From an optimization exercise on the open Yosys and OpenROAD flow, aimed at small area and a short achievable clock period; shortcuts taken in it are not production practice. RTL that was checked went through simulation tests only; none was proved equivalent to the original. Some runs may be left out. An edit can pass the tests and still lose a function that they never use. Only the layout flow was run in runs 4, 7, 8, 10 and 11; the RTL was not checked for function there.

--- flow/design.v: outline only ---
// module half_adder: 9 lines
// module full_adder_one_bit: 12 lines
// module full_adder_four_bit: 13 lines
// module full_adder_sixteen_bit: 13 lines
// module full_adder_thirtytwo_bit: 12 lines
// module and_thirtytwo_bit: 12 lines
// module or_thirtytwo_bit: 12 lines
// module xor_thirtytwo_bit: 12 lines
// module multiplier: 7 lines
// module multiplier_core: 1734 lines
// module divider: 580 lines
// module div_stage1: 1248 lines
// module div_stage2: 1247 lines
// module arithmetic_logic_unit: 29 lines
// module ALU_control: 9 lines
// module control: 23 lines
// module program_counter: 11 lines
// module register_files: 65 lines
// module rf_read: 16 lines
// module sign_extension: 6 lines
// module shift_register_from_sign_extension: 6 lines
// module shift_register_from_instruction_memory: 6 lines
// module mux_2x1: 8 lines
// module and_gate: 7 lines
// module top_CPU_Design: 68 lines
module top_CPU_Design(
    output logic [31:0] topPCOut,
    input logic clk,
    input logic rst,
    input logic [31:0] instr,
    output logic [31:0] dmem_addr,
    output logic [31:0] dmem_wdata,
    output logic dmem_we,
    output logic dmem_re,
    input logic [31:0] dmem_rdata
    );
  // ...
==> flow/flow/run.sh <==
#!/bin/bash
# The standard layout (standard.sh) with these changes:
# - synthesis: flow/synth.tcl, the standard synthesis with the divider row
#   blocks and the multiplier mapped by ABC area scripts (see synth.tcl);
# - the ports are buffered by buf_2 cells instead of the default delay
#   buffers;
# - clock tree synthesis clusters up to 30 flip-flops per clkbuf_16 leaf
#   buffer, without dummy loads.
# ORFS writes each tool's log under orfs/logs; make's output is in
# standard.log.
set -euo pipefail
F=$(pwd)/flow
export SYNTH_KEEP_MODULES="div_stage1 div_stage2 multiplier rf_read"
export MY_ABC_MAP="div_stage1=$F/area_a.script div_stage2=$F/area_a.script multiplier=$F/area_a.script rf_read=$F/area_c.script"
export BUFFER_PORTS_ARGS="-buffer_cell sky130_fd_sc_hd__buf_2"
export CTS_ARGS="-sink_clustering_enable -repair_clock_nets -sink_clustering_size 30 -sink_clustering_max_diameter 60 -buf_list sky130_fd_sc_hd__clkbuf_16 -dont_use_dummy_load"
bash standard.sh SYNTH_SCRIPT=$F/synth.tcl finish > standard.log 2>&1
==> flow/flow/area_a.script <==
strash
dch
map -a
topo
stime -c
==> flow/flow/area_b.script <==
strash
&get -n
&st
&dch
&nf -a
&put
topo
stime -c
==> flow/flow/area_c.script <==
strash
dch
amap
topo
stime -c
==> flow/flow/synth.tcl <==
# The standard synthesis (synth_recipe.tcl: ORFS synth.tcl without the fsm
# and share passes, then flattened and renamed), with one change: the
# divider's two row blocks and the multiplier are kept as separate modules
# through technology mapping (SYNTH_KEEP_MODULES) and mapped by ABC with the
# area scripts named in MY_ABC_MAP; the rest of the design is mapped with
# ORFS's standard script as before. Flip-flops are mapped before ABC and are
# the same cells, with the same names, as in the standard synthesis.
proc synth {args} { yosys synth -nofsm -noshare {*}$args }
proc abc {args} {
  set i [lsearch -exact $args -script]
  set d [lsearch -exact $args -D]
  set base $args
  if {$d >= 0} { set base [lreplace $base $d [expr {$d+1}]] }
  foreach item $::env(MY_ABC_MAP) {
    lassign [split $item =] m scr
    yosys abc {*}[lreplace $base $i [expr {$i+1}] -script $scr] $m
  }
  yosys abc {*}$args $::env(DESIGN_NAME)
}
source $::env(SCRIPTS_DIR)/synth.tcl
# left out here: clear keep_hierarchy, flatten, clean up, hide names made inside functions, write 1_2_yosys.v
==> flow/standard.sh <==
#!/bin/bash
# synth_recipe.tcl (not shown) runs the flow's synth.tcl, then flattens the netlist and writes it again
# the make line also repeats each setting of config.mk as NAME=value (left out here)
make -C /OpenROAD-flow-scripts/flow DESIGN_CONFIG=/design/flow/config.mk WORK_HOME=/design/flow/orfs CLKGATE_MAP_FILE= SYNTH_SCRIPT=/design/flow/synth_recipe.tcl "${@:-finish}"
==> flow/config.mk <==
export PLATFORM = sky130hd
export DESIGN_NAME = top_CPU_Design
export DESIGN_NICKNAME = top_CPU_Design
export VERILOG_FILES = /design/flow/design.v
export SDC_FILE = /design/flow/constraint.sdc
export NUM_CORES = 8
export LEC_CHECK = 0
export CAP_MARGIN = 20
export CORE_MARGIN = 2
export CORE_UTILIZATION = 40
export SETUP_SLACK_MARGIN = 5
export SLEW_MARGIN = 20
==> flow/constraint.sdc <==
create_clock -name core_clock -period 360.0 [get_ports {clk}]
set_input_delay 72.0000 -clock core_clock [delete_from_list [all_inputs] [get_ports {clk}]]
set_output_delay 72.0000 -clock core_clock [all_outputs]
set_load 0.01 [all_outputs]
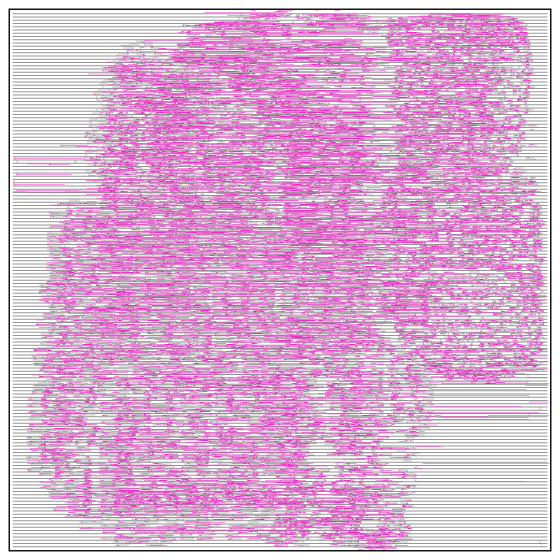
Run 1: the metal 1 layer
Supply wires on this layer in grey.
8317 nets have wire on it. The layer carries 122 mm of wire. The layer holds 38% of the routed length.
Final Routed Wirelength: 321 mm
total vias in the final route: 70400
grt met1 use: 38.5%

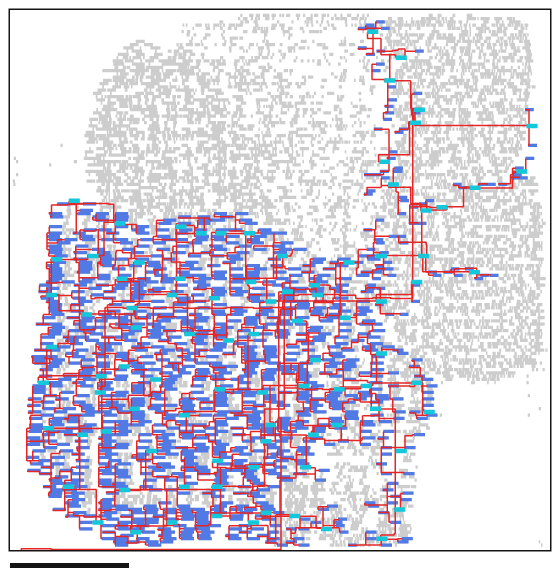
Run 1: clock distribution
Scale bar: 100 microns.
Cyan shows clock drivers, count 90. Red shows clock wires, length 13600 microns. Blue shows flip-flops, count 1148.
There are 91 routed clock nets.
Worst Skew: 0.176 ns
worst skew pair latency: 0.81 ns

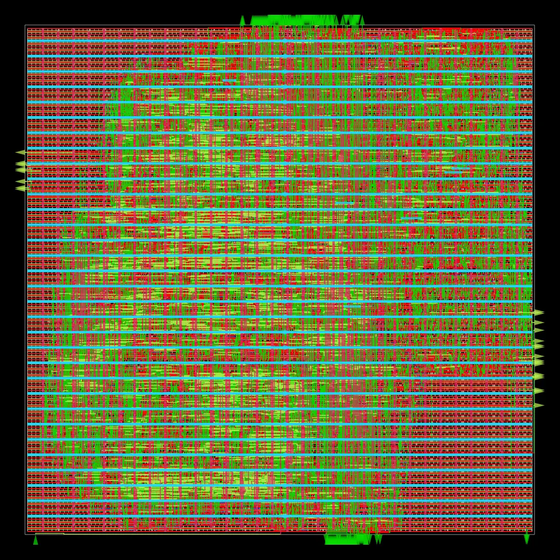
Run 1: top view of the die
Post-Layout Cell Count: 11100
DIE AREA: 0.204 sq mm
post-route core utilization: 44.4%
io pins: 164

==> reports/metrics.yaml, run 1 <==
finalCritPeriodShare_pct: 41.9
nFillCells: 18800
outcome: "finished clean"
multi_input_area_sq_mm: 0.0446
rows: 164
cts-buffers-inserted: 90
synth-edff-count: 992
nMultiInputCombCells: 6193
cts_tree: "built"
clkbuf_count: 90
cap_violations: 0
holdWs_ns: 0.464
wl_met2_mm: 146
slowest_stage: "nand3_1"
cts_setup_buffers: 0
setup_tns_ns: 0
drt-initial-drc-count: 11300
tap-cell-count: 2656
grt_usage_pct: 30.5
vias_per_cell: 6.32
synth-seq-cells: 1148
slew_violations: 0
grt_pass1_vias: 67000
clock_sinks: 1148
synthTopCellsByArea: "edfxtp_1 (37%), xor2_1 (9.3%), a222oi_1 (6.4%)"
hold_class: "flip-flop to flip-flop"
synthMuxAreaShare_pct: 0.0795
root_buffer: "clkbuf_16"
cp-start-kind: "input pin"
yosysSeqAreaShare_pct: 41.4
cts.clk_slew.worst_paths_ns: 0.05
fin_crit_ns: 150.84
ff2ff_setup_slack_ns: 214.85
synth_cell_types: 80
cp_data_arrival_time_ns: 78.84
ys_warn_count: 7
finalWorstSetupSlack_ns: 209.16
crit_path_max_fanout: 32
largest_reg_flops: 992
synth_top_family_by_area: "compound AO/OA/AOI/OAI gates"
buffer_area_share_pct: 3.35
Run 1, flops by top-level scope:
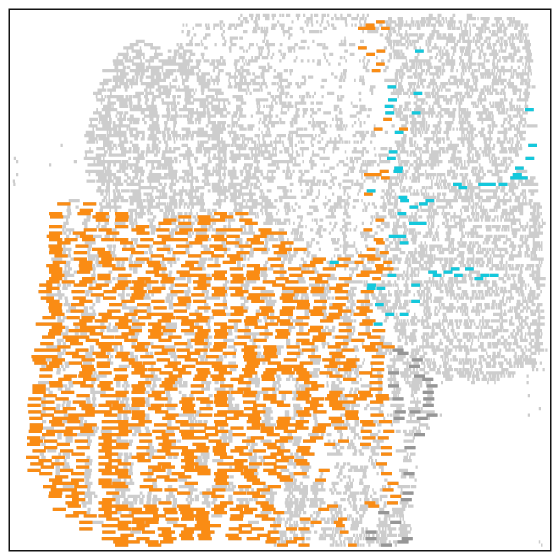

## Run 2: what changed since run 1
==> flow/flow/run.sh (replaced) <==
#!/bin/bash
# The standard layout (standard.sh) with these changes:
# - synthesis: flow/synth.tcl, the standard synthesis with ABC scripts chosen
#   per module: area-oriented mapping (area_a: dch + map -a; area_c: amap)
#   for the divider rows, the multiplier and the register file read ports,
#   and a delay-aware area mapping (area_b: dch + &nf -a) for the rest;
# - the ports are buffered by buf_2 cells instead of the default delay
#   buffers;
# - clock tree synthesis clusters up to 22 flip-flops per clkbuf_16 leaf
#   buffer, without dummy loads.
# ORFS writes each tool's log under orfs/logs; make's output is in
# standard.log.
set -euo pipefail
F=$(pwd)/flow
export SYNTH_KEEP_MODULES="div_stage1 div_stage2 multiplier rf_read"
export MY_ABC_MAP="div_stage1=$F/area_a.script div_stage2=$F/area_a.script multiplier=$F/area_a.script rf_read=$F/area_c.script"
export MY_TOP_SCRIPT=$F/area_b.script
export BUFFER_PORTS_ARGS="-buffer_cell sky130_fd_sc_hd__buf_2"
export CTS_ARGS="-sink_clustering_enable -repair_clock_nets -sink_clustering_size 22 -sink_clustering_max_diameter 70 -buf_list sky130_fd_sc_hd__clkbuf_16 -dont_use_dummy_load"
bash standard.sh SYNTH_SCRIPT=$F/synth.tcl finish > standard.log 2>&1
==> flow/flow/synth.tcl (replaced) <==
# The standard synthesis (synth_recipe.tcl: ORFS synth.tcl without the fsm
# and share passes, then flattened and renamed), with one change in
# technology mapping: the modules named in SYNTH_KEEP_MODULES (the divider's
# two row blocks, the multiplier and the register file read ports) are kept
# as separate modules through mapping and mapped by ABC with the scripts
# given in MY_ABC_MAP (module=script), and the top module with the script in
# MY_TOP_SCRIPT; the hierarchy is then flattened as in the standard
# synthesis. Flip-flops are mapped before ABC, so they are the same cells,
# with the same names, as in the standard synthesis.
proc synth {args} { yosys synth -nofsm -noshare {*}$args }
proc abc {args} {
  set i [lsearch -exact $args -script]
  set d [lsearch -exact $args -D]
  set base $args
  if {$d >= 0} { set base [lreplace $base $d [expr {$d+1}]] }
  foreach item $::env(MY_ABC_MAP) {
    lassign [split $item =] m scr
    yosys abc {*}[lreplace $base $i [expr {$i+1}] -script $scr] $m
  }
  yosys abc {*}[lreplace $base $i [expr {$i+1}] -script $::env(MY_TOP_SCRIPT)] $::env(DESIGN_NAME)
}
source $::env(SCRIPTS_DIR)/synth.tcl
# left out here: clear keep_hierarchy, flatten, clean up, hide names made inside functions, write 1_2_yosys.v
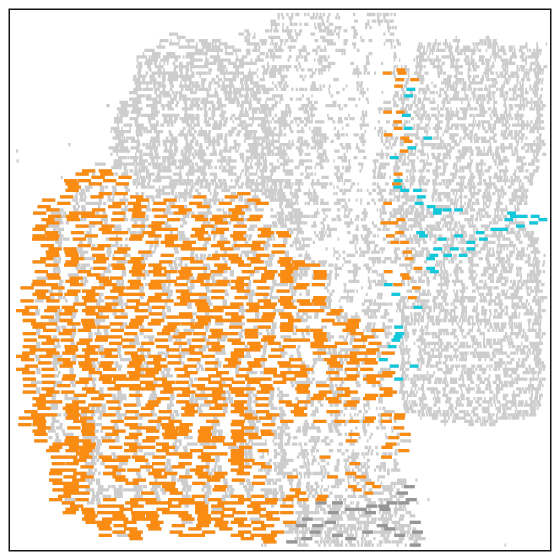
Run 2: flops by top-level scope
Orange shows u2, flops 1062. Cyan shows u14, flops 56.

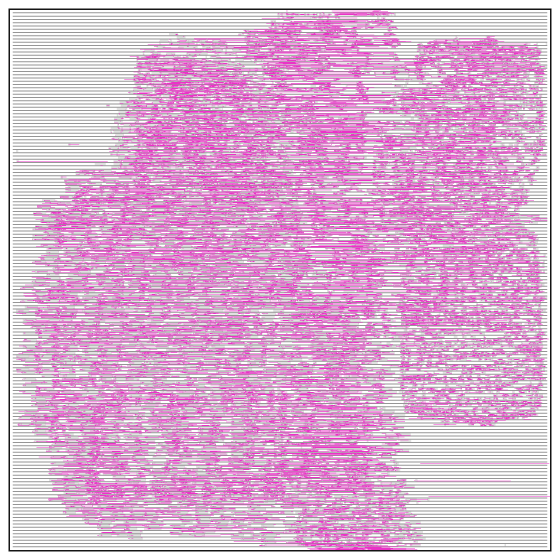
Run 2: the metal 1 layer
Supply wires on this layer in grey.
grt met1 use: 37.9%
Final Routed Wirelength: 313 mm

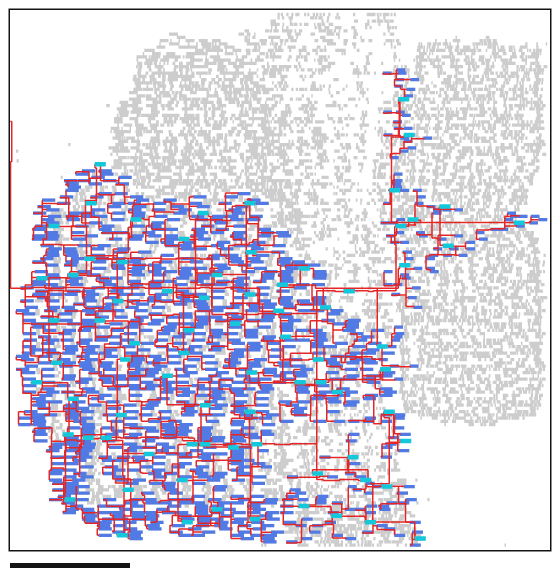
Run 2: clock distribution
Scale bar: 100 microns.
Red shows clock wires, length 13100 microns. Blue shows flip-flops, count 1148. Cyan shows clock drivers, count 78.
There are 79 routed clock nets.
Worst Skew: 0.123 ns
worst skew pair latency: 0.75 ns

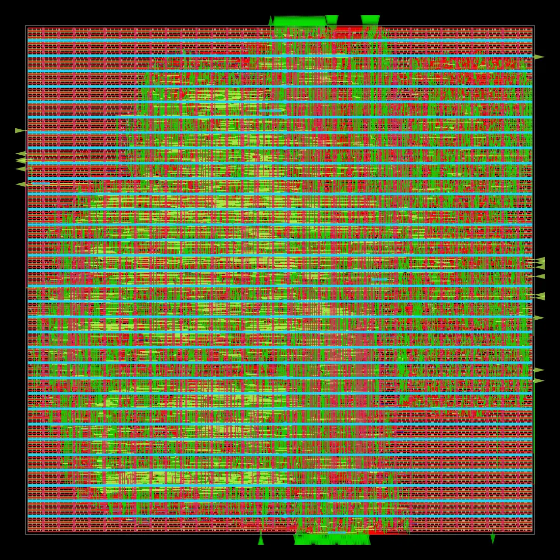
Run 2: top view of the die
fin area: 0.0883 sq mm
post-route core utilization: 44.3%
DIE AREA: 0.204 sq mm
die height: 451 microns
Die W: 451 microns

==> run 2 against run 1 <==
Still clean. Cell area fell by 0.36%. Critical path depth decreased by 1. Worst setup slack better by 0.88 ns. Non-clock buffer count fell by 2. Clock-buffer cell count down 12.
==> reports/metrics.yaml, run 2 <==
n_all_buffers: 447
cts-buffers-inserted: 78  # -13%
synth_cell_types: 61  # -24%
outcome: "finished clean"
synthTopCellsByArea: "edfxtp_1 (37%), xor2_1 (9.6%), a222oi_1 (6.4%)"
synthMuxAreaShare_pct: 0.0907  # +0.011 points
cap_violations: 0  # unchanged
synth_top_area_share_pct: 37.2
hold_class: "flip-flop to flip-flop"
setup_tns_ns: 0  # unchanged
wl_met2_mm: 141  # -3.5%
hold_violations: 0
tap-cell-count: 2656  # unchanged
nMultiInputCombCells: 6242  # +0.79%
cp_cell_sequence: "buf_2 -> nor4_2 -> buf_4 -> a222oi_1 -> nand4_1 -> a211oi_1 -> nand4_1 -> a211oi_1 -> nand3_1 -> buf_4 -> nand2_1 -> o21ai_0 -> xnor2_1 -> ha_1 -> a21oi_1 -> o21ai_0 -> a21oi_1 -> o31ai_1 -> a21o_1 -> a21oi_1 -> xnor2_1 -> buf_2"
finalCritPeriodShare_pct: 41.7  # -0.24 points
grt_pass1_vias: 66200  # -1.2%
place.detailed.hpwl_mm: 222
slowest_stage: "o31ai_1"
io_pins: 164  # unchanged
grt_overflow_total: 0
clkbuf_count: 78  # -13%
yosysSeqAreaShare_pct: 41.5  # +0.14 points
synth_top_family_by_area: "compound AO/OA/AOI/OAI gates"
clock_sinks: 1148  # unchanged
holdWs_ns: 0.491  # +0.0270 ns
fin_crit_ns: 149.96  # -0.877 ns
multi_input_area_sq_mm: 0.0445  # -0.16%
cp_data_arrival_time_ns: 77.96  # -0.88 ns
cts_setup_buffers: 0  # unchanged
largest_reg_flops: 992  # unchanged
synth-edff-count: 992  # unchanged
ys_warn_count: 7  # unchanged
nFillCells: 19000  # +0.74%
cp-start-kind: "input pin"
async_flop_share_pct: 5.40
synth-seq-cells: 1148  # unchanged
vias: 69700  # -1.0%
rows: 164  # unchanged
cts_tree: "built"
syn_area_per_cell_sq_um: 9.90
vias_per_cell: 6.24  # -1.4%
dr_wl_met3_mm: 30.0
htreeDepth: 3
crit_buf_inv: 4
buffer_area_share_pct: 3.39  # +0.041 points
cts.clk_slew.worst_paths_ns: 0.04  # about the same
ff2ff_setup_slack_ns: 214.04  # -0.81 ns
finalWorstSetupSlack_ns: 210.04  # +0.877 ns
instances_no_fill: 11200  # +0.37%
drt-initial-drc-count: 10800  # -5.0%
root_buffer: "clkbuf_16"
slew_violations: 0  # unchanged
crit_path_max_fanout: 34  # +6.3%
synth_most_common_cell: "nand2_1"
grt_usage_pct: 29.8  # -0.69 points
Run 2, register map, names as in the netlist:
Scale bar: 100 microns.
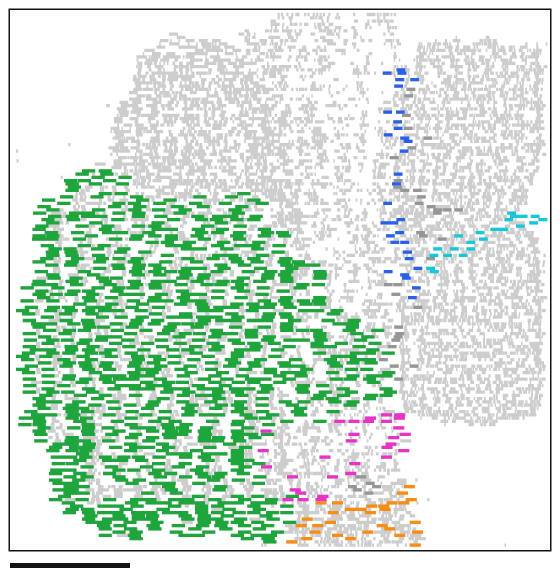

## Run 3: what changed since run 2
--- a/flow/config.mk
+++ b/flow/config.mk
@@ -7,6 +7,6 @@
 export LEC_CHECK = 0
 export CAP_MARGIN = 20
 export CORE_MARGIN = 2
-export CORE_UTILIZATION = 40
+export CORE_UTILIZATION = 50
 export SETUP_SLACK_MARGIN = 5
 export SLEW_MARGIN = 20
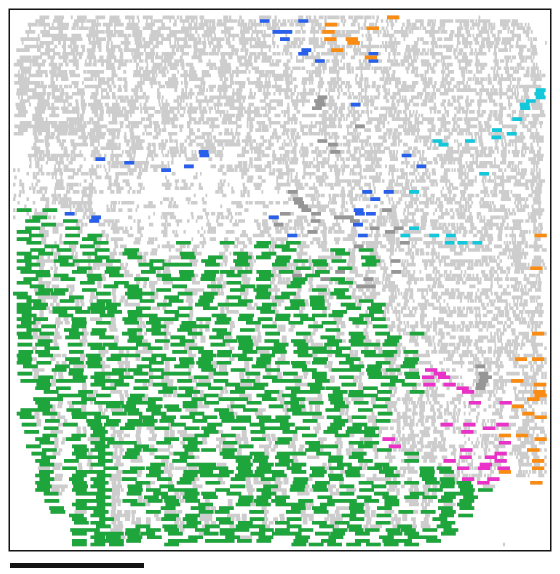
Run 3: register map, names as in the netlist
Scale bar: 100 microns.
Green shows u2.g_reg.data, flops 992. Cyan shows u14.u1.s_R, flops 22, where top right. Blue shows u2.pend_data, flops 32. Orange shows pc, flops 30. Magenta shows u2.g_reg.v, flops 31, where bottom right.

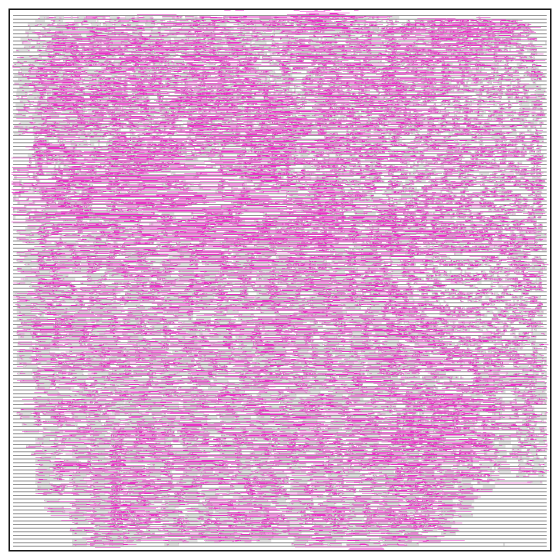
Run 3: the metal 1 layer
Supply wires on this layer in grey.
The layer holds 40% of the routed length. The wires run mostly horizontal. 8382 nets have wire on it. The layer carries 122 mm of wire. The longest straight run is 177 microns.

==> run 3 against run 2 <==
Still clean on timing, DRC and antenna. Non-clock buffer count fell by 13. Fmax fell by 0.42%. Sequential cell count did not move. Via count rose by 1.2%. Area after synthesis did not move. Critical path type unchanged. Critical endpoint is now dmem_addr[18]. Highest routed layer unchanged.
==> reports/metrics.yaml, run 3 <==
vias: 70600  # +1.2%
holdWs_ns: 0.468  # -0.0225 ns
totalWireLength_mm: 302  # -3.5%
synthMuxAreaShare_pct: 0.0907  # unchanged
synth_cell_types: 61  # unchanged
ys_warn_count: 7  # unchanged
grt_pass1_vias: 66400  # +0.34%
synth-edff-count: 992  # unchanged
yosysSeqAreaShare_pct: 41.5  # unchanged
hold_class: "flip-flop to flip-flop"
dieArea_sq_mm: 0.163  # -20%
grt_overflow_total: 0  # unchanged
cp_cell_sequence: "buf_2 -> nand2b_1 -> nor4_2 -> buf_4 -> a222oi_1 -> nand4_1 -> a211oi_1 -> nand4_1 -> a211oi_1 -> nand3_1 -> nand2_1 -> o21ai_0 -> xnor2_1 -> ha_1 -> nand2_1 -> nor2_1 -> nand2_1 -> o21ai_0 -> a21o_1 -> xor2_1 -> buf_2"
ff2ff_setup_slack_ns: 215.37  # +1.33 ns
crit_buf_inv: 3  # -1
nFillCells: 14100  # -26%
cap_violations: 0  # unchanged
clock_sinks: 1148  # unchanged
synthTopCellsByArea: "edfxtp_1 (37%), xor2_1 (9.6%), a222oi_1 (6.4%)"
die_w_microns: 404  # -10%
tap-cell-count: 2072  # -22%
cts.clk_slew.worst_paths_ns: 0.05  # about the same
cts_tree: "built"
cts-buffers-inserted: 84  # +7.7%
synth-seq-cells: 1148  # unchanged
setup_tns_ns: 0  # unchanged
finalCritPeriodShare_pct: 41.8  # +0.18 points
hold_violations: 0  # unchanged
wl_met2_mm: 128  # -9.4%
die_y_microns: 404  # -10%
synth_top_family_by_area: "compound AO/OA/AOI/OAI gates"
fin_area_sq_mm: 0.0876  # -0.77%
use_met1_pct: 51.2  # +13 points
async_flop_share_pct: 5.40  # unchanged
outcome: "finished clean"
synth_most_common_cell: "nand2_1"
slowest_stage: "nand3_1"
rows: 146  # -11%
place.detailed.hpwl_mm: 207  # -6.5%
vias_per_cell: 6.67  # +6.9%
crit_path_max_fanout: 32  # -5.9%
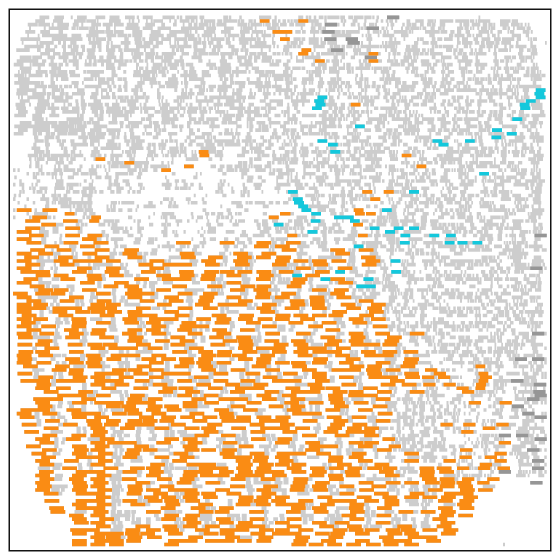
Run 3: flops by top-level scope
Cyan shows u14, flops 56. Orange shows u2, flops 1062.

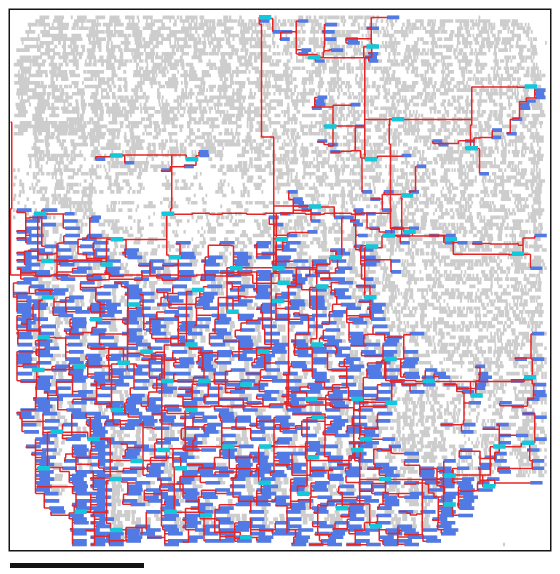
Run 3: clock distribution
Scale bar: 100 microns.
Blue shows flip-flops, count 1148. Cyan shows clock drivers, count 84. Red shows clock wires, length 13100 microns.
There are 85 routed clock nets.
Worst Skew: 0.153 ns
worst skew pair latency: 0.76 ns

Run 3, top view of the die:
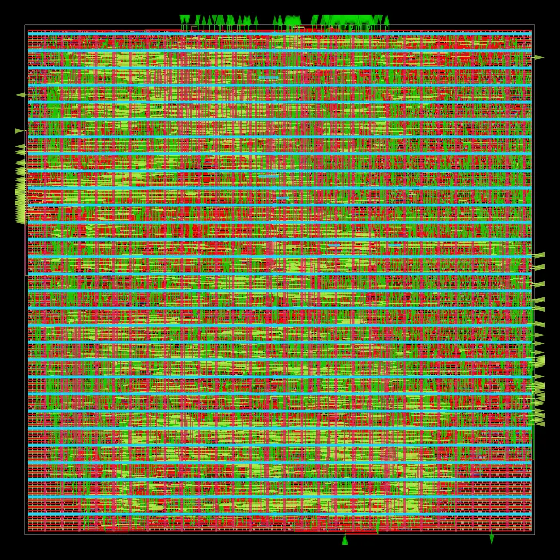

## Run 4: large edit since run 3, in outline
flow/design.v: 5184 -> 4792 lines; modules unchanged: 24
  multiplier_core: edited, 1734 -> 1342 lines
--- a/flow/config.mk
+++ b/flow/config.mk
@@ -8,5 +8,5 @@
 export CAP_MARGIN = 20
 export CORE_MARGIN = 2
-export CORE_UTILIZATION = 50
+export CORE_UTILIZATION = 40
 export SETUP_SLACK_MARGIN = 5
 export SLEW_MARGIN = 20
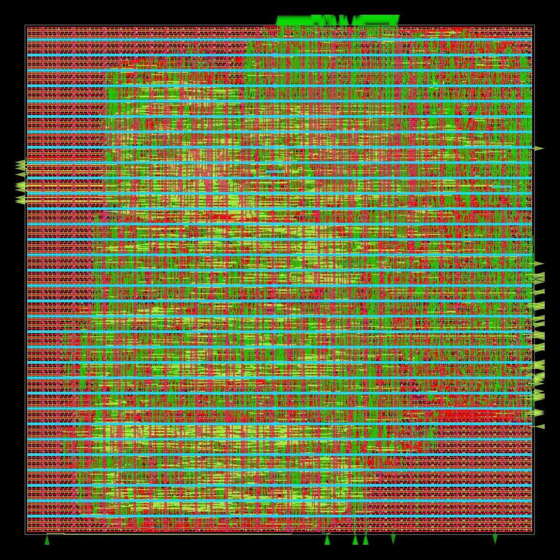
Run 4: top view of the die
Die W: 451 microns
die height: 451 microns

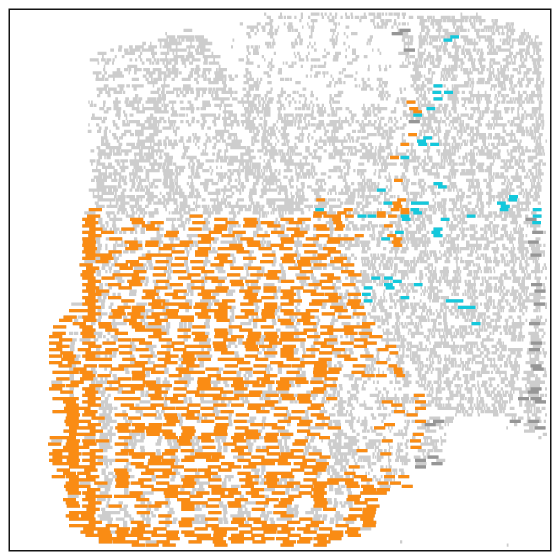
Run 4: flops by top-level scope
Orange shows u2, flops 1062. Cyan shows u14, flops 56.
Post-Layout Cell Count: 11300
DIE AREA: 0.203 sq mm
post-route core utilization: 44.3%

==> run 4 against run 3 <==
Register-to-register slack got worse by 2.7 ns. Fmax barely moved. Cell area rose by 0.74%. Hold slack got worse by 0.0051 ns. Clock-buffer cell count fell by 1. Routed wire length rose by 5.8%. Sequential share of layout area fell by 0.28 points. First-iteration DRC count fell by 1.4%. Critical path depth rose by 501. Highest routed layer unchanged. Cell count rose by 6.7%. Largest cell class unchanged. Critical path type is now input pin to flip-flop.
==> reports/metrics.yaml, run 4 <==
setup_tns_ns: 0  # unchanged
vias_per_cell: 6.38  # -4.4%
cts_tree: "built"
synth-edff-count: 992  # unchanged
fin_skew_ns: 0.196  # +0.0425 ns
synth_top_family_by_area: "compound AO/OA/AOI/OAI gates"
synth-seq-cells: 1148  # unchanged
cts-buffers-inserted: 83  # -1.2%
insertion_delay_ns: 0.79  # +0.03 ns
finalCritPeriodShare_pct: 41.9  # about the same
holdWs_ns: 0.463  # -0.00513 ns
place.detailed.hpwl_mm: 221  # +6.5%
slowest_stage: "o211a_1"
tap-cell-count: 2656  # +28%
nFillCells: 19000  # +35%
outcome: "finished clean"
synthMuxAreaShare_pct: 0.103  # +0.013 points
yosysSeqAreaShare_pct: 41.6  # +0.049 points
ff2ff_setup_slack_ns: 212.72  # -2.65 ns
hold_class: "flip-flop to flip-flop"
cts.clk_slew.worst_paths_ns: 0.04  # about the same
fin_area_sq_mm: 0.0883  # +0.74%
synth_cell_types: 62  # +1.6%
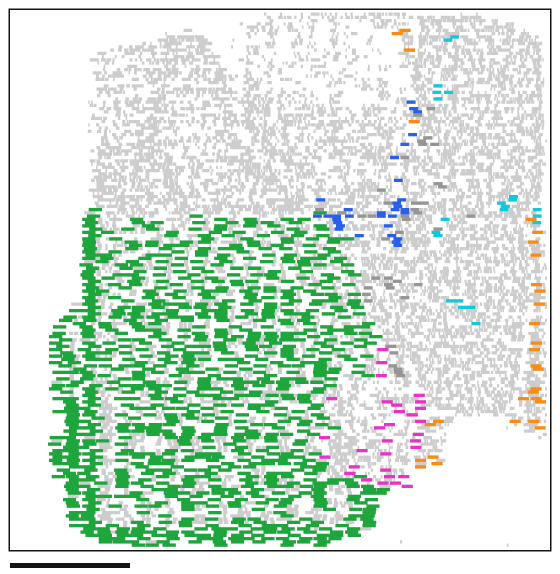
Run 4: register map, names as in the netlist
Scale bar: 100 microns.
Seq area share: 37.6%
Register Area: 0.0332 sq mm

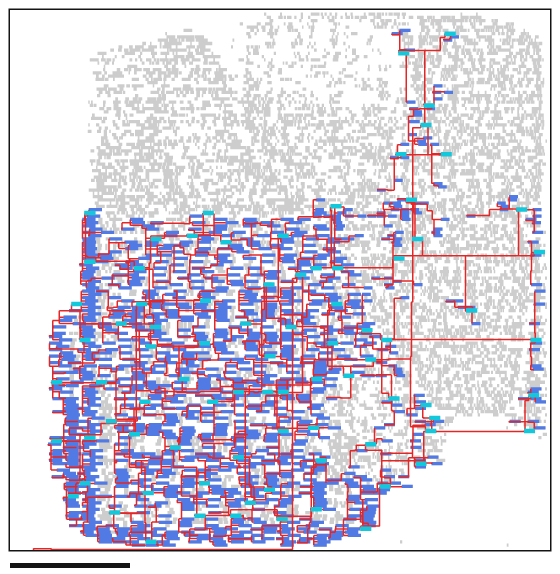
Run 4: clock distribution
Scale bar: 100 microns.
Cyan shows clock drivers, count 83. Blue shows flip-flops, count 1148. Red shows clock wires, length 13400 microns.
There are 84 routed clock nets.

Run 4, the metal 1 layer:
Supply wires on this layer in grey.
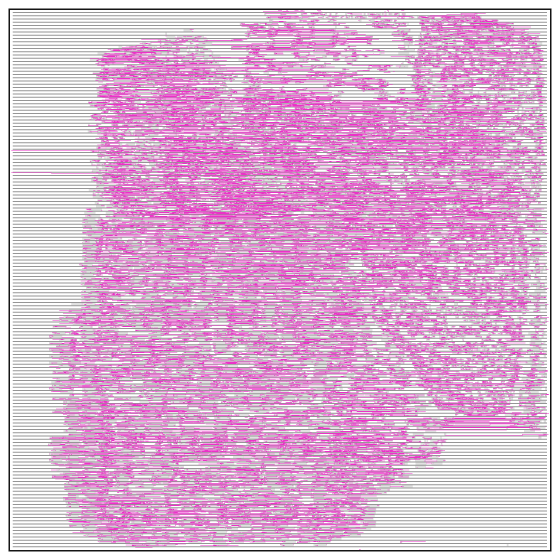

## Run 5: large edit since run 4, in outline
flow/design.v: 4792 -> 4266 lines; modules unchanged: 17
  multiplier_core: edited, 1342 -> 1734 lines
  divider: edited, 580 -> 36 lines
  div_stage1: edited, 1248 -> 812 lines
  div_stage2: edited, 1247 -> 1327 lines
  arithmetic_logic_unit: edited, 29 -> 26 lines
  register_files: edited, 65 -> 66 lines
  top_CPU_Design: edited, 68 -> 68 lines
  removed: rf_read
==> module divider as of run 5 <==
module divider(
    output logic [31:0] result,
    input  logic clk,
    input  logic [31:0] divisorIn,
    input  logic [31:0] dividendIn
    );
    logic sx, sd, neg, fix;
    logic [31:0] a, b, nb;
    assign sx = dividendIn[31];
    assign sd = divisorIn[31];
    assign a = sx ? -dividendIn : dividendIn;
    assign b = sd ? -divisorIn : divisorIn;
    assign nb = ~b;
    assign neg = sx ^ sd;
    assign fix = (divisorIn == 32'd0) && a[31];
    logic [18:0] R1, q1;
    div_stage1 u_s1(.R(R1), .q(q1), .a(a), .nb(nb));
    logic [31:0] s_nb;
    logic [12:0] s_a;
    logic [18:0] s_R, s_q;
    logic s_neg, s_fix;
    always_ff @(posedge clk) begin
        s_nb <= nb;
        s_a <= a[12:0];
        s_R <= R1;
        s_q <= q1;
        s_neg <= neg;
        s_fix <= fix;
    end
    logic [12:0] q2;
    div_stage2 u_s2(.q(q2), .s_a(s_a), .s_R(s_R), .s_nb(s_nb));
    logic [31:0] q, qf;
    assign q = {s_q, q2};
    assign qf = {q[31:1], q[0] & ~s_fix};
    assign result = s_neg ? -qf : qf;
endmodule
==> module register_files as of run 5 <==
module register_files(
    output logic [31:0] read_Data_One,
    output logic [31:0] read_Data_Two,
    input [31:0] write_Data,
    input [4:0] read_Reg_One_Addr,
    input [4:0] read_Reg_Two_Addr,
    input [4:0] write_Addr,
    input write_Ena,
    input write_Div,
    input [31:0] div_Result,
    input rst,
    input clk
    );
    logic [31:0] rf [0:31];
    logic [31:0] valid, readable;
    logic pend_v, pend_div;
    logic [4:0] pend_tag;
    logic [31:0] pend_data, pend_value;
    always_ff @(posedge clk or posedge rst) begin
        if (rst) pend_v <= 1'b0;
        else pend_v <= write_Ena && (write_Addr != 5'd0);
    end
    always_ff @(posedge clk) begin
        pend_tag <= write_Addr;
        pend_div <= write_Div;
        pend_data <= write_Data;
    end
    assign pend_value = pend_div ? div_Result : pend_data;
    assign rf[0] = 32'd0;
    assign valid[0] = 1'b0;
    assign readable[0] = 1'b0;
    genvar i;
    for (i = 1; i < 32; i++) begin : g_reg
        logic [31:0] data;
        logic v, we;
        assign we = pend_v && (pend_tag == i);
        always_ff @(posedge clk) begin
            if (we) data <= pend_value;
        end
        always_ff @(posedge clk or posedge rst) begin
            if (rst) v <= 1'b0;
            else if (we) v <= 1'b1;
        end
        assign rf[i] = data;
        assign valid[i] = v;
        assign readable[i] = v && !we;
    end
    logic byp1, byp2;
    assign byp1 = pend_v && (pend_tag == read_Reg_One_Addr);
    assign byp2 = pend_v && (pend_tag == read_Reg_Two_Addr);
    logic [31:0] sel1, sel2;
    assign sel1[0] = 1'b0;
    assign sel2[0] = 1'b0;
    for (i = 1; i < 32; i++) begin : g_sel
        assign sel1[i] = (read_Reg_One_Addr == i) && readable[i];
        assign sel2[i] = (read_Reg_Two_Addr == i) && readable[i];
    end
    always_comb begin
        read_Data_One = pend_value & {32{byp1}};
        read_Data_Two = pend_value & {32{byp2}};
        for (int k = 1; k < 32; k++) begin
            read_Data_One = read_Data_One | (rf[k] & {32{sel1[k]}});
            read_Data_Two = read_Data_Two | (rf[k] & {32{sel2[k]}});
        end
    end
endmodule
==> module arithmetic_logic_unit as of run 5 <==
module arithmetic_logic_unit(
    output logic [31:0] aluResult,
    output logic [31:0] sumOut,
    output logic [31:0] divResult,
    input logic clk,
    input logic [31:0] opA,
    input logic [31:0] opB,
    input logic [31:0] regB,
    input logic sub,
    input logic selMul,
    input logic selAnd,
    input logic selOr,
    input logic selXor
    );
    logic [31:0] outMult;
    assign sumOut = opA + (opB ^ {32{sub}}) + {31'd0, sub};
    divider u1(.result(divResult), .clk(clk), .divisorIn(regB), .dividendIn(opA));
    multiplier u2(.outMult(outMult), .inpMultA(opA), .inpMultB(regB));
    always_comb begin
        if (selMul) aluResult = outMult;
        else if (selAnd) aluResult = opA & regB;
        else if (selOr) aluResult = opA | regB;
        else if (selXor) aluResult = opA ^ regB;
        else aluResult = sumOut;
    end
endmodule
==> module top_CPU_Design as of run 5 <==
module top_CPU_Design(
    output logic [31:0] topPCOut,
    input logic clk,
    input logic rst,
    input logic [31:0] instr,
    output logic [31:0] dmem_addr,
    output logic [31:0] dmem_wdata,
    output logic dmem_we,
    output logic dmem_re,
    input logic [31:0] dmem_rdata
    );
    logic [5:0] op, funct;
    logic isR, isAddi, isLw, isSw, isBeq, isJ, regWrite;
    logic sub, selMul, selDiv, selAnd, selOr, selXor;
    logic [4:0] wAddr;
    logic [31:0] simm, regA, regB, opB, aluResult, sumOut, wData, divResult;
    logic [31:2] pc, pc4, brTarget, pcNext;
    assign op = instr[31:26];
    assign funct = instr[5:0];
    assign isR = (op == 6'b000000);
    assign isAddi = (op == 6'b001000);
    assign isLw = (op == 6'b100011);
    assign isSw = (op == 6'b101011);
    assign isBeq = (op == 6'b000100);
    assign isJ = (op == 6'b000010);
    assign regWrite = isR | isLw | isAddi;
    assign wAddr = isR ? instr[15:11] : instr[20:16];
    assign sub = isR & (funct == 6'b100010);
    assign selMul = isR & (funct == 6'b010010);
    assign selDiv = isR & (funct == 6'b011010);
    assign selAnd = isR & (funct == 6'b101000);
    assign selOr = isR & (funct == 6'b100101);
    assign selXor = isR & (funct == 6'b100110);
    assign simm = {{16{instr[15]}}, instr[15:0]};
    assign opB = (isAddi | isLw | isSw) ? simm : regB;
    register_files u2(.read_Data_One(regA), .read_Data_Two(regB), .write_Data(wData),
        .read_Reg_One_Addr(instr[25:21]), .read_Reg_Two_Addr(instr[20:16]),
        .write_Addr(wAddr), .write_Ena(regWrite), .write_Div(selDiv),
        .div_Result(divResult), .rst(rst), .clk(clk));
    arithmetic_logic_unit u14(.aluResult(aluResult), .sumOut(sumOut), .divResult(divResult),
        .clk(clk), .opA(regA), .opB(opB),
        .regB(regB), .sub(sub), .selMul(selMul), .selAnd(selAnd),
        .selOr(selOr), .selXor(selXor));
    assign wData = isLw ? dmem_rdata : aluResult;
    assign dmem_addr = sumOut;
    assign dmem_wdata = regB;
    assign dmem_we = isSw;
    assign dmem_re = isLw;
    logic [30:0] incCarry, brCarry;
    assign incCarry[0] = 1'b1;
    assign brCarry[0] = 1'b0;
    for (genvar i = 0; i < 30; i++) begin : g_pcadd
        assign pc4[i+2] = pc[i+2] ^ incCarry[i];
        assign incCarry[i+1] = pc[i+2] & incCarry[i];
        assign brTarget[i+2] = pc4[i+2] ^ simm[i] ^ brCarry[i];
        assign brCarry[i+1] = (pc4[i+2] & simm[i]) | (brCarry[i] & (pc4[i+2] ^ simm[i]));
    end
    always_comb begin
        if (isJ) pcNext = {pc4[31:28], instr[25:0]};
        else if (isBeq && regA == regB) pcNext = brTarget;
        else pcNext = pc4;
    end
    always_ff @(posedge clk or posedge rst) begin
        if (rst) pc <= 30'd0;
        else pc <= pcNext;
    end
    assign topPCOut = {pc, 2'b00};
endmodule
==> flow/flow/run.sh (replaced) <==
#!/bin/bash
# The standard layout (standard.sh) with these changes:
# - synthesis: flow/synth.tcl, the standard synthesis with the divider row
#   blocks and the multiplier mapped by ABC area scripts (see synth.tcl);
# - the ports are buffered by buf_2 cells instead of the default delay
#   buffers;
# - clock tree synthesis clusters up to 22 flip-flops per clkbuf_16 leaf
#   buffer, without dummy loads.
# ORFS writes each tool's log under orfs/logs; make's output is in
# standard.log.
set -euo pipefail
F=$(pwd)/flow
export SYNTH_KEEP_MODULES="div_stage1 div_stage2 multiplier"
export MY_ABC_MAP="div_stage1=$F/area_a.script div_stage2=$F/area_b.script multiplier=$F/area_a.script"
export BUFFER_PORTS_ARGS="-buffer_cell sky130_fd_sc_hd__buf_2"
export CTS_ARGS="-sink_clustering_enable -repair_clock_nets -sink_clustering_size 22 -sink_clustering_max_diameter 70 -buf_list sky130_fd_sc_hd__clkbuf_16 -dont_use_dummy_load"
bash standard.sh SYNTH_SCRIPT=$F/synth.tcl finish > standard.log 2>&1
==> flow/flow/synth.tcl (replaced) <==
# The standard synthesis (synth_recipe.tcl: ORFS synth.tcl without the fsm
# and share passes, then flattened and renamed), with one change: the
# divider's two row blocks and the multiplier are kept as separate modules
# through technology mapping (SYNTH_KEEP_MODULES) and mapped by ABC with the
# area scripts named in MY_ABC_MAP; the rest of the design is mapped with
# ORFS's standard script as before. Flip-flops are mapped before ABC and are
# the same cells, with the same names, as in the standard synthesis.
proc synth {args} { yosys synth -nofsm -noshare {*}$args }
proc abc {args} {
  set i [lsearch -exact $args -script]
  set d [lsearch -exact $args -D]
  set base $args
  if {$d >= 0} { set base [lreplace $base $d [expr {$d+1}]] }
  foreach item $::env(MY_ABC_MAP) {
    lassign [split $item =] m scr
    yosys abc {*}[lreplace $base $i [expr {$i+1}] -script $scr] $m
  }
  yosys abc {*}$args $::env(DESIGN_NAME)
}
source $::env(SCRIPTS_DIR)/synth.tcl
# left out here: clear keep_hierarchy, flatten, clean up, hide names made inside functions, write 1_2_yosys.v
removed: flow/flow/area_c.script
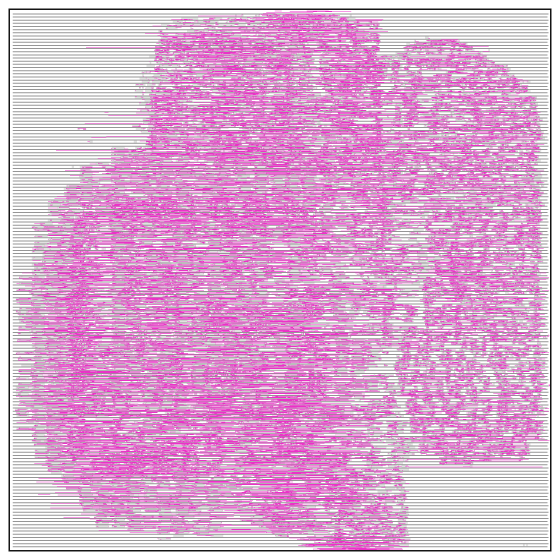
Run 5: the metal 1 layer
Supply wires on this layer in grey.
8873 nets have wire on it. The wires run mostly horizontal. The layer holds 35% of the routed length. The longest straight run is 121 microns. The layer carries 148 mm of wire.
grt met1 use: 45.3%
total vias in the final route: 80600
Final Routed Wirelength: 420 mm

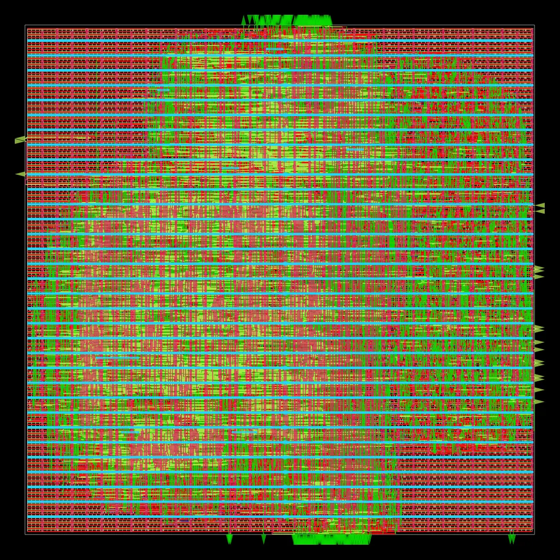
Run 5: top view of the die
die height: 466 microns
DIE AREA: 0.217 sq mm
post-route core utilization: 44.2%
Die W: 466 microns
Rows: 169

==> run 5 against run 4 <==
Worst setup slack got worse by 1.7 ns. Highest routed layer unchanged. Synthesized cell count rose by 6.7%. Critical endpoint is now dmem_addr[30]. Largest cell class unchanged. Cell count rose by 4.6%.
==> reports/metrics.yaml, run 5 <==
dp_cells: 11700
setup_viol: 0
clkbuf_count: 91
outcome: "finished clean"
required_ns: 288.00
finalCritPeriodShare_pct: 42.3  # +0.46 points
hold_class: "flip-flop to flip-flop"
place.detailed.hpwl_mm: 278  # +26%
async_flop_share_pct: 5.27
setup_tns_ns: 0  # unchanged
instances_no_fill: 11800  # +4.6%
port_buffers: 161
holdWs_ns: 0.472  # +0.00829 ns
m1WireLength_mm: 148
pre_cts_ws_ns: 208.11
cts_setup_buffers: 0
nFlopsAndLatches: 1177
vias_per_cell: 6.83  # +7.1%
slowest_stage: "or2_0"
final_cell_mix: "edfxtp_1 (992), nand2_1 (868), xor2_1 (738), nor2_1 (719), xnor2_1 (562)"
insertion_delay_ns: 0.85  # +0.06 ns
synth_compound_area_share_pct: 20.4
n_all_buffers: 529
cts.clk_slew.worst_paths_ns: 0.07  # +0.03 ns
grt_usage_pct: 37.4
yosysSeqAreaShare_pct: 39.6  # -1.9 points
cts_hold_buf: 0
tap-cell-count: 2821  # +6.2%
cts_tree: "built"
synth-seq-cells: 1177  # +2.5%
fin_skew_ns: 0.168  # -0.0272 ns
fin_nets: 9435
fmax_ghz: 0.00656
final_common_cell: "edfxtp_1"
cts-buffers-inserted: 91  # +9.6%
crit_path_max_fanout: 21
fin_area_sq_mm: 0.0938  # +6.3%
synth_cell_types: 97  # +56%
synthTopCellsByArea: "edfxtp_1 (35%), xor2_1 (7.6%), xnor2_1 (5.9%)"
synth_top_family_by_area: "compound AO/OA/AOI/OAI gates"
ys_warn_count: 5
nFillCells: 20000  # +5.2%
ff2ff_setup_slack_ns: 229.89  # +17.17 ns
synthMuxAreaShare_pct: 0.214  # +0.11 points
synth-edff-count: 992  # unchanged
top_area_cell_class: "multi-input combinational cells"
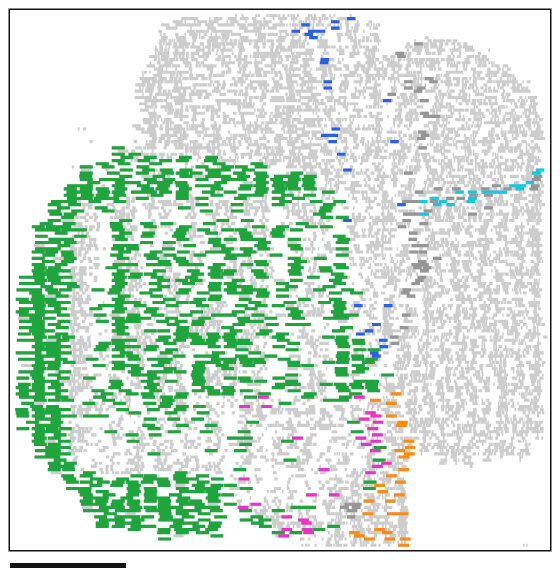
Run 5: register map, names as in the netlist
Scale bar: 100 microns.
Blue shows u2.pend_data, flops 32. Cyan shows u14.u1.s_R, flops 19. Orange shows pc, flops 30. Green shows u2.g_reg.data, flops 992. Magenta shows u2.g_reg.v, flops 31, where bottom middle.
Seq area share: 36.0%
Register Area: 0.0338 sq mm

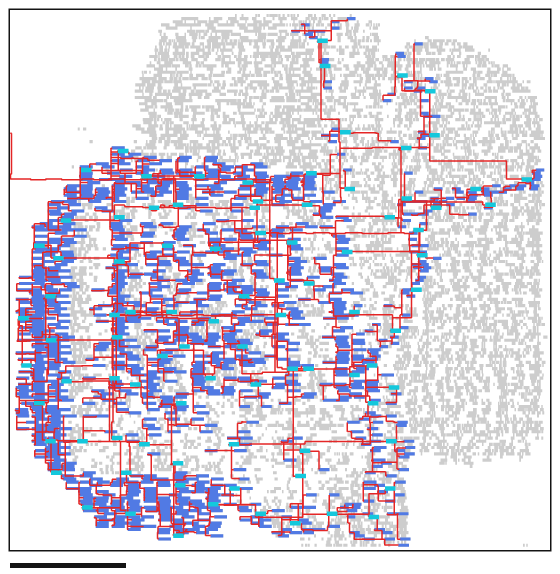
Run 5: clock distribution
Scale bar: 100 microns.
Red shows clock wires, length 14100 microns. Blue shows flip-flops, count 1177. Cyan shows clock drivers, count 91.
There are 92 routed clock nets.

Run 5, flops by top-level scope:
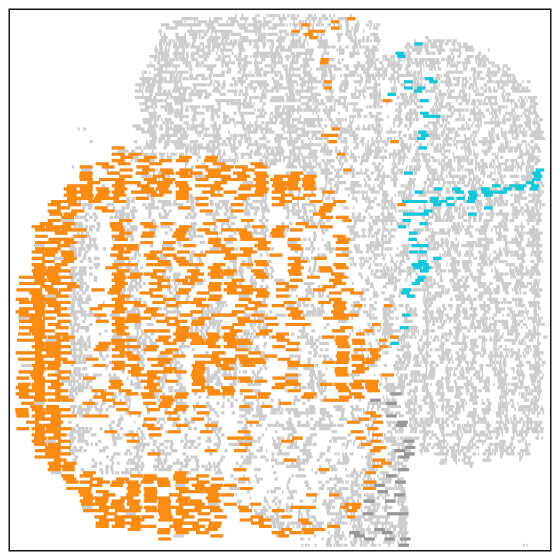

## Run 6: what changed since run 5
==> flow/flow/run.sh (replaced) <==
#!/bin/bash
# The standard layout (standard.sh) with these changes:
# - synthesis: flow/synth.tcl, the standard synthesis with the divider row
#   blocks and the multiplier mapped by ABC area scripts (see synth.tcl);
# - the ports are buffered by buf_2 cells instead of the default delay
#   buffers;
# - clock tree synthesis clusters up to 12 flip-flops per leaf
#   buffer, without dummy loads.
# ORFS writes each tool's log under orfs/logs; make's output is in
# standard.log.
set -euo pipefail
F=$(pwd)/flow
export SYNTH_KEEP_MODULES="div_stage1 div_stage2 multiplier"
export MY_ABC_MAP="div_stage1=$F/area_a.script div_stage2=$F/area_b.script multiplier=$F/area_a.script"
export BUFFER_PORTS_ARGS="-buffer_cell sky130_fd_sc_hd__buf_2"
export CTS_ARGS="-sink_clustering_enable -repair_clock_nets -sink_clustering_size 12 -sink_clustering_max_diameter 50 -buf_list {sky130_fd_sc_hd__clkbuf_8 sky130_fd_sc_hd__clkbuf_16} -dont_use_dummy_load"
bash standard.sh SYNTH_SCRIPT=$F/synth.tcl finish > standard.log 2>&1
--- a/flow/config.mk
+++ b/flow/config.mk
@@ -5,8 +5,8 @@
 export SDC_FILE = /design/flow/constraint.sdc
 export NUM_CORES = 8
 export LEC_CHECK = 0
-export CAP_MARGIN = 20
+export CAP_MARGIN = 10
 export CORE_MARGIN = 2
 export CORE_UTILIZATION = 40
 export SETUP_SLACK_MARGIN = 5
-export SLEW_MARGIN = 20
+export SLEW_MARGIN = 10
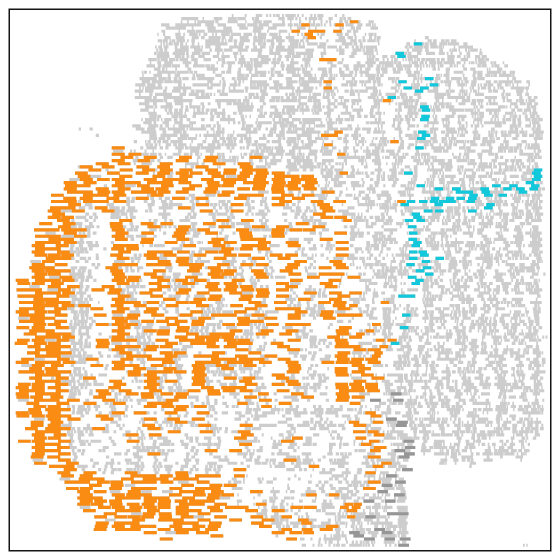
Run 6: flops by top-level scope
Cyan shows u14, flops 85. Orange shows u2, flops 1062.
Another 30 sequential cells are not coloured.

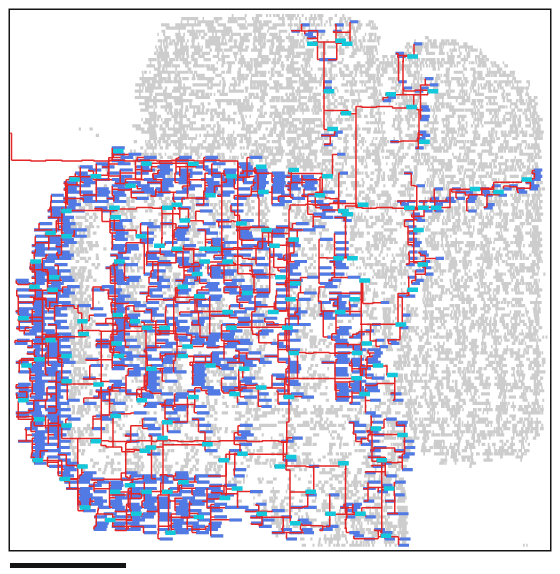
Run 6: clock distribution
Scale bar: 100 microns.
Cyan shows clock drivers, count 149. Blue shows flip-flops, count 1177. Red shows clock wires, length 15200 microns.
There are 150 routed clock nets.

==> run 6 against run 5 <==
The layout now fails its checks (max-capacitance violations). Hold slack improved by 0.0077 ns. First-iteration DRC count fell by 0.93%. Sequential share of layout area fell by 0.54 points. Routed wire length rose by 0.53%. Cell count rose by 0.42%. Area after synthesis did not move. Die area did not move. Highest routed layer unchanged.
==> reports/metrics.yaml, run 6 <==
instances_no_fill: 11900  # +0.42%
fmax_ghz: 0.00657  # +0.16%
async_flop_share_pct: 5.27  # unchanged
synthMuxAreaShare_pct: 0.214  # unchanged
die_w_microns: 466  # unchanged
clkbuf_count: 149  # +64%
ff2ff_setup_slack_ns: 230.14  # +0.25 ns
rows: 169  # unchanged
synth-edff-count: 992  # unchanged
final_cell_mix: "edfxtp_1 (992), nand2_1 (868), xor2_1 (738), nor2_1 (719), xnor2_1 (562)"
die_y_microns: 466  # unchanged
dieArea_sq_mm: 0.217  # unchanged
fin_skew_ns: 0.174  # +0.00575 ns
dp_cells: 11700  # -0.0086%
slowest_stage: "or2_0"
finalCritPeriodShare_pct: 42.3  # -0.066 points
grt_usage_pct: 37.7  # +0.26 points
hold_class: "flip-flop to flip-flop"
vias: 81000  # +0.48%
fin_nets: 9492  # +0.60%
place.detailed.hpwl_mm: 278  # about the same
yosysSeqAreaShare_pct: 39.6  # unchanged
endpoint_kind: "primary output"
setup_viol: 0  # unchanged
synth_top_area_share_pct: 34.9
synthXorXnorAreaFrac_pct: 13.5
synth_top_family_by_area: "compound AO/OA/AOI/OAI gates"
register_area_sq_mm: 0.0338  # unchanged
hold_violations: 0
check-failures: "max-capacitance violations"
tap-cell-count: 2821  # unchanged
cts_setup_buffers: 0  # unchanged
synth_compound_area_share_pct: 20.4  # unchanged
ys_warn_count: 5  # unchanged
synth_cell_types: 97  # unchanged
vias_per_cell: 6.83  # about the same
relSlewSlack_pct: -4.73
required_ns: 288.00  # about the same
synth-seq-cells: 1177  # unchanged
outcome: "complete, but fails checks"
grt_overflow_total: 0
holdWs_ns: 0.479  # +0.00769 ns
final_common_cell: "edfxtp_1"
setup_tns_ns: 0  # unchanged
cts_tree: "built"
cts-buffers-inserted: 149  # +64%
use_met1_pct: 45.7  # +0.37 points
pre_cts_ws_ns: 208.09  # -0.0170 ns
nFillCells: 19900  # -0.68%
insertion_delay_ns: 0.88  # +0.03 ns
synthTopCellsByArea: "edfxtp_1 (35%), xor2_1 (7.6%), xnor2_1 (5.9%)"
cap_violations: 1
n_all_buffers: 528  # -0.19%
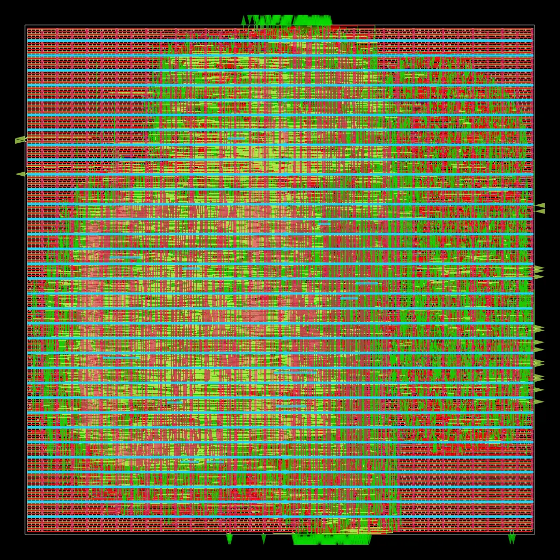
Run 6: top view of the die
Final Routed Wirelength: 422 mm
fin area: 0.0953 sq mm
post-route core utilization: 44.9%

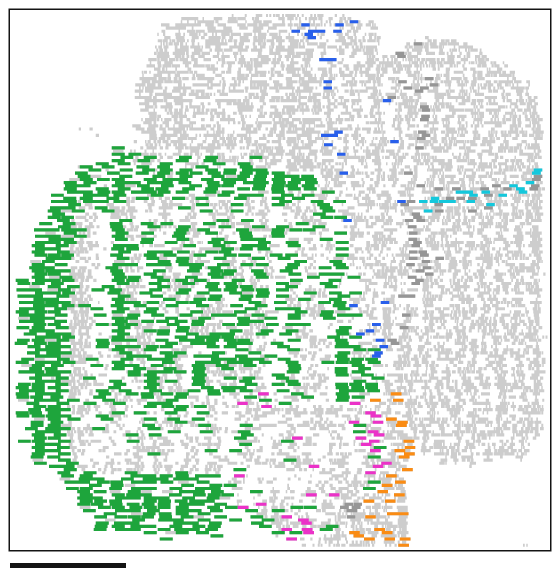
Run 6: register map, names as in the netlist
Scale bar: 100 microns.
Green shows u2.g_reg.data, flops 992. Blue shows u2.pend_data, flops 32. Cyan shows u14.u1.s_R, flops 19. Orange shows pc, flops 30. Magenta shows u2.g_reg.v, flops 31, where bottom middle.
Another 73 sequential cells are not coloured.
Seq area share: 35.5%

Run 6, the metal 1 layer:
Supply wires on this layer in grey.
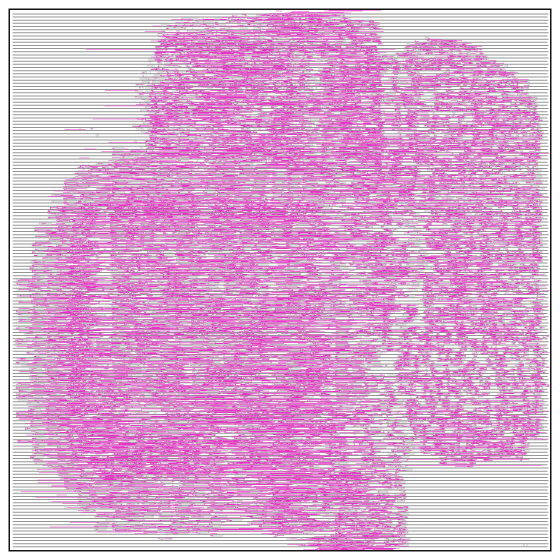

==> run 7: too many edits to list; what changed since run 6 <==
flow/design.v: 4266 -> 9489 lines; modules unchanged: 21
  divider: edited, 36 -> 7398 lines
  removed: div_stage1, div_stage2
==> flow/run.sh (new file) <==
#!/bin/bash
# synth_recipe.tcl (not shown) runs the flow's synth.tcl, then flattens the netlist and writes it again
# the make line also repeats each setting of config.mk as NAME=value (left out here)
make -C /OpenROAD-flow-scripts/flow DESIGN_CONFIG=/design/flow/config.mk WORK_HOME=/design/flow/orfs CLKGATE_MAP_FILE= SYNTH_SCRIPT=/design/flow/synth_recipe.tcl finish
--- a/flow/config.mk
+++ b/flow/config.mk
@@ -6,7 +6,7 @@
 export NUM_CORES = 8
 export LEC_CHECK = 0
-export CAP_MARGIN = 10
+export CAP_MARGIN = 20
 export CORE_MARGIN = 2
 export CORE_UTILIZATION = 40
 export SETUP_SLACK_MARGIN = 5
-export SLEW_MARGIN = 10
+export SLEW_MARGIN = 20
removed: flow/flow/run.sh
removed: flow/flow/area_a.script
removed: flow/flow/area_b.script
removed: flow/flow/synth.tcl
removed: flow/standard.sh
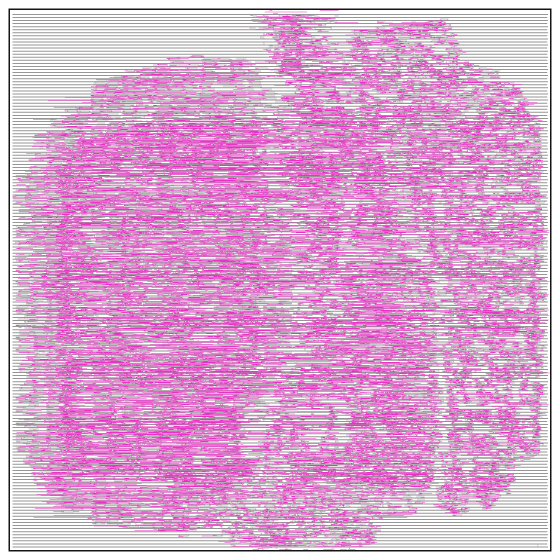
Run 7: the metal 1 layer
Supply wires on this layer in grey.
The layer carries 159 mm of wire. 9440 nets have wire on it.

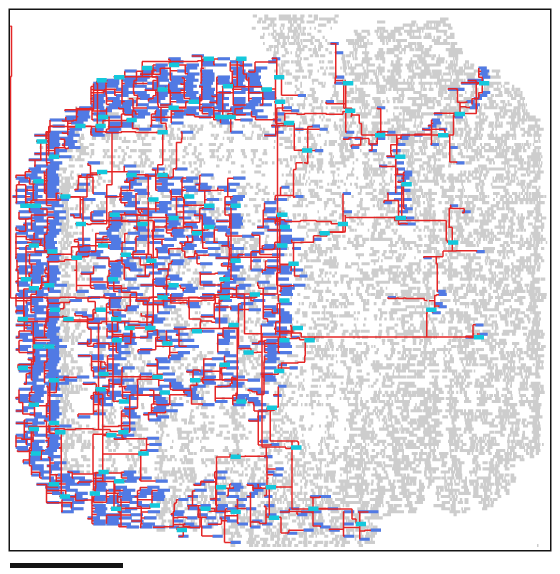
Run 7: clock distribution
Scale bar: 100 microns.
Cyan shows clock drivers, count 130. Red shows clock wires, length 15600 microns. Blue shows flip-flops, count 1174.
There are 131 routed clock nets.
Worst Skew: 0.0623 ns
worst skew pair latency: 0.85 ns

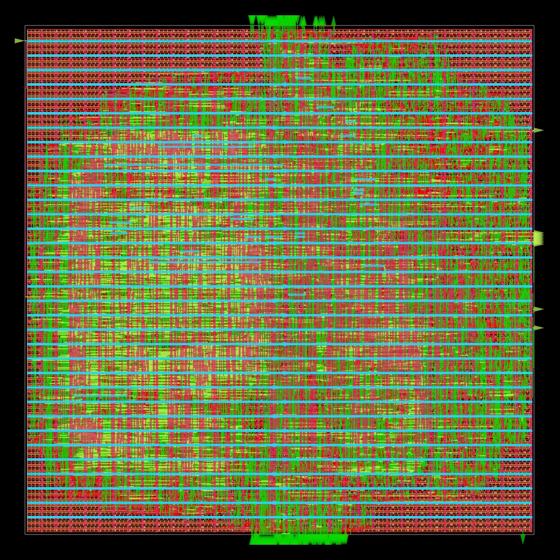
Run 7: top view of the die
Post-Layout Cell Count: 12000
fin area: 0.102 sq mm
Final Routed Wirelength: 466 mm
Die W: 480 microns
post-route core utilization: 45.4%

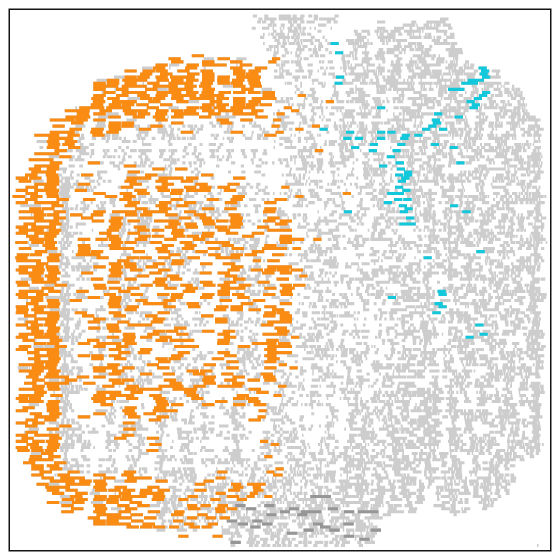
Run 7: flops by top-level scope
Cyan shows u14, flops 82. Orange shows u2, flops 1062.
Another 30 sequential cells are not coloured.

==> run 7 against run 6 <==
The run now finishes clean. Worst setup slack worse by 1.3 ns. Utilization up 0.47 points. Die area up 6.2%. Non-clock buffer count down 14. Synthesized cell count up 0.35%. Global-route usage up 1.7 points. First-iteration DRC count up 1.1%.
==> reports/metrics.yaml, run 7 <==
synthMuxAreaShare_pct: 2.99  # +2.8 points
pre_cts_ws_ns: 206.84  # -1.25 ns
async_flop_share_pct: 5.28  # +0.013 points
fmax_ghz: 0.00652  # -0.87%
clkbuf_count: 154  # +3.4%
synth-edff-count: 992  # unchanged
register_area_sq_mm: 0.0337  # -0.17%
dieArea_sq_mm: 0.230  # +6.2%
cts_tree: "built"
slowest_stage: "clkdlybuf4s50_1"
final_cell_mix: "edfxtp_1 (992), ha_1 (564), nand2_1 (554), xnor2_1 (516), nor2_1 (500)"
synth_top_family_by_area: "compound AO/OA/AOI/OAI gates"
synthXorXnorAreaFrac_pct: 6.46  # -7.0 points
finalCritPeriodShare_pct: 42.6  # +0.37 points
outcome: "finished clean"
grt_overflow_total: 0  # unchanged
holdWs_ns: 0.500  # +0.0210 ns
vias_per_cell: 6.98  # +2.1%
setup_viol: 0  # unchanged
fin_nets: 9947  # +4.8%
synthTopCellsByArea: "edfxtp_1 (33%), fa_1 (9.7%), ha_1 (7.8%)"
final_common_cell: "edfxtp_1"
place.detailed.hpwl_mm: 320  # +15%
n_all_buffers: 514  # -2.7%
relSlewSlack_pct: 12.2  # +17 points
vias: 83700  # +3.3%
synth_compound_area_share_pct: 20.5  # +0.099 points
rows: 174  # +3.0%
ff2ff_setup_slack_ns: 244.44  # +14.30 ns
grt_usage_pct: 39.4  # +1.7 points
hold_class: "flip-flop to flip-flop"
cap_violations: 0  # -1
cts-buffers-inserted: 130  # -13%
required_ns: 288.00  # about the same
yosysSeqAreaShare_pct: 37.2  # -2.4 points
endpoint_kind: "primary output"
cts_setup_buffers: 0  # unchanged
dp_cells: 11700  # +0.37%
ys_warn_count: 5  # unchanged
tap-cell-count: 2992  # +6.1%
final_antenna_net_count: 0
synth-seq-cells: 1174  # -0.25%
nFillCells: 20800  # +4.6%
setup_tns_ns: 0  # unchanged
synth_top_area_share_pct: 32.9  # -2.0 points
seq_share_pct: 33.1  # -2.4 points
Run 7, register map, names as in the netlist:
Scale bar: 100 microns.
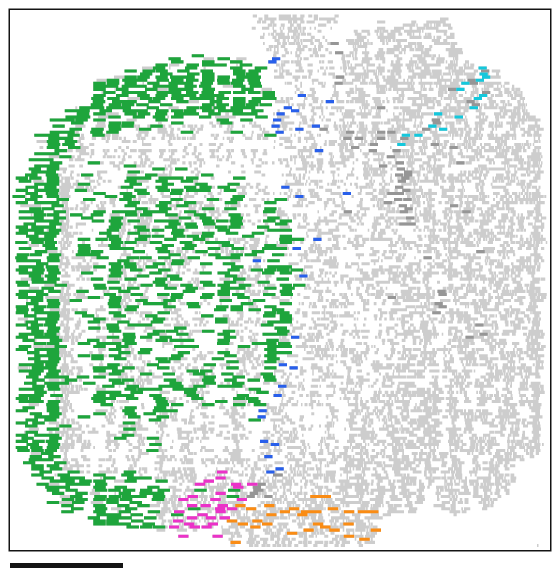

--- run 8: outline of the changes from run 7 ---
flow/design.v: 9489 -> 10753 lines; modules unchanged: 19
  multiplier_core: edited, 1734 -> 3016 lines
  register_files: edited, 66 -> 55 lines
  top_CPU_Design: edited, 68 -> 61 lines
==> module register_files as of run 8 <==
module register_files(
    output logic [31:0] read_Data_One,
    output logic [31:0] read_Data_Two,
    input [31:0] write_Data,
    input [4:0] read_Reg_One_Addr,
    input [4:0] read_Reg_Two_Addr,
    input [4:0] write_Addr,
    input write_Ena,
    input write_Div,
    input [31:0] div_Result,
    input rst,
    input clk
    );
    logic [31:0] rf [0:31];
    logic [31:0] valid, readable;
    logic pend_v, pend_div;
    logic [4:0] pend_tag;
    logic [31:0] pend_data, pend_value;
    always_ff @(posedge clk or posedge rst) begin
        if (rst) pend_v <= 1'b0;
        else pend_v <= write_Ena && (write_Addr != 5'd0);
    end
    always_ff @(posedge clk) begin
        pend_tag <= write_Addr;
        pend_div <= write_Div;
        pend_data <= write_Data;
    end
    assign pend_value = pend_div ? div_Result : pend_data;
    assign rf[0] = 32'd0;
    assign valid[0] = 1'b0;
    assign readable[0] = 1'b0;
    genvar i;
    for (i = 1; i < 32; i++) begin : g_reg
        logic [31:0] data;
        logic v, we;
        assign we = pend_v && (pend_tag == i);
        always_ff @(posedge clk) begin
            if (we) data <= pend_value;
        end
        always_ff @(posedge clk or posedge rst) begin
            if (rst) v <= 1'b0;
            else if (we) v <= 1'b1;
        end
        assign rf[i] = data;
        assign valid[i] = v;
        assign readable[i] = v && !we;
    end
    logic byp1, byp2;
    assign byp1 = pend_v && (pend_tag == read_Reg_One_Addr);
    assign byp2 = pend_v && (pend_tag == read_Reg_Two_Addr);
    assign read_Data_One = (rf[read_Reg_One_Addr] & {32{readable[read_Reg_One_Addr]}})
                         | (pend_value & {32{byp1}});
    assign read_Data_Two = (rf[read_Reg_Two_Addr] & {32{readable[read_Reg_Two_Addr]}})
                         | (pend_value & {32{byp2}});
endmodule
==> module top_CPU_Design as of run 8 <==
module top_CPU_Design(
    output logic [31:0] topPCOut,
    input logic clk,
    input logic rst,
    input logic [31:0] instr,
    output logic [31:0] dmem_addr,
    output logic [31:0] dmem_wdata,
    output logic dmem_we,
    output logic dmem_re,
    input logic [31:0] dmem_rdata
    );
    logic [5:0] op, funct;
    logic isR, isAddi, isLw, isSw, isBeq, isJ, regWrite;
    logic sub, selMul, selDiv, selAnd, selOr, selXor;
    logic [4:0] wAddr;
    logic [31:0] simm, regA, regB, opB, aluResult, sumOut, wData, divResult;
    logic [31:2] pc, pc4, brTarget, pcNext;
    assign op = instr[31:26];
    assign funct = instr[5:0];
    assign isR = (op == 6'b000000);
    assign isAddi = (op == 6'b001000);
    assign isLw = (op == 6'b100011);
    assign isSw = (op == 6'b101011);
    assign isBeq = (op == 6'b000100);
    assign isJ = (op == 6'b000010);
    assign regWrite = isR | isLw | isAddi;
    assign wAddr = isR ? instr[15:11] : instr[20:16];
    assign sub = isR & (funct == 6'b100010);
    assign selMul = isR & (funct == 6'b010010);
    assign selDiv = isR & (funct == 6'b011010);
    assign selAnd = isR & (funct == 6'b101000);
    assign selOr = isR & (funct == 6'b100101);
    assign selXor = isR & (funct == 6'b100110);
    assign simm = {{16{instr[15]}}, instr[15:0]};
    assign opB = (isAddi | isLw | isSw) ? simm : regB;
    register_files u2(.read_Data_One(regA), .read_Data_Two(regB), .write_Data(wData),
        .read_Reg_One_Addr(instr[25:21]), .read_Reg_Two_Addr(instr[20:16]),
        .write_Addr(wAddr), .write_Ena(regWrite), .write_Div(selDiv),
        .div_Result(divResult), .rst(rst), .clk(clk));
    arithmetic_logic_unit u14(.aluResult(aluResult), .sumOut(sumOut), .divResult(divResult),
        .clk(clk), .opA(regA), .opB(opB),
        .regB(regB), .sub(sub), .selMul(selMul), .selAnd(selAnd),
        .selOr(selOr), .selXor(selXor));
    assign wData = isLw ? dmem_rdata : aluResult;
    assign dmem_addr = sumOut;
    assign dmem_wdata = regB;
    assign dmem_we = isSw;
    assign dmem_re = isLw;
    assign pc4 = pc + 30'd1;
    assign brTarget = pc4 + simm[29:0];
    always_comb begin
        if (isJ) pcNext = {pc4[31:28], instr[25:0]};
        else if (isBeq && regA == regB) pcNext = brTarget;
        else pcNext = pc4;
    end
    always_ff @(posedge clk or posedge rst) begin
        if (rst) pc <= 30'd0;
        else pc <= pcNext;
    end
    assign topPCOut = {pc, 2'b00};
endmodule
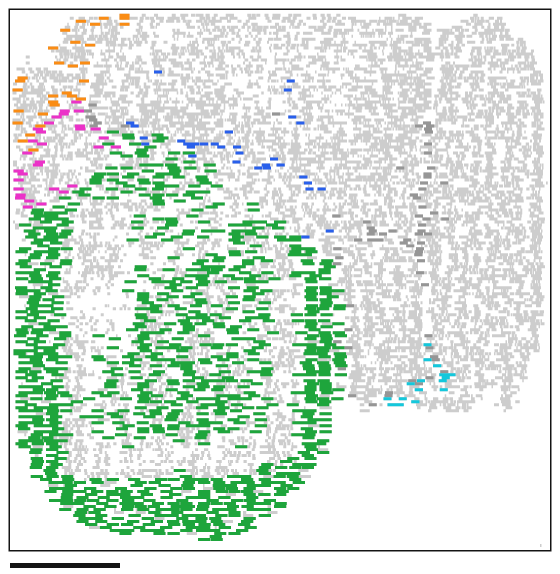
Run 8: register map, names as in the netlist
Scale bar: 100 microns.
Magenta shows u2.g_reg.v, flops 31, where top left. Blue shows u2.pend_data, flops 32, where top middle. Green shows u2.g_reg.data, flops 992. Cyan shows u14.u1.s_R, flops 16. Orange shows pc, flops 30, where top left.

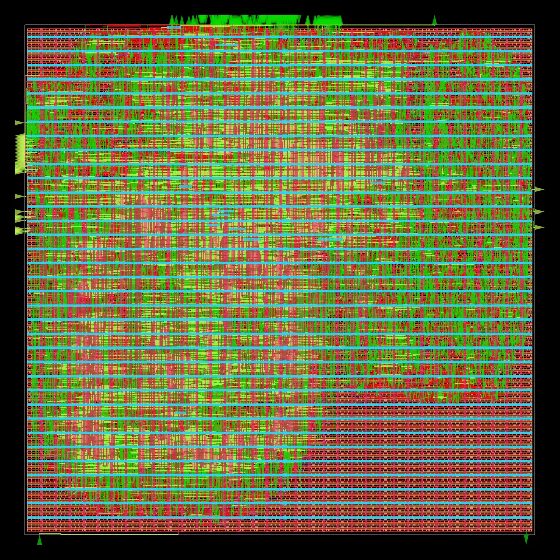
Run 8: top view of the die
post-route core utilization: 45.0%
fin area: 0.106 sq mm

==> run 8 against run 7 <==
Non-clock buffer count shrank 19. First-iteration DRC count shrank 1.7%. Die area rose by 4.3%. Routed wire length fell by 0.16%. Critical path type unchanged. Highest routed layer unchanged.
==> reports/metrics.yaml, run 8 <==
vias_per_cell: 6.78  # -2.8%
synth-seq-cells: 1174  # unchanged
crit_cells: 32
totalWireLength_mm: 465  # -0.16%
cts_tree: "built"
fmax_ghz: 0.00651  # -0.14%
dp_cells: 12500  # +6.9%
synthTopCellsByArea: "edfxtp_1 (32%), fa_1 (13%), ha_1 (7.2%)"
final_antenna_net_count: 0  # unchanged
setup_tns_ns: 0  # unchanged
endpoint_kind: "primary output"
start_util_pct: 40.2
n_all_buffers: 495  # -3.7%
hold_class: "flip-flop to flip-flop"
final_common_cell: "edfxtp_1"
relSlewSlack_pct: 16.1  # +3.9 points
cts-buffers-inserted: 119  # -8.5%
tap-cell-count: 3150  # +5.3%
finalCritPeriodShare_pct: 42.7  # +0.058 points
synth_compound_area_share_pct: 18.2  # -2.4 points
slowest_stage: "nor2_4"
outcome: "finished clean"
required_ns: 288.00  # about the same
yosysSeqAreaShare_pct: 35.7  # -1.6 points
holdWs_ns: 0.470  # -0.0302 ns
synth_top_family_by_area: "adder cells"
synth_top_area_share_pct: 31.5  # -1.4 points
pre_cts_ws_ns: 206.81  # -0.0310 ns
vias: 86800  # +3.7%
area.growth.synth_to_final_pct: 12.0
cts_setup_buffers: 0  # unchanged
synth-edff-count: 992  # unchanged
fin_skew_ns: 0.0891  # +0.0268 ns
setup_viol: 0  # unchanged
die_w_microns: 490  # +2.1%
clkbuf_count: 137  # -11%
grt_overflow_total: 0  # unchanged
fin_nets: 10800  # +8.2%
place.detailed.hpwl_mm: 317  # -1.0%
ff2ff_setup_slack_ns: 244.28  # -0.16 ns
nFillCells: 22300  # +7.2%
seq_share_pct: 31.9  # -1.2 points
ys_warn_count: 5  # unchanged
synthMuxAreaShare_pct: 3.19  # +0.21 points
insertion_delay_ns: 0.81  # -0.04 ns
async_flop_share_pct: 5.28  # unchanged
register_area_sq_mm: 0.0337  # about the same
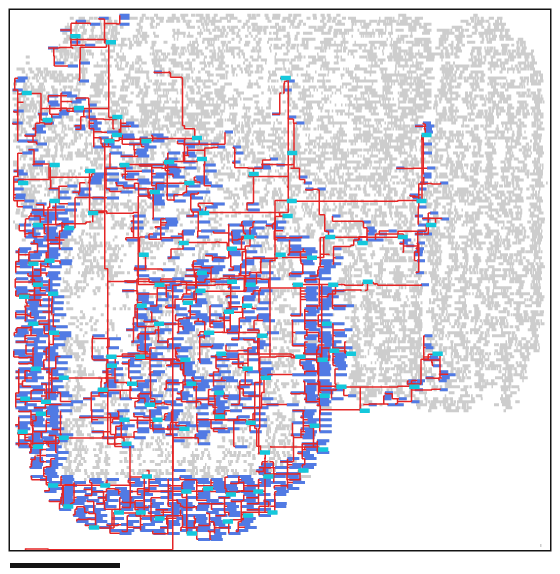
Run 8: clock distribution
Scale bar: 100 microns.
Blue shows flip-flops, count 1174. Cyan shows clock drivers, count 119. Red shows clock wires, length 15500 microns.
There are 120 routed clock nets.

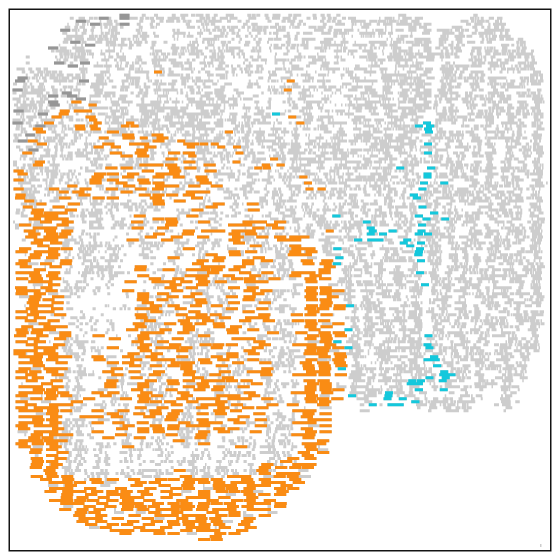
Run 8: flops by top-level scope
Cyan shows u14, flops 82. Orange shows u2, flops 1062.
Another 30 sequential cells are not coloured.
DIE AREA: 0.240 sq mm
Post-Layout Cell Count: 12800

Run 8, the metal 1 layer:
Supply wires on this layer in grey.
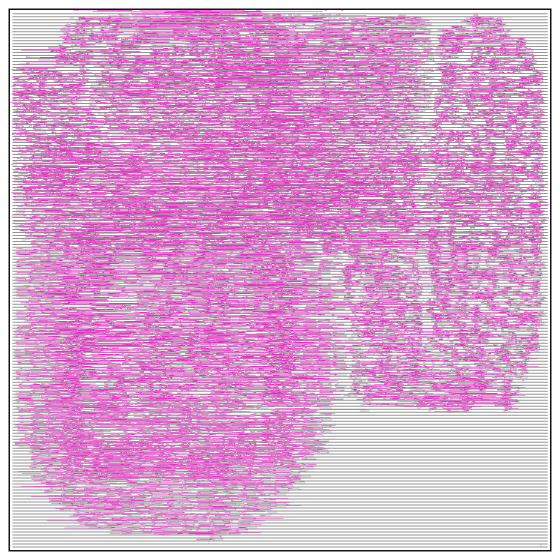

==> run 9: too many edits to list; what changed since run 8 <==
flow/design.v: 10753 -> 11777 lines; modules unchanged: 18
  divider: edited, 7398 -> 16 lines
  divider_core: new, 8428 lines
  arithmetic_logic_unit: edited, 26 -> 26 lines
  register_files: edited, 55 -> 35 lines
  top_CPU_Design: edited, 61 -> 59 lines
==> module register_files as of run 9 <==
module register_files(
    output [31:0] read_Data_One,
    output [31:0] read_Data_Two,
    input [31:0] write_Data,
    input [4:0] read_Reg_One_Addr,
    input [4:0] read_Reg_Two_Addr,
    input [4:0] write_Addr,
    input write_Ena,
    input rst,
    input clk
    );
    logic [31:0] rf [0:31];
    logic [31:0] valid;
    logic [31:0] wsel;
    assign rf[0] = 32'd0;
    assign valid[0] = 1'b0;
    assign wsel[0] = 1'b0;
    genvar i;
    for (i = 1; i < 32; i++) begin : g_reg
        logic [31:0] data;
        logic v;
        assign wsel[i] = write_Ena && (write_Addr == i);
        always_ff @(posedge clk) begin
            if (wsel[i]) data <= write_Data;
        end
        always_ff @(posedge clk or posedge rst) begin
            if (rst) v <= 1'b0;
            else if (wsel[i]) v <= 1'b1;
        end
        assign rf[i] = data;
        assign valid[i] = v;
    end
    assign read_Data_One = rf[read_Reg_One_Addr] & {32{valid[read_Reg_One_Addr]}};
    assign read_Data_Two = rf[read_Reg_Two_Addr] & {32{valid[read_Reg_Two_Addr]}};
endmodule
==> module top_CPU_Design as of run 9 <==
module top_CPU_Design(
    output logic [31:0] topPCOut,
    input logic clk,
    input logic rst,
    input logic [31:0] instr,
    output logic [31:0] dmem_addr,
    output logic [31:0] dmem_wdata,
    output logic dmem_we,
    output logic dmem_re,
    input logic [31:0] dmem_rdata
    );
    logic [5:0] op, funct;
    logic isR, isAddi, isLw, isSw, isBeq, isJ, regWrite;
    logic sub, selMul, selDiv, selAnd, selOr, selXor;
    logic [4:0] wAddr;
    logic [31:0] simm, regA, regB, opB, aluResult, sumOut, wData;
    logic [31:2] pc, pc4, brTarget, pcNext;
    assign op = instr[31:26];
    assign funct = instr[5:0];
    assign isR = (op == 6'b000000);
    assign isAddi = (op == 6'b001000);
    assign isLw = (op == 6'b100011);
    assign isSw = (op == 6'b101011);
    assign isBeq = (op == 6'b000100);
    assign isJ = (op == 6'b000010);
    assign regWrite = isR | isLw | isAddi;
    assign wAddr = isR ? instr[15:11] : instr[20:16];
    assign sub = isR & (funct == 6'b100010);
    assign selMul = isR & (funct == 6'b010010);
    assign selDiv = isR & (funct == 6'b011010);
    assign selAnd = isR & (funct == 6'b101000);
    assign selOr = isR & (funct == 6'b100101);
    assign selXor = isR & (funct == 6'b100110);
    assign simm = {{16{instr[15]}}, instr[15:0]};
    assign opB = (isAddi | isLw | isSw) ? simm : regB;
    register_files u2(.read_Data_One(regA), .read_Data_Two(regB), .write_Data(wData),
        .read_Reg_One_Addr(instr[25:21]), .read_Reg_Two_Addr(instr[20:16]),
        .write_Addr(wAddr), .write_Ena(regWrite), .rst(rst), .clk(clk));
    arithmetic_logic_unit u14(.aluResult(aluResult), .sumOut(sumOut), .opA(regA), .opB(opB),
        .regB(regB), .sub(sub), .selMul(selMul), .selDiv(selDiv), .selAnd(selAnd),
        .selOr(selOr), .selXor(selXor));
    assign wData = isLw ? dmem_rdata : aluResult;
    assign dmem_addr = sumOut;
    assign dmem_wdata = regB;
    assign dmem_we = isSw;
    assign dmem_re = isLw;
    assign pc4 = pc + 30'd1;
    assign brTarget = pc4 + simm[29:0];
    always_comb begin
        if (isJ) pcNext = {pc4[31:28], instr[25:0]};
        else if (isBeq && regA == regB) pcNext = brTarget;
        else pcNext = pc4;
    end
    always_ff @(posedge clk or posedge rst) begin
        if (rst) pc <= 30'd0;
        else pc <= pcNext;
    end
    assign topPCOut = {pc, 2'b00};
endmodule
==> module arithmetic_logic_unit as of run 9 <==
module arithmetic_logic_unit(
    output logic [31:0] aluResult,
    output logic [31:0] sumOut,
    input logic [31:0] opA,
    input logic [31:0] opB,
    input logic [31:0] regB,
    input logic sub,
    input logic selMul,
    input logic selDiv,
    input logic selAnd,
    input logic selOr,
    input logic selXor
    );
    logic [31:0] outDivide, outMult, outOther;
    assign sumOut = opA + (opB ^ {32{sub}}) + {31'd0, sub};
    divider u1(.result(outDivide), .divisorIn(regB), .dividendIn(opA));
    multiplier u2(.outMult(outMult), .inpMultA(opA), .inpMultB(regB));
    always_comb begin
        if (selMul) outOther = outMult;
        else if (selAnd) outOther = opA & regB;
        else if (selOr) outOther = opA | regB;
        else if (selXor) outOther = opA ^ regB;
        else outOther = sumOut;
    end
    assign aluResult = selDiv ? outDivide : outOther;
endmodule
==> module divider as of run 9 <==
module divider(
    output logic [31:0] result,
    input  logic [31:0] divisorIn,
    input  logic [31:0] dividendIn
    );
    logic sx, sd, bz;
    logic [31:0] a, b, q, qf;
    assign sx = dividendIn[31];
    assign sd = divisorIn[31];
    assign a = sx ? -dividendIn : dividendIn;
    assign b = sd ? -divisorIn : divisorIn;
    assign bz = (divisorIn == 32'd0);
    divider_core u_core(.q(q), .a(a), .b(b));
    assign qf = {q[31:1], q[0] & ~(bz & a[31])};
    assign result = (sx ^ sd) ? -qf : qf;
endmodule
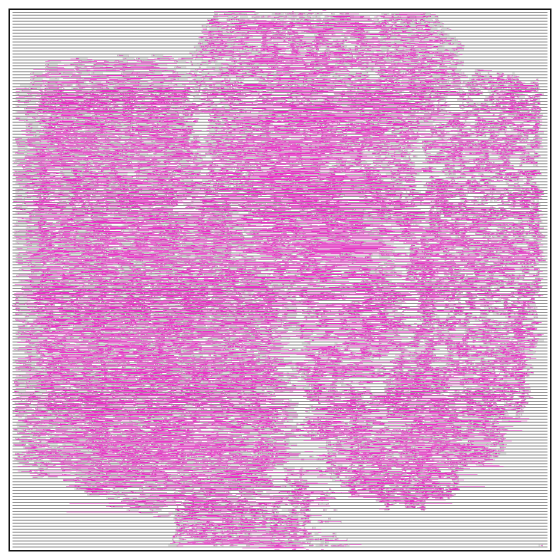
Run 9: the metal 1 layer
Supply wires on this layer in grey.
The layer carries 181 mm of wire. The layer holds 34% of the routed length.

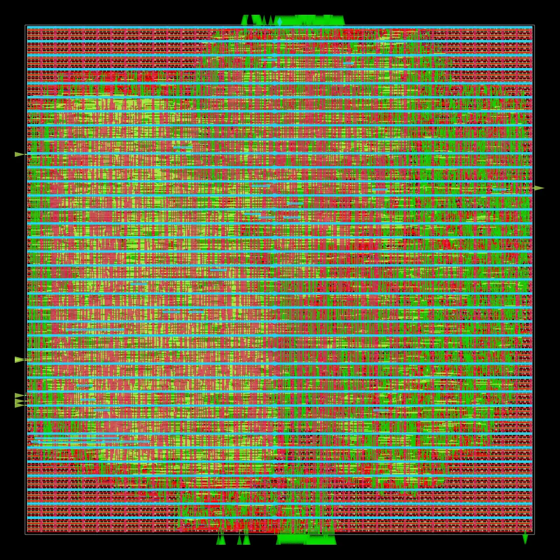
Run 9: top view of the die
Final Routed Wirelength: 533 mm
Die W: 495 microns

==> run 9 against run 8 <==
Still clean on timing, DRC and antenna. Worst setup slack worse by 36 ns. Area after synthesis increased by 1.8%. Global-route usage up 4.9 points. Non-clock buffer count rose by 57. Routed wire length grew 15%. Clock skew fell by 0.033 ns. Hold slack better by 0.024 ns. Sequential share of layout area is 2.5 points lower. Register-to-register slack got worse by 1.9 ns.
==> reports/metrics.yaml, run 9 <==
pre_cts_ws_ns: 171.90  # -34.91 ns
endpoint_kind: "flip-flop"
utilization_pct: 44.5  # -0.50 points
cts_setup_buffers: 0  # unchanged
required_ns: 360.41  # +72.41 ns
vias: 95000  # +9.5%
setup_viol: 0  # unchanged
synthTopCellsByArea: "edfxtp_1 (31%), fa_1 (12%), ha_1 (8.5%)"
fmax_ghz: 0.00526  # -19%
crit_cells: 472  # +1400%
synth_top_area_share_pct: 31.0  # -0.55 points
finalCritPeriodShare_pct: 52.8  # +10 points
seq_share_pct: 29.3  # -2.5 points
yosysSeqAreaShare_pct: 32.5  # -3.1 points
cts-buffers-inserted: 100  # -16%
synth_compound_area_share_pct: 16.7  # -1.4 points
dieArea_sq_mm: 0.245  # +1.8%
holdWs_ns: 0.494  # +0.0241 ns
final_common_cell: "edfxtp_1"
synth_top_family_by_area: "adder cells"
final_antenna_net_count: 0  # unchanged
outcome: "finished clean"
start_util_pct: 40.1  # -0.082 points
hold_class: "flip-flop to flip-flop"
async_flop_share_pct: 5.79  # +0.51 points
synth-edff-count: 992  # unchanged
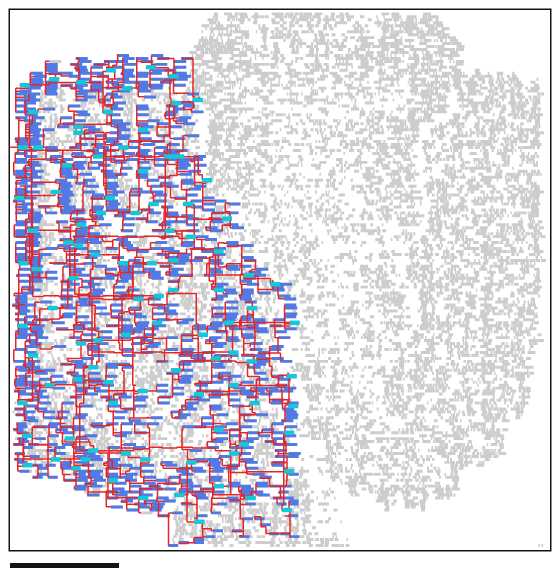
Run 9: clock distribution
Scale bar: 100 microns.
Cyan shows clock drivers, count 100. Red shows clock wires, length 13500 microns. Blue shows flip-flops, count 1053.
There are 101 routed clock nets.

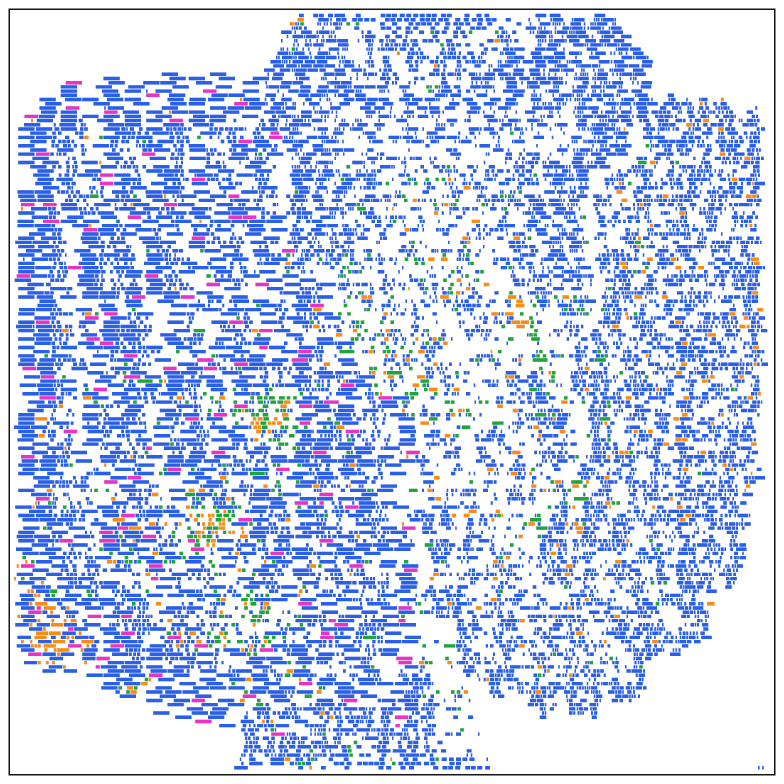
Run 9: cells by drive strength
Blue shows _0 and _1 cells, cells 9263. Green shows _3 and _4 cells, cells 474. Magenta shows _6 and larger, cells 128. Orange shows _2 cells, cells 417.

Run 9, register map, names as in the netlist:
Scale bar: 100 microns.
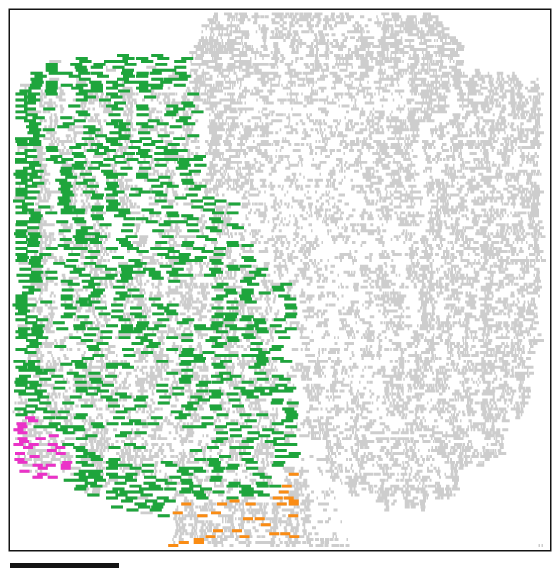

## Run 10: large edit since run 9, in outline
flow/design.v: 11777 -> 8967 lines; modules unchanged: 17
  multiplier_core: edited, 3016 -> 1734 lines
  divider: edited, 16 -> 6876 lines
  arithmetic_logic_unit: edited, 26 -> 26 lines
  register_files: edited, 35 -> 66 lines
  top_CPU_Design: edited, 59 -> 68 lines
  removed: divider_core
==> module arithmetic_logic_unit as of run 10 <==
module arithmetic_logic_unit(
    output logic [31:0] aluResult,
    output logic [31:0] sumOut,
    output logic [31:0] divResult,
    input logic clk,
    input logic [31:0] opA,
    input logic [31:0] opB,
    input logic [31:0] regB,
    input logic sub,
    input logic selMul,
    input logic selAnd,
    input logic selOr,
    input logic selXor
    );
    logic [31:0] outMult;
    assign sumOut = opA + (opB ^ {32{sub}}) + {31'd0, sub};
    divider u1(.result(divResult), .clk(clk), .divisorIn(regB), .dividendIn(opA));
    multiplier u2(.outMult(outMult), .inpMultA(opA), .inpMultB(regB));
    always_comb begin
        if (selMul) aluResult = outMult;
        else if (selAnd) aluResult = opA & regB;
        else if (selOr) aluResult = opA | regB;
        else if (selXor) aluResult = opA ^ regB;
        else aluResult = sumOut;
    end
endmodule
==> module top_CPU_Design as of run 10 <==
module top_CPU_Design(
    output logic [31:0] topPCOut,
    input logic clk,
    input logic rst,
    input logic [31:0] instr,
    output logic [31:0] dmem_addr,
    output logic [31:0] dmem_wdata,
    output logic dmem_we,
    output logic dmem_re,
    input logic [31:0] dmem_rdata
    );
    logic [5:0] op, funct;
    logic isR, isAddi, isLw, isSw, isBeq, isJ, regWrite;
    logic sub, selMul, selDiv, selAnd, selOr, selXor;
    logic [4:0] wAddr;
    logic [31:0] simm, regA, regB, opB, aluResult, sumOut, wData, divResult;
    logic [31:2] pc, pc4, brTarget, pcNext;
    assign op = instr[31:26];
    assign funct = instr[5:0];
    assign isR = (op == 6'b000000);
    assign isAddi = (op == 6'b001000);
    assign isLw = (op == 6'b100011);
    assign isSw = (op == 6'b101011);
    assign isBeq = (op == 6'b000100);
    assign isJ = (op == 6'b000010);
    assign regWrite = isR | isLw | isAddi;
    assign wAddr = isR ? instr[15:11] : instr[20:16];
    assign sub = isR & (funct == 6'b100010);
    assign selMul = isR & (funct == 6'b010010);
    assign selDiv = isR & (funct == 6'b011010);
    assign selAnd = isR & (funct == 6'b101000);
    assign selOr = isR & (funct == 6'b100101);
    assign selXor = isR & (funct == 6'b100110);
    assign simm = {{16{instr[15]}}, instr[15:0]};
    assign opB = (isAddi | isLw | isSw) ? simm : regB;
    register_files u2(.read_Data_One(regA), .read_Data_Two(regB), .write_Data(wData),
        .read_Reg_One_Addr(instr[25:21]), .read_Reg_Two_Addr(instr[20:16]),
        .write_Addr(wAddr), .write_Ena(regWrite), .write_Div(selDiv),
        .div_Result(divResult), .rst(rst), .clk(clk));
    arithmetic_logic_unit u14(.aluResult(aluResult), .sumOut(sumOut), .divResult(divResult),
        .clk(clk), .opA(regA), .opB(opB),
        .regB(regB), .sub(sub), .selMul(selMul), .selAnd(selAnd),
        .selOr(selOr), .selXor(selXor));
    assign wData = isLw ? dmem_rdata : aluResult;
    assign dmem_addr = sumOut;
    assign dmem_wdata = regB;
    assign dmem_we = isSw;
    assign dmem_re = isLw;
    logic [30:0] incCarry, brCarry;
    assign incCarry[0] = 1'b1;
    assign brCarry[0] = 1'b0;
    for (genvar i = 0; i < 30; i++) begin : g_pcadd
        assign pc4[i+2] = pc[i+2] ^ incCarry[i];
        assign incCarry[i+1] = pc[i+2] & incCarry[i];
        assign brTarget[i+2] = pc4[i+2] ^ simm[i] ^ brCarry[i];
        assign brCarry[i+1] = (pc4[i+2] & simm[i]) | (brCarry[i] & (pc4[i+2] ^ simm[i]));
    end
    always_comb begin
        if (isJ) pcNext = {pc4[31:28], instr[25:0]};
        else if (isBeq && regA == regB) pcNext = brTarget;
        else pcNext = pc4;
    end
    always_ff @(posedge clk or posedge rst) begin
        if (rst) pc <= 30'd0;
        else pc <= pcNext;
    end
    assign topPCOut = {pc, 2'b00};
endmodule
==> module register_files as of run 10 <==
module register_files(
    output logic [31:0] read_Data_One,
    output logic [31:0] read_Data_Two,
    input [31:0] write_Data,
    input [4:0] read_Reg_One_Addr,
    input [4:0] read_Reg_Two_Addr,
    input [4:0] write_Addr,
    input write_Ena,
    input write_Div,
    input [31:0] div_Result,
    input rst,
    input clk
    );
    logic [31:0] rf [0:31];
    logic [31:0] valid, readable;
    logic pend_v, pend_div;
    logic [4:0] pend_tag;
    logic [31:0] pend_data, pend_value;
    always_ff @(posedge clk or posedge rst) begin
        if (rst) pend_v <= 1'b0;
        else pend_v <= write_Ena && (write_Addr != 5'd0);
    end
    always_ff @(posedge clk) begin
        pend_tag <= write_Addr;
        pend_div <= write_Div;
        pend_data <= write_Data;
    end
    assign pend_value = pend_div ? div_Result : pend_data;
    assign rf[0] = 32'd0;
    assign valid[0] = 1'b0;
    assign readable[0] = 1'b0;
    genvar i;
    for (i = 1; i < 32; i++) begin : g_reg
        logic [31:0] data;
        logic v, we;
        assign we = pend_v && (pend_tag == i);
        always_ff @(posedge clk) begin
            if (we) data <= pend_value;
        end
        always_ff @(posedge clk or posedge rst) begin
            if (rst) v <= 1'b0;
            else if (we) v <= 1'b1;
        end
        assign rf[i] = data;
        assign valid[i] = v;
        assign readable[i] = v && !we;
    end
    logic byp1, byp2;
    assign byp1 = pend_v && (pend_tag == read_Reg_One_Addr);
    assign byp2 = pend_v && (pend_tag == read_Reg_Two_Addr);
    logic [31:0] sel1, sel2;
    assign sel1[0] = 1'b0;
    assign sel2[0] = 1'b0;
    for (i = 1; i < 32; i++) begin : g_sel
        assign sel1[i] = (read_Reg_One_Addr == i) && readable[i];
        assign sel2[i] = (read_Reg_Two_Addr == i) && readable[i];
    end
    always_comb begin
        read_Data_One = pend_value & {32{byp1}};
        read_Data_Two = pend_value & {32{byp2}};
        for (int k = 1; k < 32; k++) begin
            read_Data_One = read_Data_One | (rf[k] & {32{sel1[k]}});
            read_Data_Two = read_Data_Two | (rf[k] & {32{sel2[k]}});
        end
    end
endmodule
--- a/flow/config.mk
+++ b/flow/config.mk
@@ -8,5 +8,6 @@
 export CAP_MARGIN = 20
 export CORE_MARGIN = 2
-export CORE_UTILIZATION = 40
+export CORE_UTILIZATION = 55
+export CTS_BUF_LIST = sky130_fd_sc_hd__clkbuf_4 sky130_fd_sc_hd__clkbuf_8
 export SETUP_SLACK_MARGIN = 5
 export SLEW_MARGIN = 20
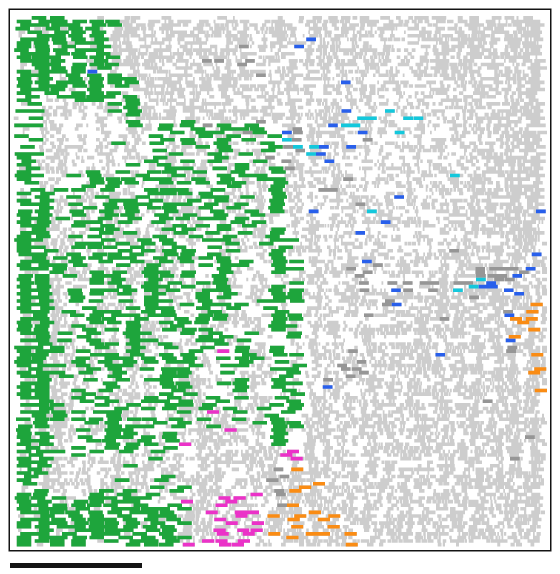
Run 10: register map, names as in the netlist
Scale bar: 100 microns.
Orange shows pc, flops 30. Blue shows u2.pend_data, flops 32. Magenta shows u2.g_reg.v, flops 31, where bottom middle. Cyan shows u14.u1.s_R, flops 17. Green shows u2.g_reg.data, flops 992.

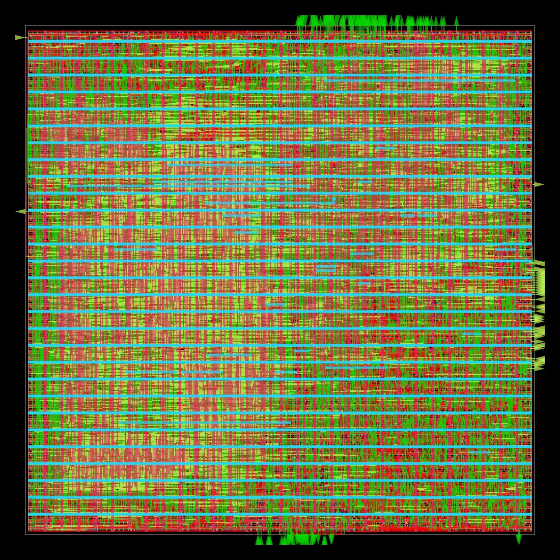
Run 10: top view of the die
die height: 410 microns
post-route core utilization: 61.6%
DIE AREA: 0.168 sq mm
fin area: 0.101 sq mm
Post-Layout Cell Count: 11200

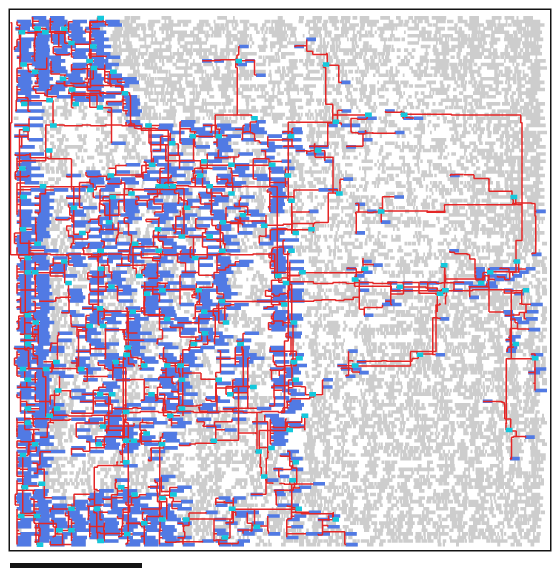
Run 10: clock distribution
Scale bar: 100 microns.
Cyan shows clock drivers, count 192. Blue shows flip-flops, count 1175. Red shows clock wires, length 15800 microns.
There are 193 routed clock nets.

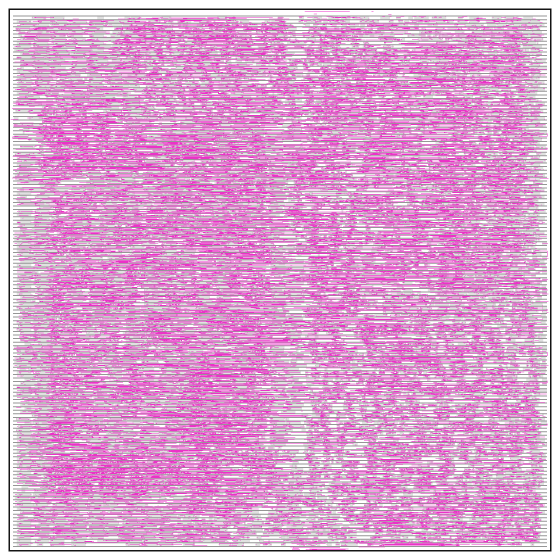
Run 10: the metal 1 layer
Supply wires on this layer in grey.
Final Routed Wirelength: 441 mm
total vias in the final route: 85400
grt met1 use: 60.3%

==> run 10 against run 9 <==
Still clean. Clock skew is 0.083 ns higher. Via count is 10% lower. Cell area is 5.9% lower. Synthesized cell count is 14% lower. Worst setup slack better by 36 ns. Cell count is 17% lower. First-iteration DRC count is 7.0% higher. Hold slack worse by 0.024 ns. Global-route usage is 8.9 points higher. Critical path type is now input pin to primary output. Critical endpoint is now dmem_addr[30]. Largest cell class unchanged.
==> reports/metrics.yaml, run 10 <==
synth_cells: 8644
start_util_pct: 55.5  # +15 points
synthMuxAreaShare_pct: 3.56
final_common_cell: "edfxtp_1"
synthTopCellsByArea: "edfxtp_1 (33%), fa_1 (11%), ha_1 (7.1%)"
synth-edff-count: 992  # unchanged
outcome: "finished clean"
vias_per_cell: 7.66
yosysSeqAreaShare_pct: 37.3  # +4.7 points
cts-buffers-inserted: 192  # +92%
dr_wl_met3_mm: 72.9
async_flop_share_pct: 5.28  # -0.52 points
multi_input_area_share_pct: 53.8
required_ns: 288.00  # -72.41 ns
cap_violations: 0
synth_top_cell_by_area: "edfxtp_1"
tap-cell-count: 2175
endpoint_kind: "primary output"
synth_top_area_share_pct: 32.9  # +1.9 points
synth_top_family_by_area: "compound AO/OA/AOI/OAI gates"
place_congestion: 1.10
hold_class: "flip-flop to flip-flop"
cts_setup_buffers: 0  # unchanged
final_antenna_net_count: 0  # unchanged
holdWs_ns: 0.470  # -0.0238 ns
synth-seq-cells: 1175
crit_cells: 32  # -93%
nFillCells: 13400
synth_compound_area_share_pct: 20.2  # +3.5 points
area.growth.synth_to_final_pct: 11.0
slew_violations: 0
die_w_microns: 410  # -17%
finalCritPeriodShare_pct: 42.7  # -10 points
cp_data_arrival_time_ns: 81.69
seq_share_pct: 33.6  # +4.3 points
setup_viol: 0  # unchanged
fmax_ghz: 0.00651  # +24%
pre_cts_ws_ns: 206.95  # +35.05 ns
Run 10, flops by top-level scope:
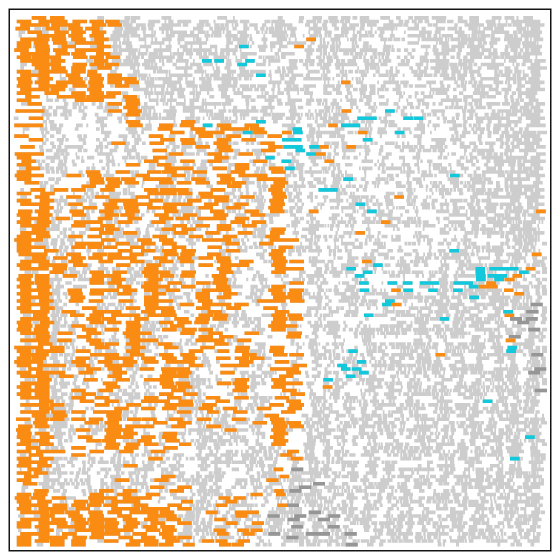

## Run 11: what changed since run 10
==> flow/flow/run.sh (new file) <==
#!/bin/bash
# The standard layout, with two changes: the ports are buffered by buf_2
# cells (faster than the default delay buffers), and clock tree synthesis
# uses clkbuf_4/clkbuf_8 cells without dummy loads.
set -euo pipefail
export BUFFER_PORTS_ARGS="-buffer_cell sky130_fd_sc_hd__buf_2"
export CTS_ARGS="-sink_clustering_enable -repair_clock_nets -buf_list {sky130_fd_sc_hd__clkbuf_4 sky130_fd_sc_hd__clkbuf_8} -dont_use_dummy_load"
bash standard.sh > standard.log 2>&1
==> flow/standard.sh (new file) <==
#!/bin/bash
# synth_recipe.tcl (not shown) runs the flow's synth.tcl, then flattens the netlist and writes it again
# the make line also repeats each setting of config.mk as NAME=value (left out here)
make -C /OpenROAD-flow-scripts/flow DESIGN_CONFIG=/design/flow/config.mk WORK_HOME=/design/flow/orfs CLKGATE_MAP_FILE= SYNTH_SCRIPT=/design/flow/synth_recipe.tcl "${@:-finish}"
--- a/flow/config.mk
+++ b/flow/config.mk
@@ -8,6 +8,5 @@
 export CAP_MARGIN = 20
 export CORE_MARGIN = 2
 export CORE_UTILIZATION = 55
-export CTS_BUF_LIST = sky130_fd_sc_hd__clkbuf_4 sky130_fd_sc_hd__clkbuf_8
 export SETUP_SLACK_MARGIN = 5
 export SLEW_MARGIN = 20
removed: flow/run.sh
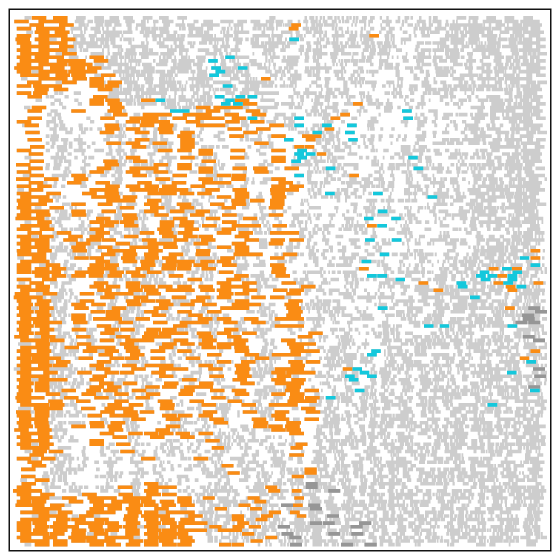
Run 11: flops by top-level scope
post-route core utilization: 60.2%
Post-Layout Cell Count: 11000

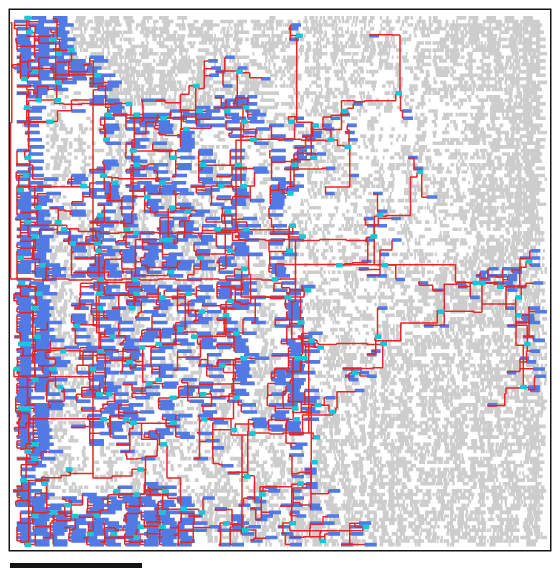
Run 11: clock distribution
Scale bar: 100 microns.
worst skew pair latency: 1.03 ns
Worst Skew: 0.133 ns

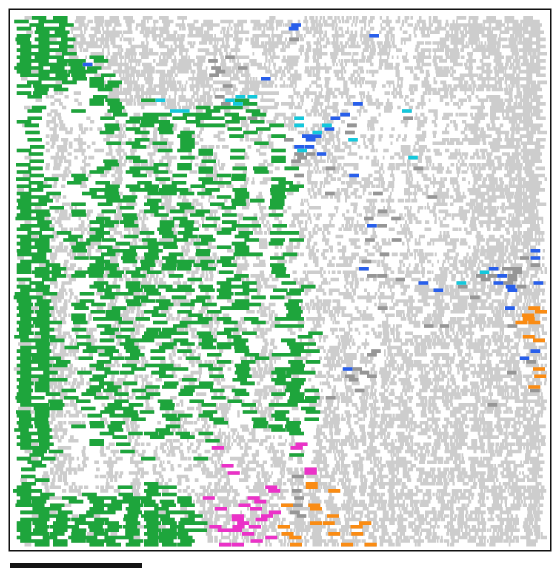
Run 11: register map, names as in the netlist
Scale bar: 100 microns.
Green shows u2.g_reg.data, flops 992. Magenta shows u2.g_reg.v, flops 31, where bottom middle. Blue shows u2.pend_data, flops 32. Orange shows pc, flops 30. Cyan shows u14.u1.s_R, flops 17.
Another 73 sequential cells are not coloured.
Register Area: 0.0338 sq mm

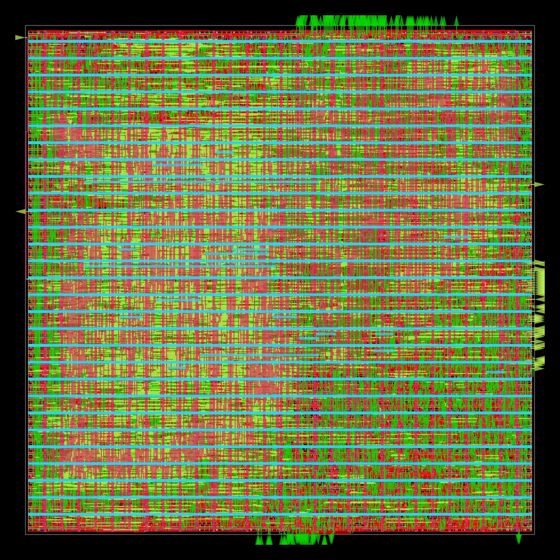
Run 11: top view of the die
Die W: 410 microns
Rows: 148
fin area: 0.0983 sq mm
Final Routed Wirelength: 445 mm

==> run 11 against run 10 <==
Global-route usage grew 0.43 points. Sequential cell count stayed put. Worst setup slack improved by 0.96 ns. Critical path depth grew 2. Hold slack got worse by 0.011 ns. Still clean on timing, DRC and antenna. Synthesized cell count is the same. Die area unchanged.
==> reports/metrics.yaml, run 11 <==
synth-edff-count: 992  # unchanged
vias: 85000  # -0.49%
place_congestion: 1.10  # -0.44%
multi_input_area_share_pct: 55.0  # +1.2 points
yosys.area_share.adder_pct: 17.7
synth-seq-cells: 1175  # unchanged
relSlewSlack_pct: 8.67
crit_cells: 34  # +6.3%
finalCritPeriodShare_pct: 42.4  # -0.27 points
area.growth.synth_to_final_pct: 8.47
dieArea_sq_mm: 0.168  # unchanged
seq_share_pct: 34.4  # +0.77 points
synth_top_family_by_area: "compound AO/OA/AOI/OAI gates"
final_antenna_net_count: 0  # unchanged
dr_wl_met3_mm: 72.6  # -0.40%
nFillCells: 13500  # +0.49%
setup_viol: 0  # unchanged
yosysSeqAreaShare_pct: 37.3  # unchanged
cap_violations: 0  # unchanged
cts-buffers-inserted: 192  # unchanged
cts_setup_buffers: 0  # unchanged
vias_per_cell: 7.73  # +0.94%
endpoint_kind: "primary output"
cp_data_arrival_time_ns: 80.73  # -0.96 ns
pre_cts_ws_ns: 207.83  # +0.878 ns
synth_top_cell_by_area: "edfxtp_1"
start_util_pct: 55.5  # unchanged
syn_area_per_cell_sq_um: 10.5
n_all_buffers: 493
fmax_ghz: 0.00655  # +0.63%
synthTopCellsByArea: "edfxtp_1 (33%), fa_1 (11%), ha_1 (7.1%)"
use_met1_pct: 60.7  # +0.41 points
synth_compound_area_share_pct: 20.2  # unchanged
final_common_cell: "edfxtp_1"
synth_top_area_share_pct: 32.9  # unchanged
holdWs_ns: 0.459  # -0.0109 ns
slew_violations: 0  # unchanged
synthMuxAreaShare_pct: 3.56  # unchanged
outcome: "finished clean"
wl_met2_mm: 179
tap-cell-count: 2175  # unchanged
hold_class: "flip-flop to flip-flop"
synth_cells: 8644  # unchanged
async_flop_share_pct: 5.28  # unchanged
required_ns: 288.00  # about the same
Run 11, the metal 1 layer:
Supply wires on this layer in grey.
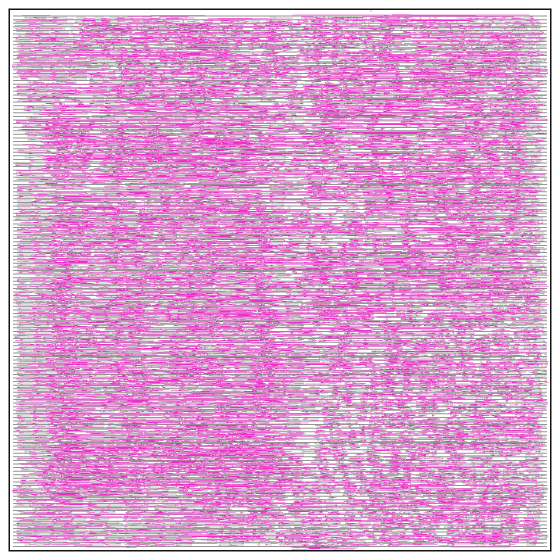

## Run 12: what changed since run 11
--- a/flow/design.v
+++ b/flow/design.v
@@ -8734,7 +8734,7 @@
     input logic selXor
     );
     logic [31:0] outMult;
-    assign sumOut = opA + (opB ^ {32{sub}}) + {31'd0, sub};
+    alu_adder u0(.sum(sumOut), .a(opA), .b(opB ^ {32{sub}}), .cin(sub));
     divider u1(.result(divResult), .clk(clk), .divisorIn(regB), .dividendIn(opA));
     multiplier u2(.outMult(outMult), .inpMultA(opA), .inpMultB(regB));
     always_comb begin
@@ -8745,6 +8745,32 @@
         else aluResult = sumOut;
     end
 endmodule
+module alu_adder(
+    output logic [31:0] sum,
+    input logic [31:0] a,
+    input logic [31:0] b,
+    input logic cin
+    );
+    logic [31:0] g [0:5];
+    logic [31:0] p [0:5];
+    logic [31:0] p0;
+    assign p0 = a ^ b;
+    assign g[0] = {a[31:1] & b[31:1], (a[0] & b[0]) | (cin & p0[0])};
+    assign p[0] = p0;
+    for (genvar l = 0; l < 5; l++) begin : g_lvl
+        for (genvar i = 0; i < 32; i++) begin : g_bit
+            if (((i >> l) & 1) == 1) begin : g_node
+                localparam int J = ((i >> l) << l) - 1;
+                assign g[l+1][i] = g[l][i] | (p[l][i] & g[l][J]);
+                assign p[l+1][i] = p[l][i] & p[l][J];
+            end else begin : g_pass
+                assign g[l+1][i] = g[l][i];
+                assign p[l+1][i] = p[l][i];
+            end
+        end
+    end
+    assign sum = p0 ^ {g[5][30:0], cin};
+endmodule
 `timescale 1ns / 1ps
 module ALU_control(
     output logic [2:0] alu_control_out,
==> flow/flow/run.sh (replaced) <==
#!/bin/bash
# The standard layout (standard.sh, the standard flow's own flow and synthesis), with
# two changes: the ports are buffered by buf_2 cells instead of the default
# delay buffers, and clock tree synthesis clusters up to 22 flip-flops per
# clkbuf_16 leaf buffer without dummy loads. ORFS writes each tool's log
# under orfs/logs; standard.log holds make's own output.
set -euo pipefail
export BUFFER_PORTS_ARGS="-buffer_cell sky130_fd_sc_hd__buf_2"
export CTS_ARGS="-sink_clustering_enable -repair_clock_nets -sink_clustering_size 22 -sink_clustering_max_diameter 70 -buf_list sky130_fd_sc_hd__clkbuf_16 -dont_use_dummy_load"
bash standard.sh > standard.log 2>&1
--- a/flow/config.mk
+++ b/flow/config.mk
@@ -7,6 +7,6 @@
 export LEC_CHECK = 0
 export CAP_MARGIN = 20
 export CORE_MARGIN = 2
-export CORE_UTILIZATION = 55
+export CORE_UTILIZATION = 40
 export SETUP_SLACK_MARGIN = 5
 export SLEW_MARGIN = 20
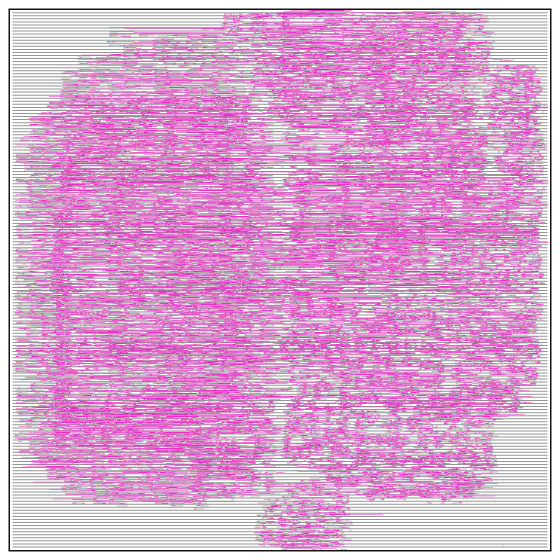
Run 12: the metal 1 layer
Supply wires on this layer in grey.
The layer carries 168 mm of wire. The layer holds 36% of the routed length. The wires run mostly horizontal. The longest straight run is 118 microns. 9394 nets have wire on it.
Final Routed Wirelength: 468 mm
grt met1 use: 47.6%
total vias in the final route: 83300

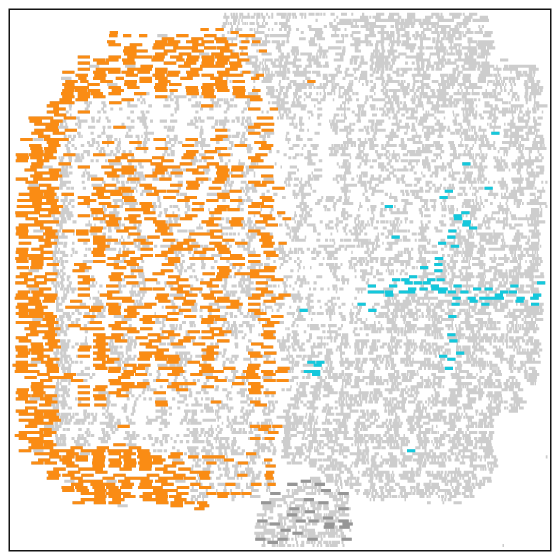
Run 12: flops by top-level scope
Cyan shows u14, flops 83, where right middle. Orange shows u2, flops 1062.
Another 30 sequential cells are not coloured.

==> run 12 against run 11 <==
Via count down 2.1%. Global-route usage down 12 points. Critical endpoint is now dmem_addr[25]. Worst setup slack better by 0.19 ns. Sequential share of layout area down 0.46 points. Synthesized cell count up 1.4%. Area after synthesis up 0.51%. Fmax up 0.13%. Highest routed layer unchanged. Hold slack better by 0.012 ns.
==> reports/metrics.yaml, run 12 <==
synth-edff-count: 992  # unchanged
cts_setup_buffers: 0  # unchanged
synth-seq-cells: 1175  # unchanged
final_common_cell: "edfxtp_1"
outcome: "finished clean"
rows: 175  # +18%
relSlewSlack_pct: 13.5  # +4.9 points
dieArea_sq_mm: 0.232  # +38%
cp_data_arrival_time_ns: 80.54  # -0.19 ns
nFillCells: 21500  # +59%
register_area_sq_mm: 0.0338  # unchanged
seq_share_pct: 33.9  # -0.46 points
cap_violations: 0  # unchanged
multi_input_area_share_pct: 54.7  # -0.26 points
slew_violations: 0  # unchanged
pre_cts_ws_ns: 208.00  # +0.175 ns
die_w_microns: 481  # +17%
place_congestion: 1.03  # -6.2%
synthMuxAreaShare_pct: 3.26  # -0.31 points
synth_top_cell_by_area: "edfxtp_1"
n_all_buffers: 522  # +5.9%
dr_wl_met3_mm: 60.9  # -16%
hold_class: "flip-flop to flip-flop"
fin_skew_ns: 0.119  # -0.0137 ns
synth_cells: 8767  # +1.4%
synthTopCellsByArea: "edfxtp_1 (33%), fa_1 (11%), ha_1 (7.1%)"
tap-cell-count: 3009  # +38%
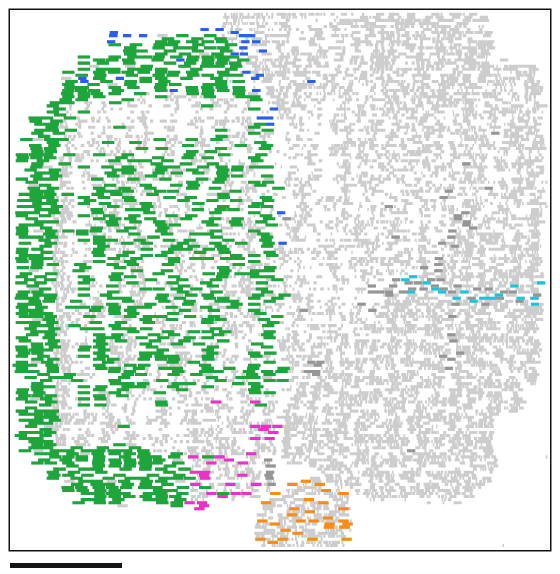
Run 12: register map, names as in the netlist
Scale bar: 100 microns.
Orange shows pc, flops 30, where bottom middle. Magenta shows u2.g_reg.v, flops 31, where bottom middle. Blue shows u2.pend_data, flops 32, where top middle. Green shows u2.g_reg.data, flops 992. Cyan shows u14.u1.s_R, flops 17, where right middle.
Another 73 sequential cells are not coloured.

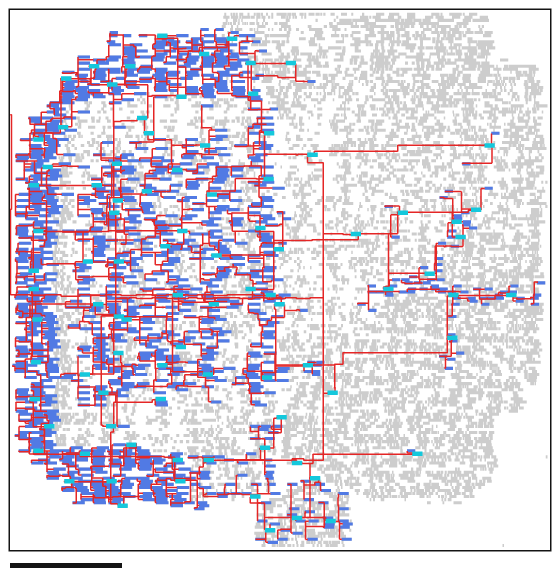
Run 12: clock distribution
Scale bar: 100 microns.
Cyan shows clock drivers, count 90. Blue shows flip-flops, count 1175. Red shows clock wires, length 14600 microns.
There are 91 routed clock nets.

static timing again, ports no longer ideal:
Ports are ideal in the flow. The routed layouts listed here were re-timed in OpenROAD. Step 1 (the two cells are an assumption about what drives the block):
set clk [get_ports {clk}]
set_driving_cell -lib_cell sky130_fd_sc_hd__clkbuf_16 $clk
set_driving_cell -lib_cell sky130_fd_sc_hd__buf_2 [delete_from_list [all_inputs] $clk]
Step 2 moves the port delays by t, midway between the first and last clock arrival at a register: inputs arrive t later, outputs are due t later. That takes back most of the time a late clock gives input paths. Slacks: no drivers / after step 1 / after step 2; pairs: no drivers / after step 1.
run	t (ns)	setup WS [ns]	clock arrival spread, ns
run 1	0.810	209.159 / 209.138 / 209.138	0.176 / 0.176
run 2	0.758	210.036 / 210.010 / 210.010	0.142 / 0.142
run 3	0.756	209.406 / 209.333 / 209.333	0.154 / 0.153
run 4	0.781	209.273 / 209.320 / 208.539	0.195 / 0.196
run 5	0.843	207.607 / 207.587 / 207.587	0.171 / 0.172
run 6	0.871	207.845 / 207.822 / 207.822	0.175 / 0.175
run 7	0.911	206.508 / 206.481 / 206.481	0.064 / 0.064
run 8	0.859	206.299 / 206.208 / 206.208	0.089 / 0.089
run 9	0.857	169.905 / 169.958 / 169.100	0.057 / 0.057
run 10	1.077	206.310 / 206.254 / 206.254	0.139 / 0.140
run 11	1.041	207.271 / 207.250 / 207.250	0.156 / 0.156
run 12	0.814	207.462 / 207.438 / 207.438	0.119 / 0.120
The setup slack of run 9, which loses most, moves by +0.053 ns with the drivers and by -0.805 ns with both steps.
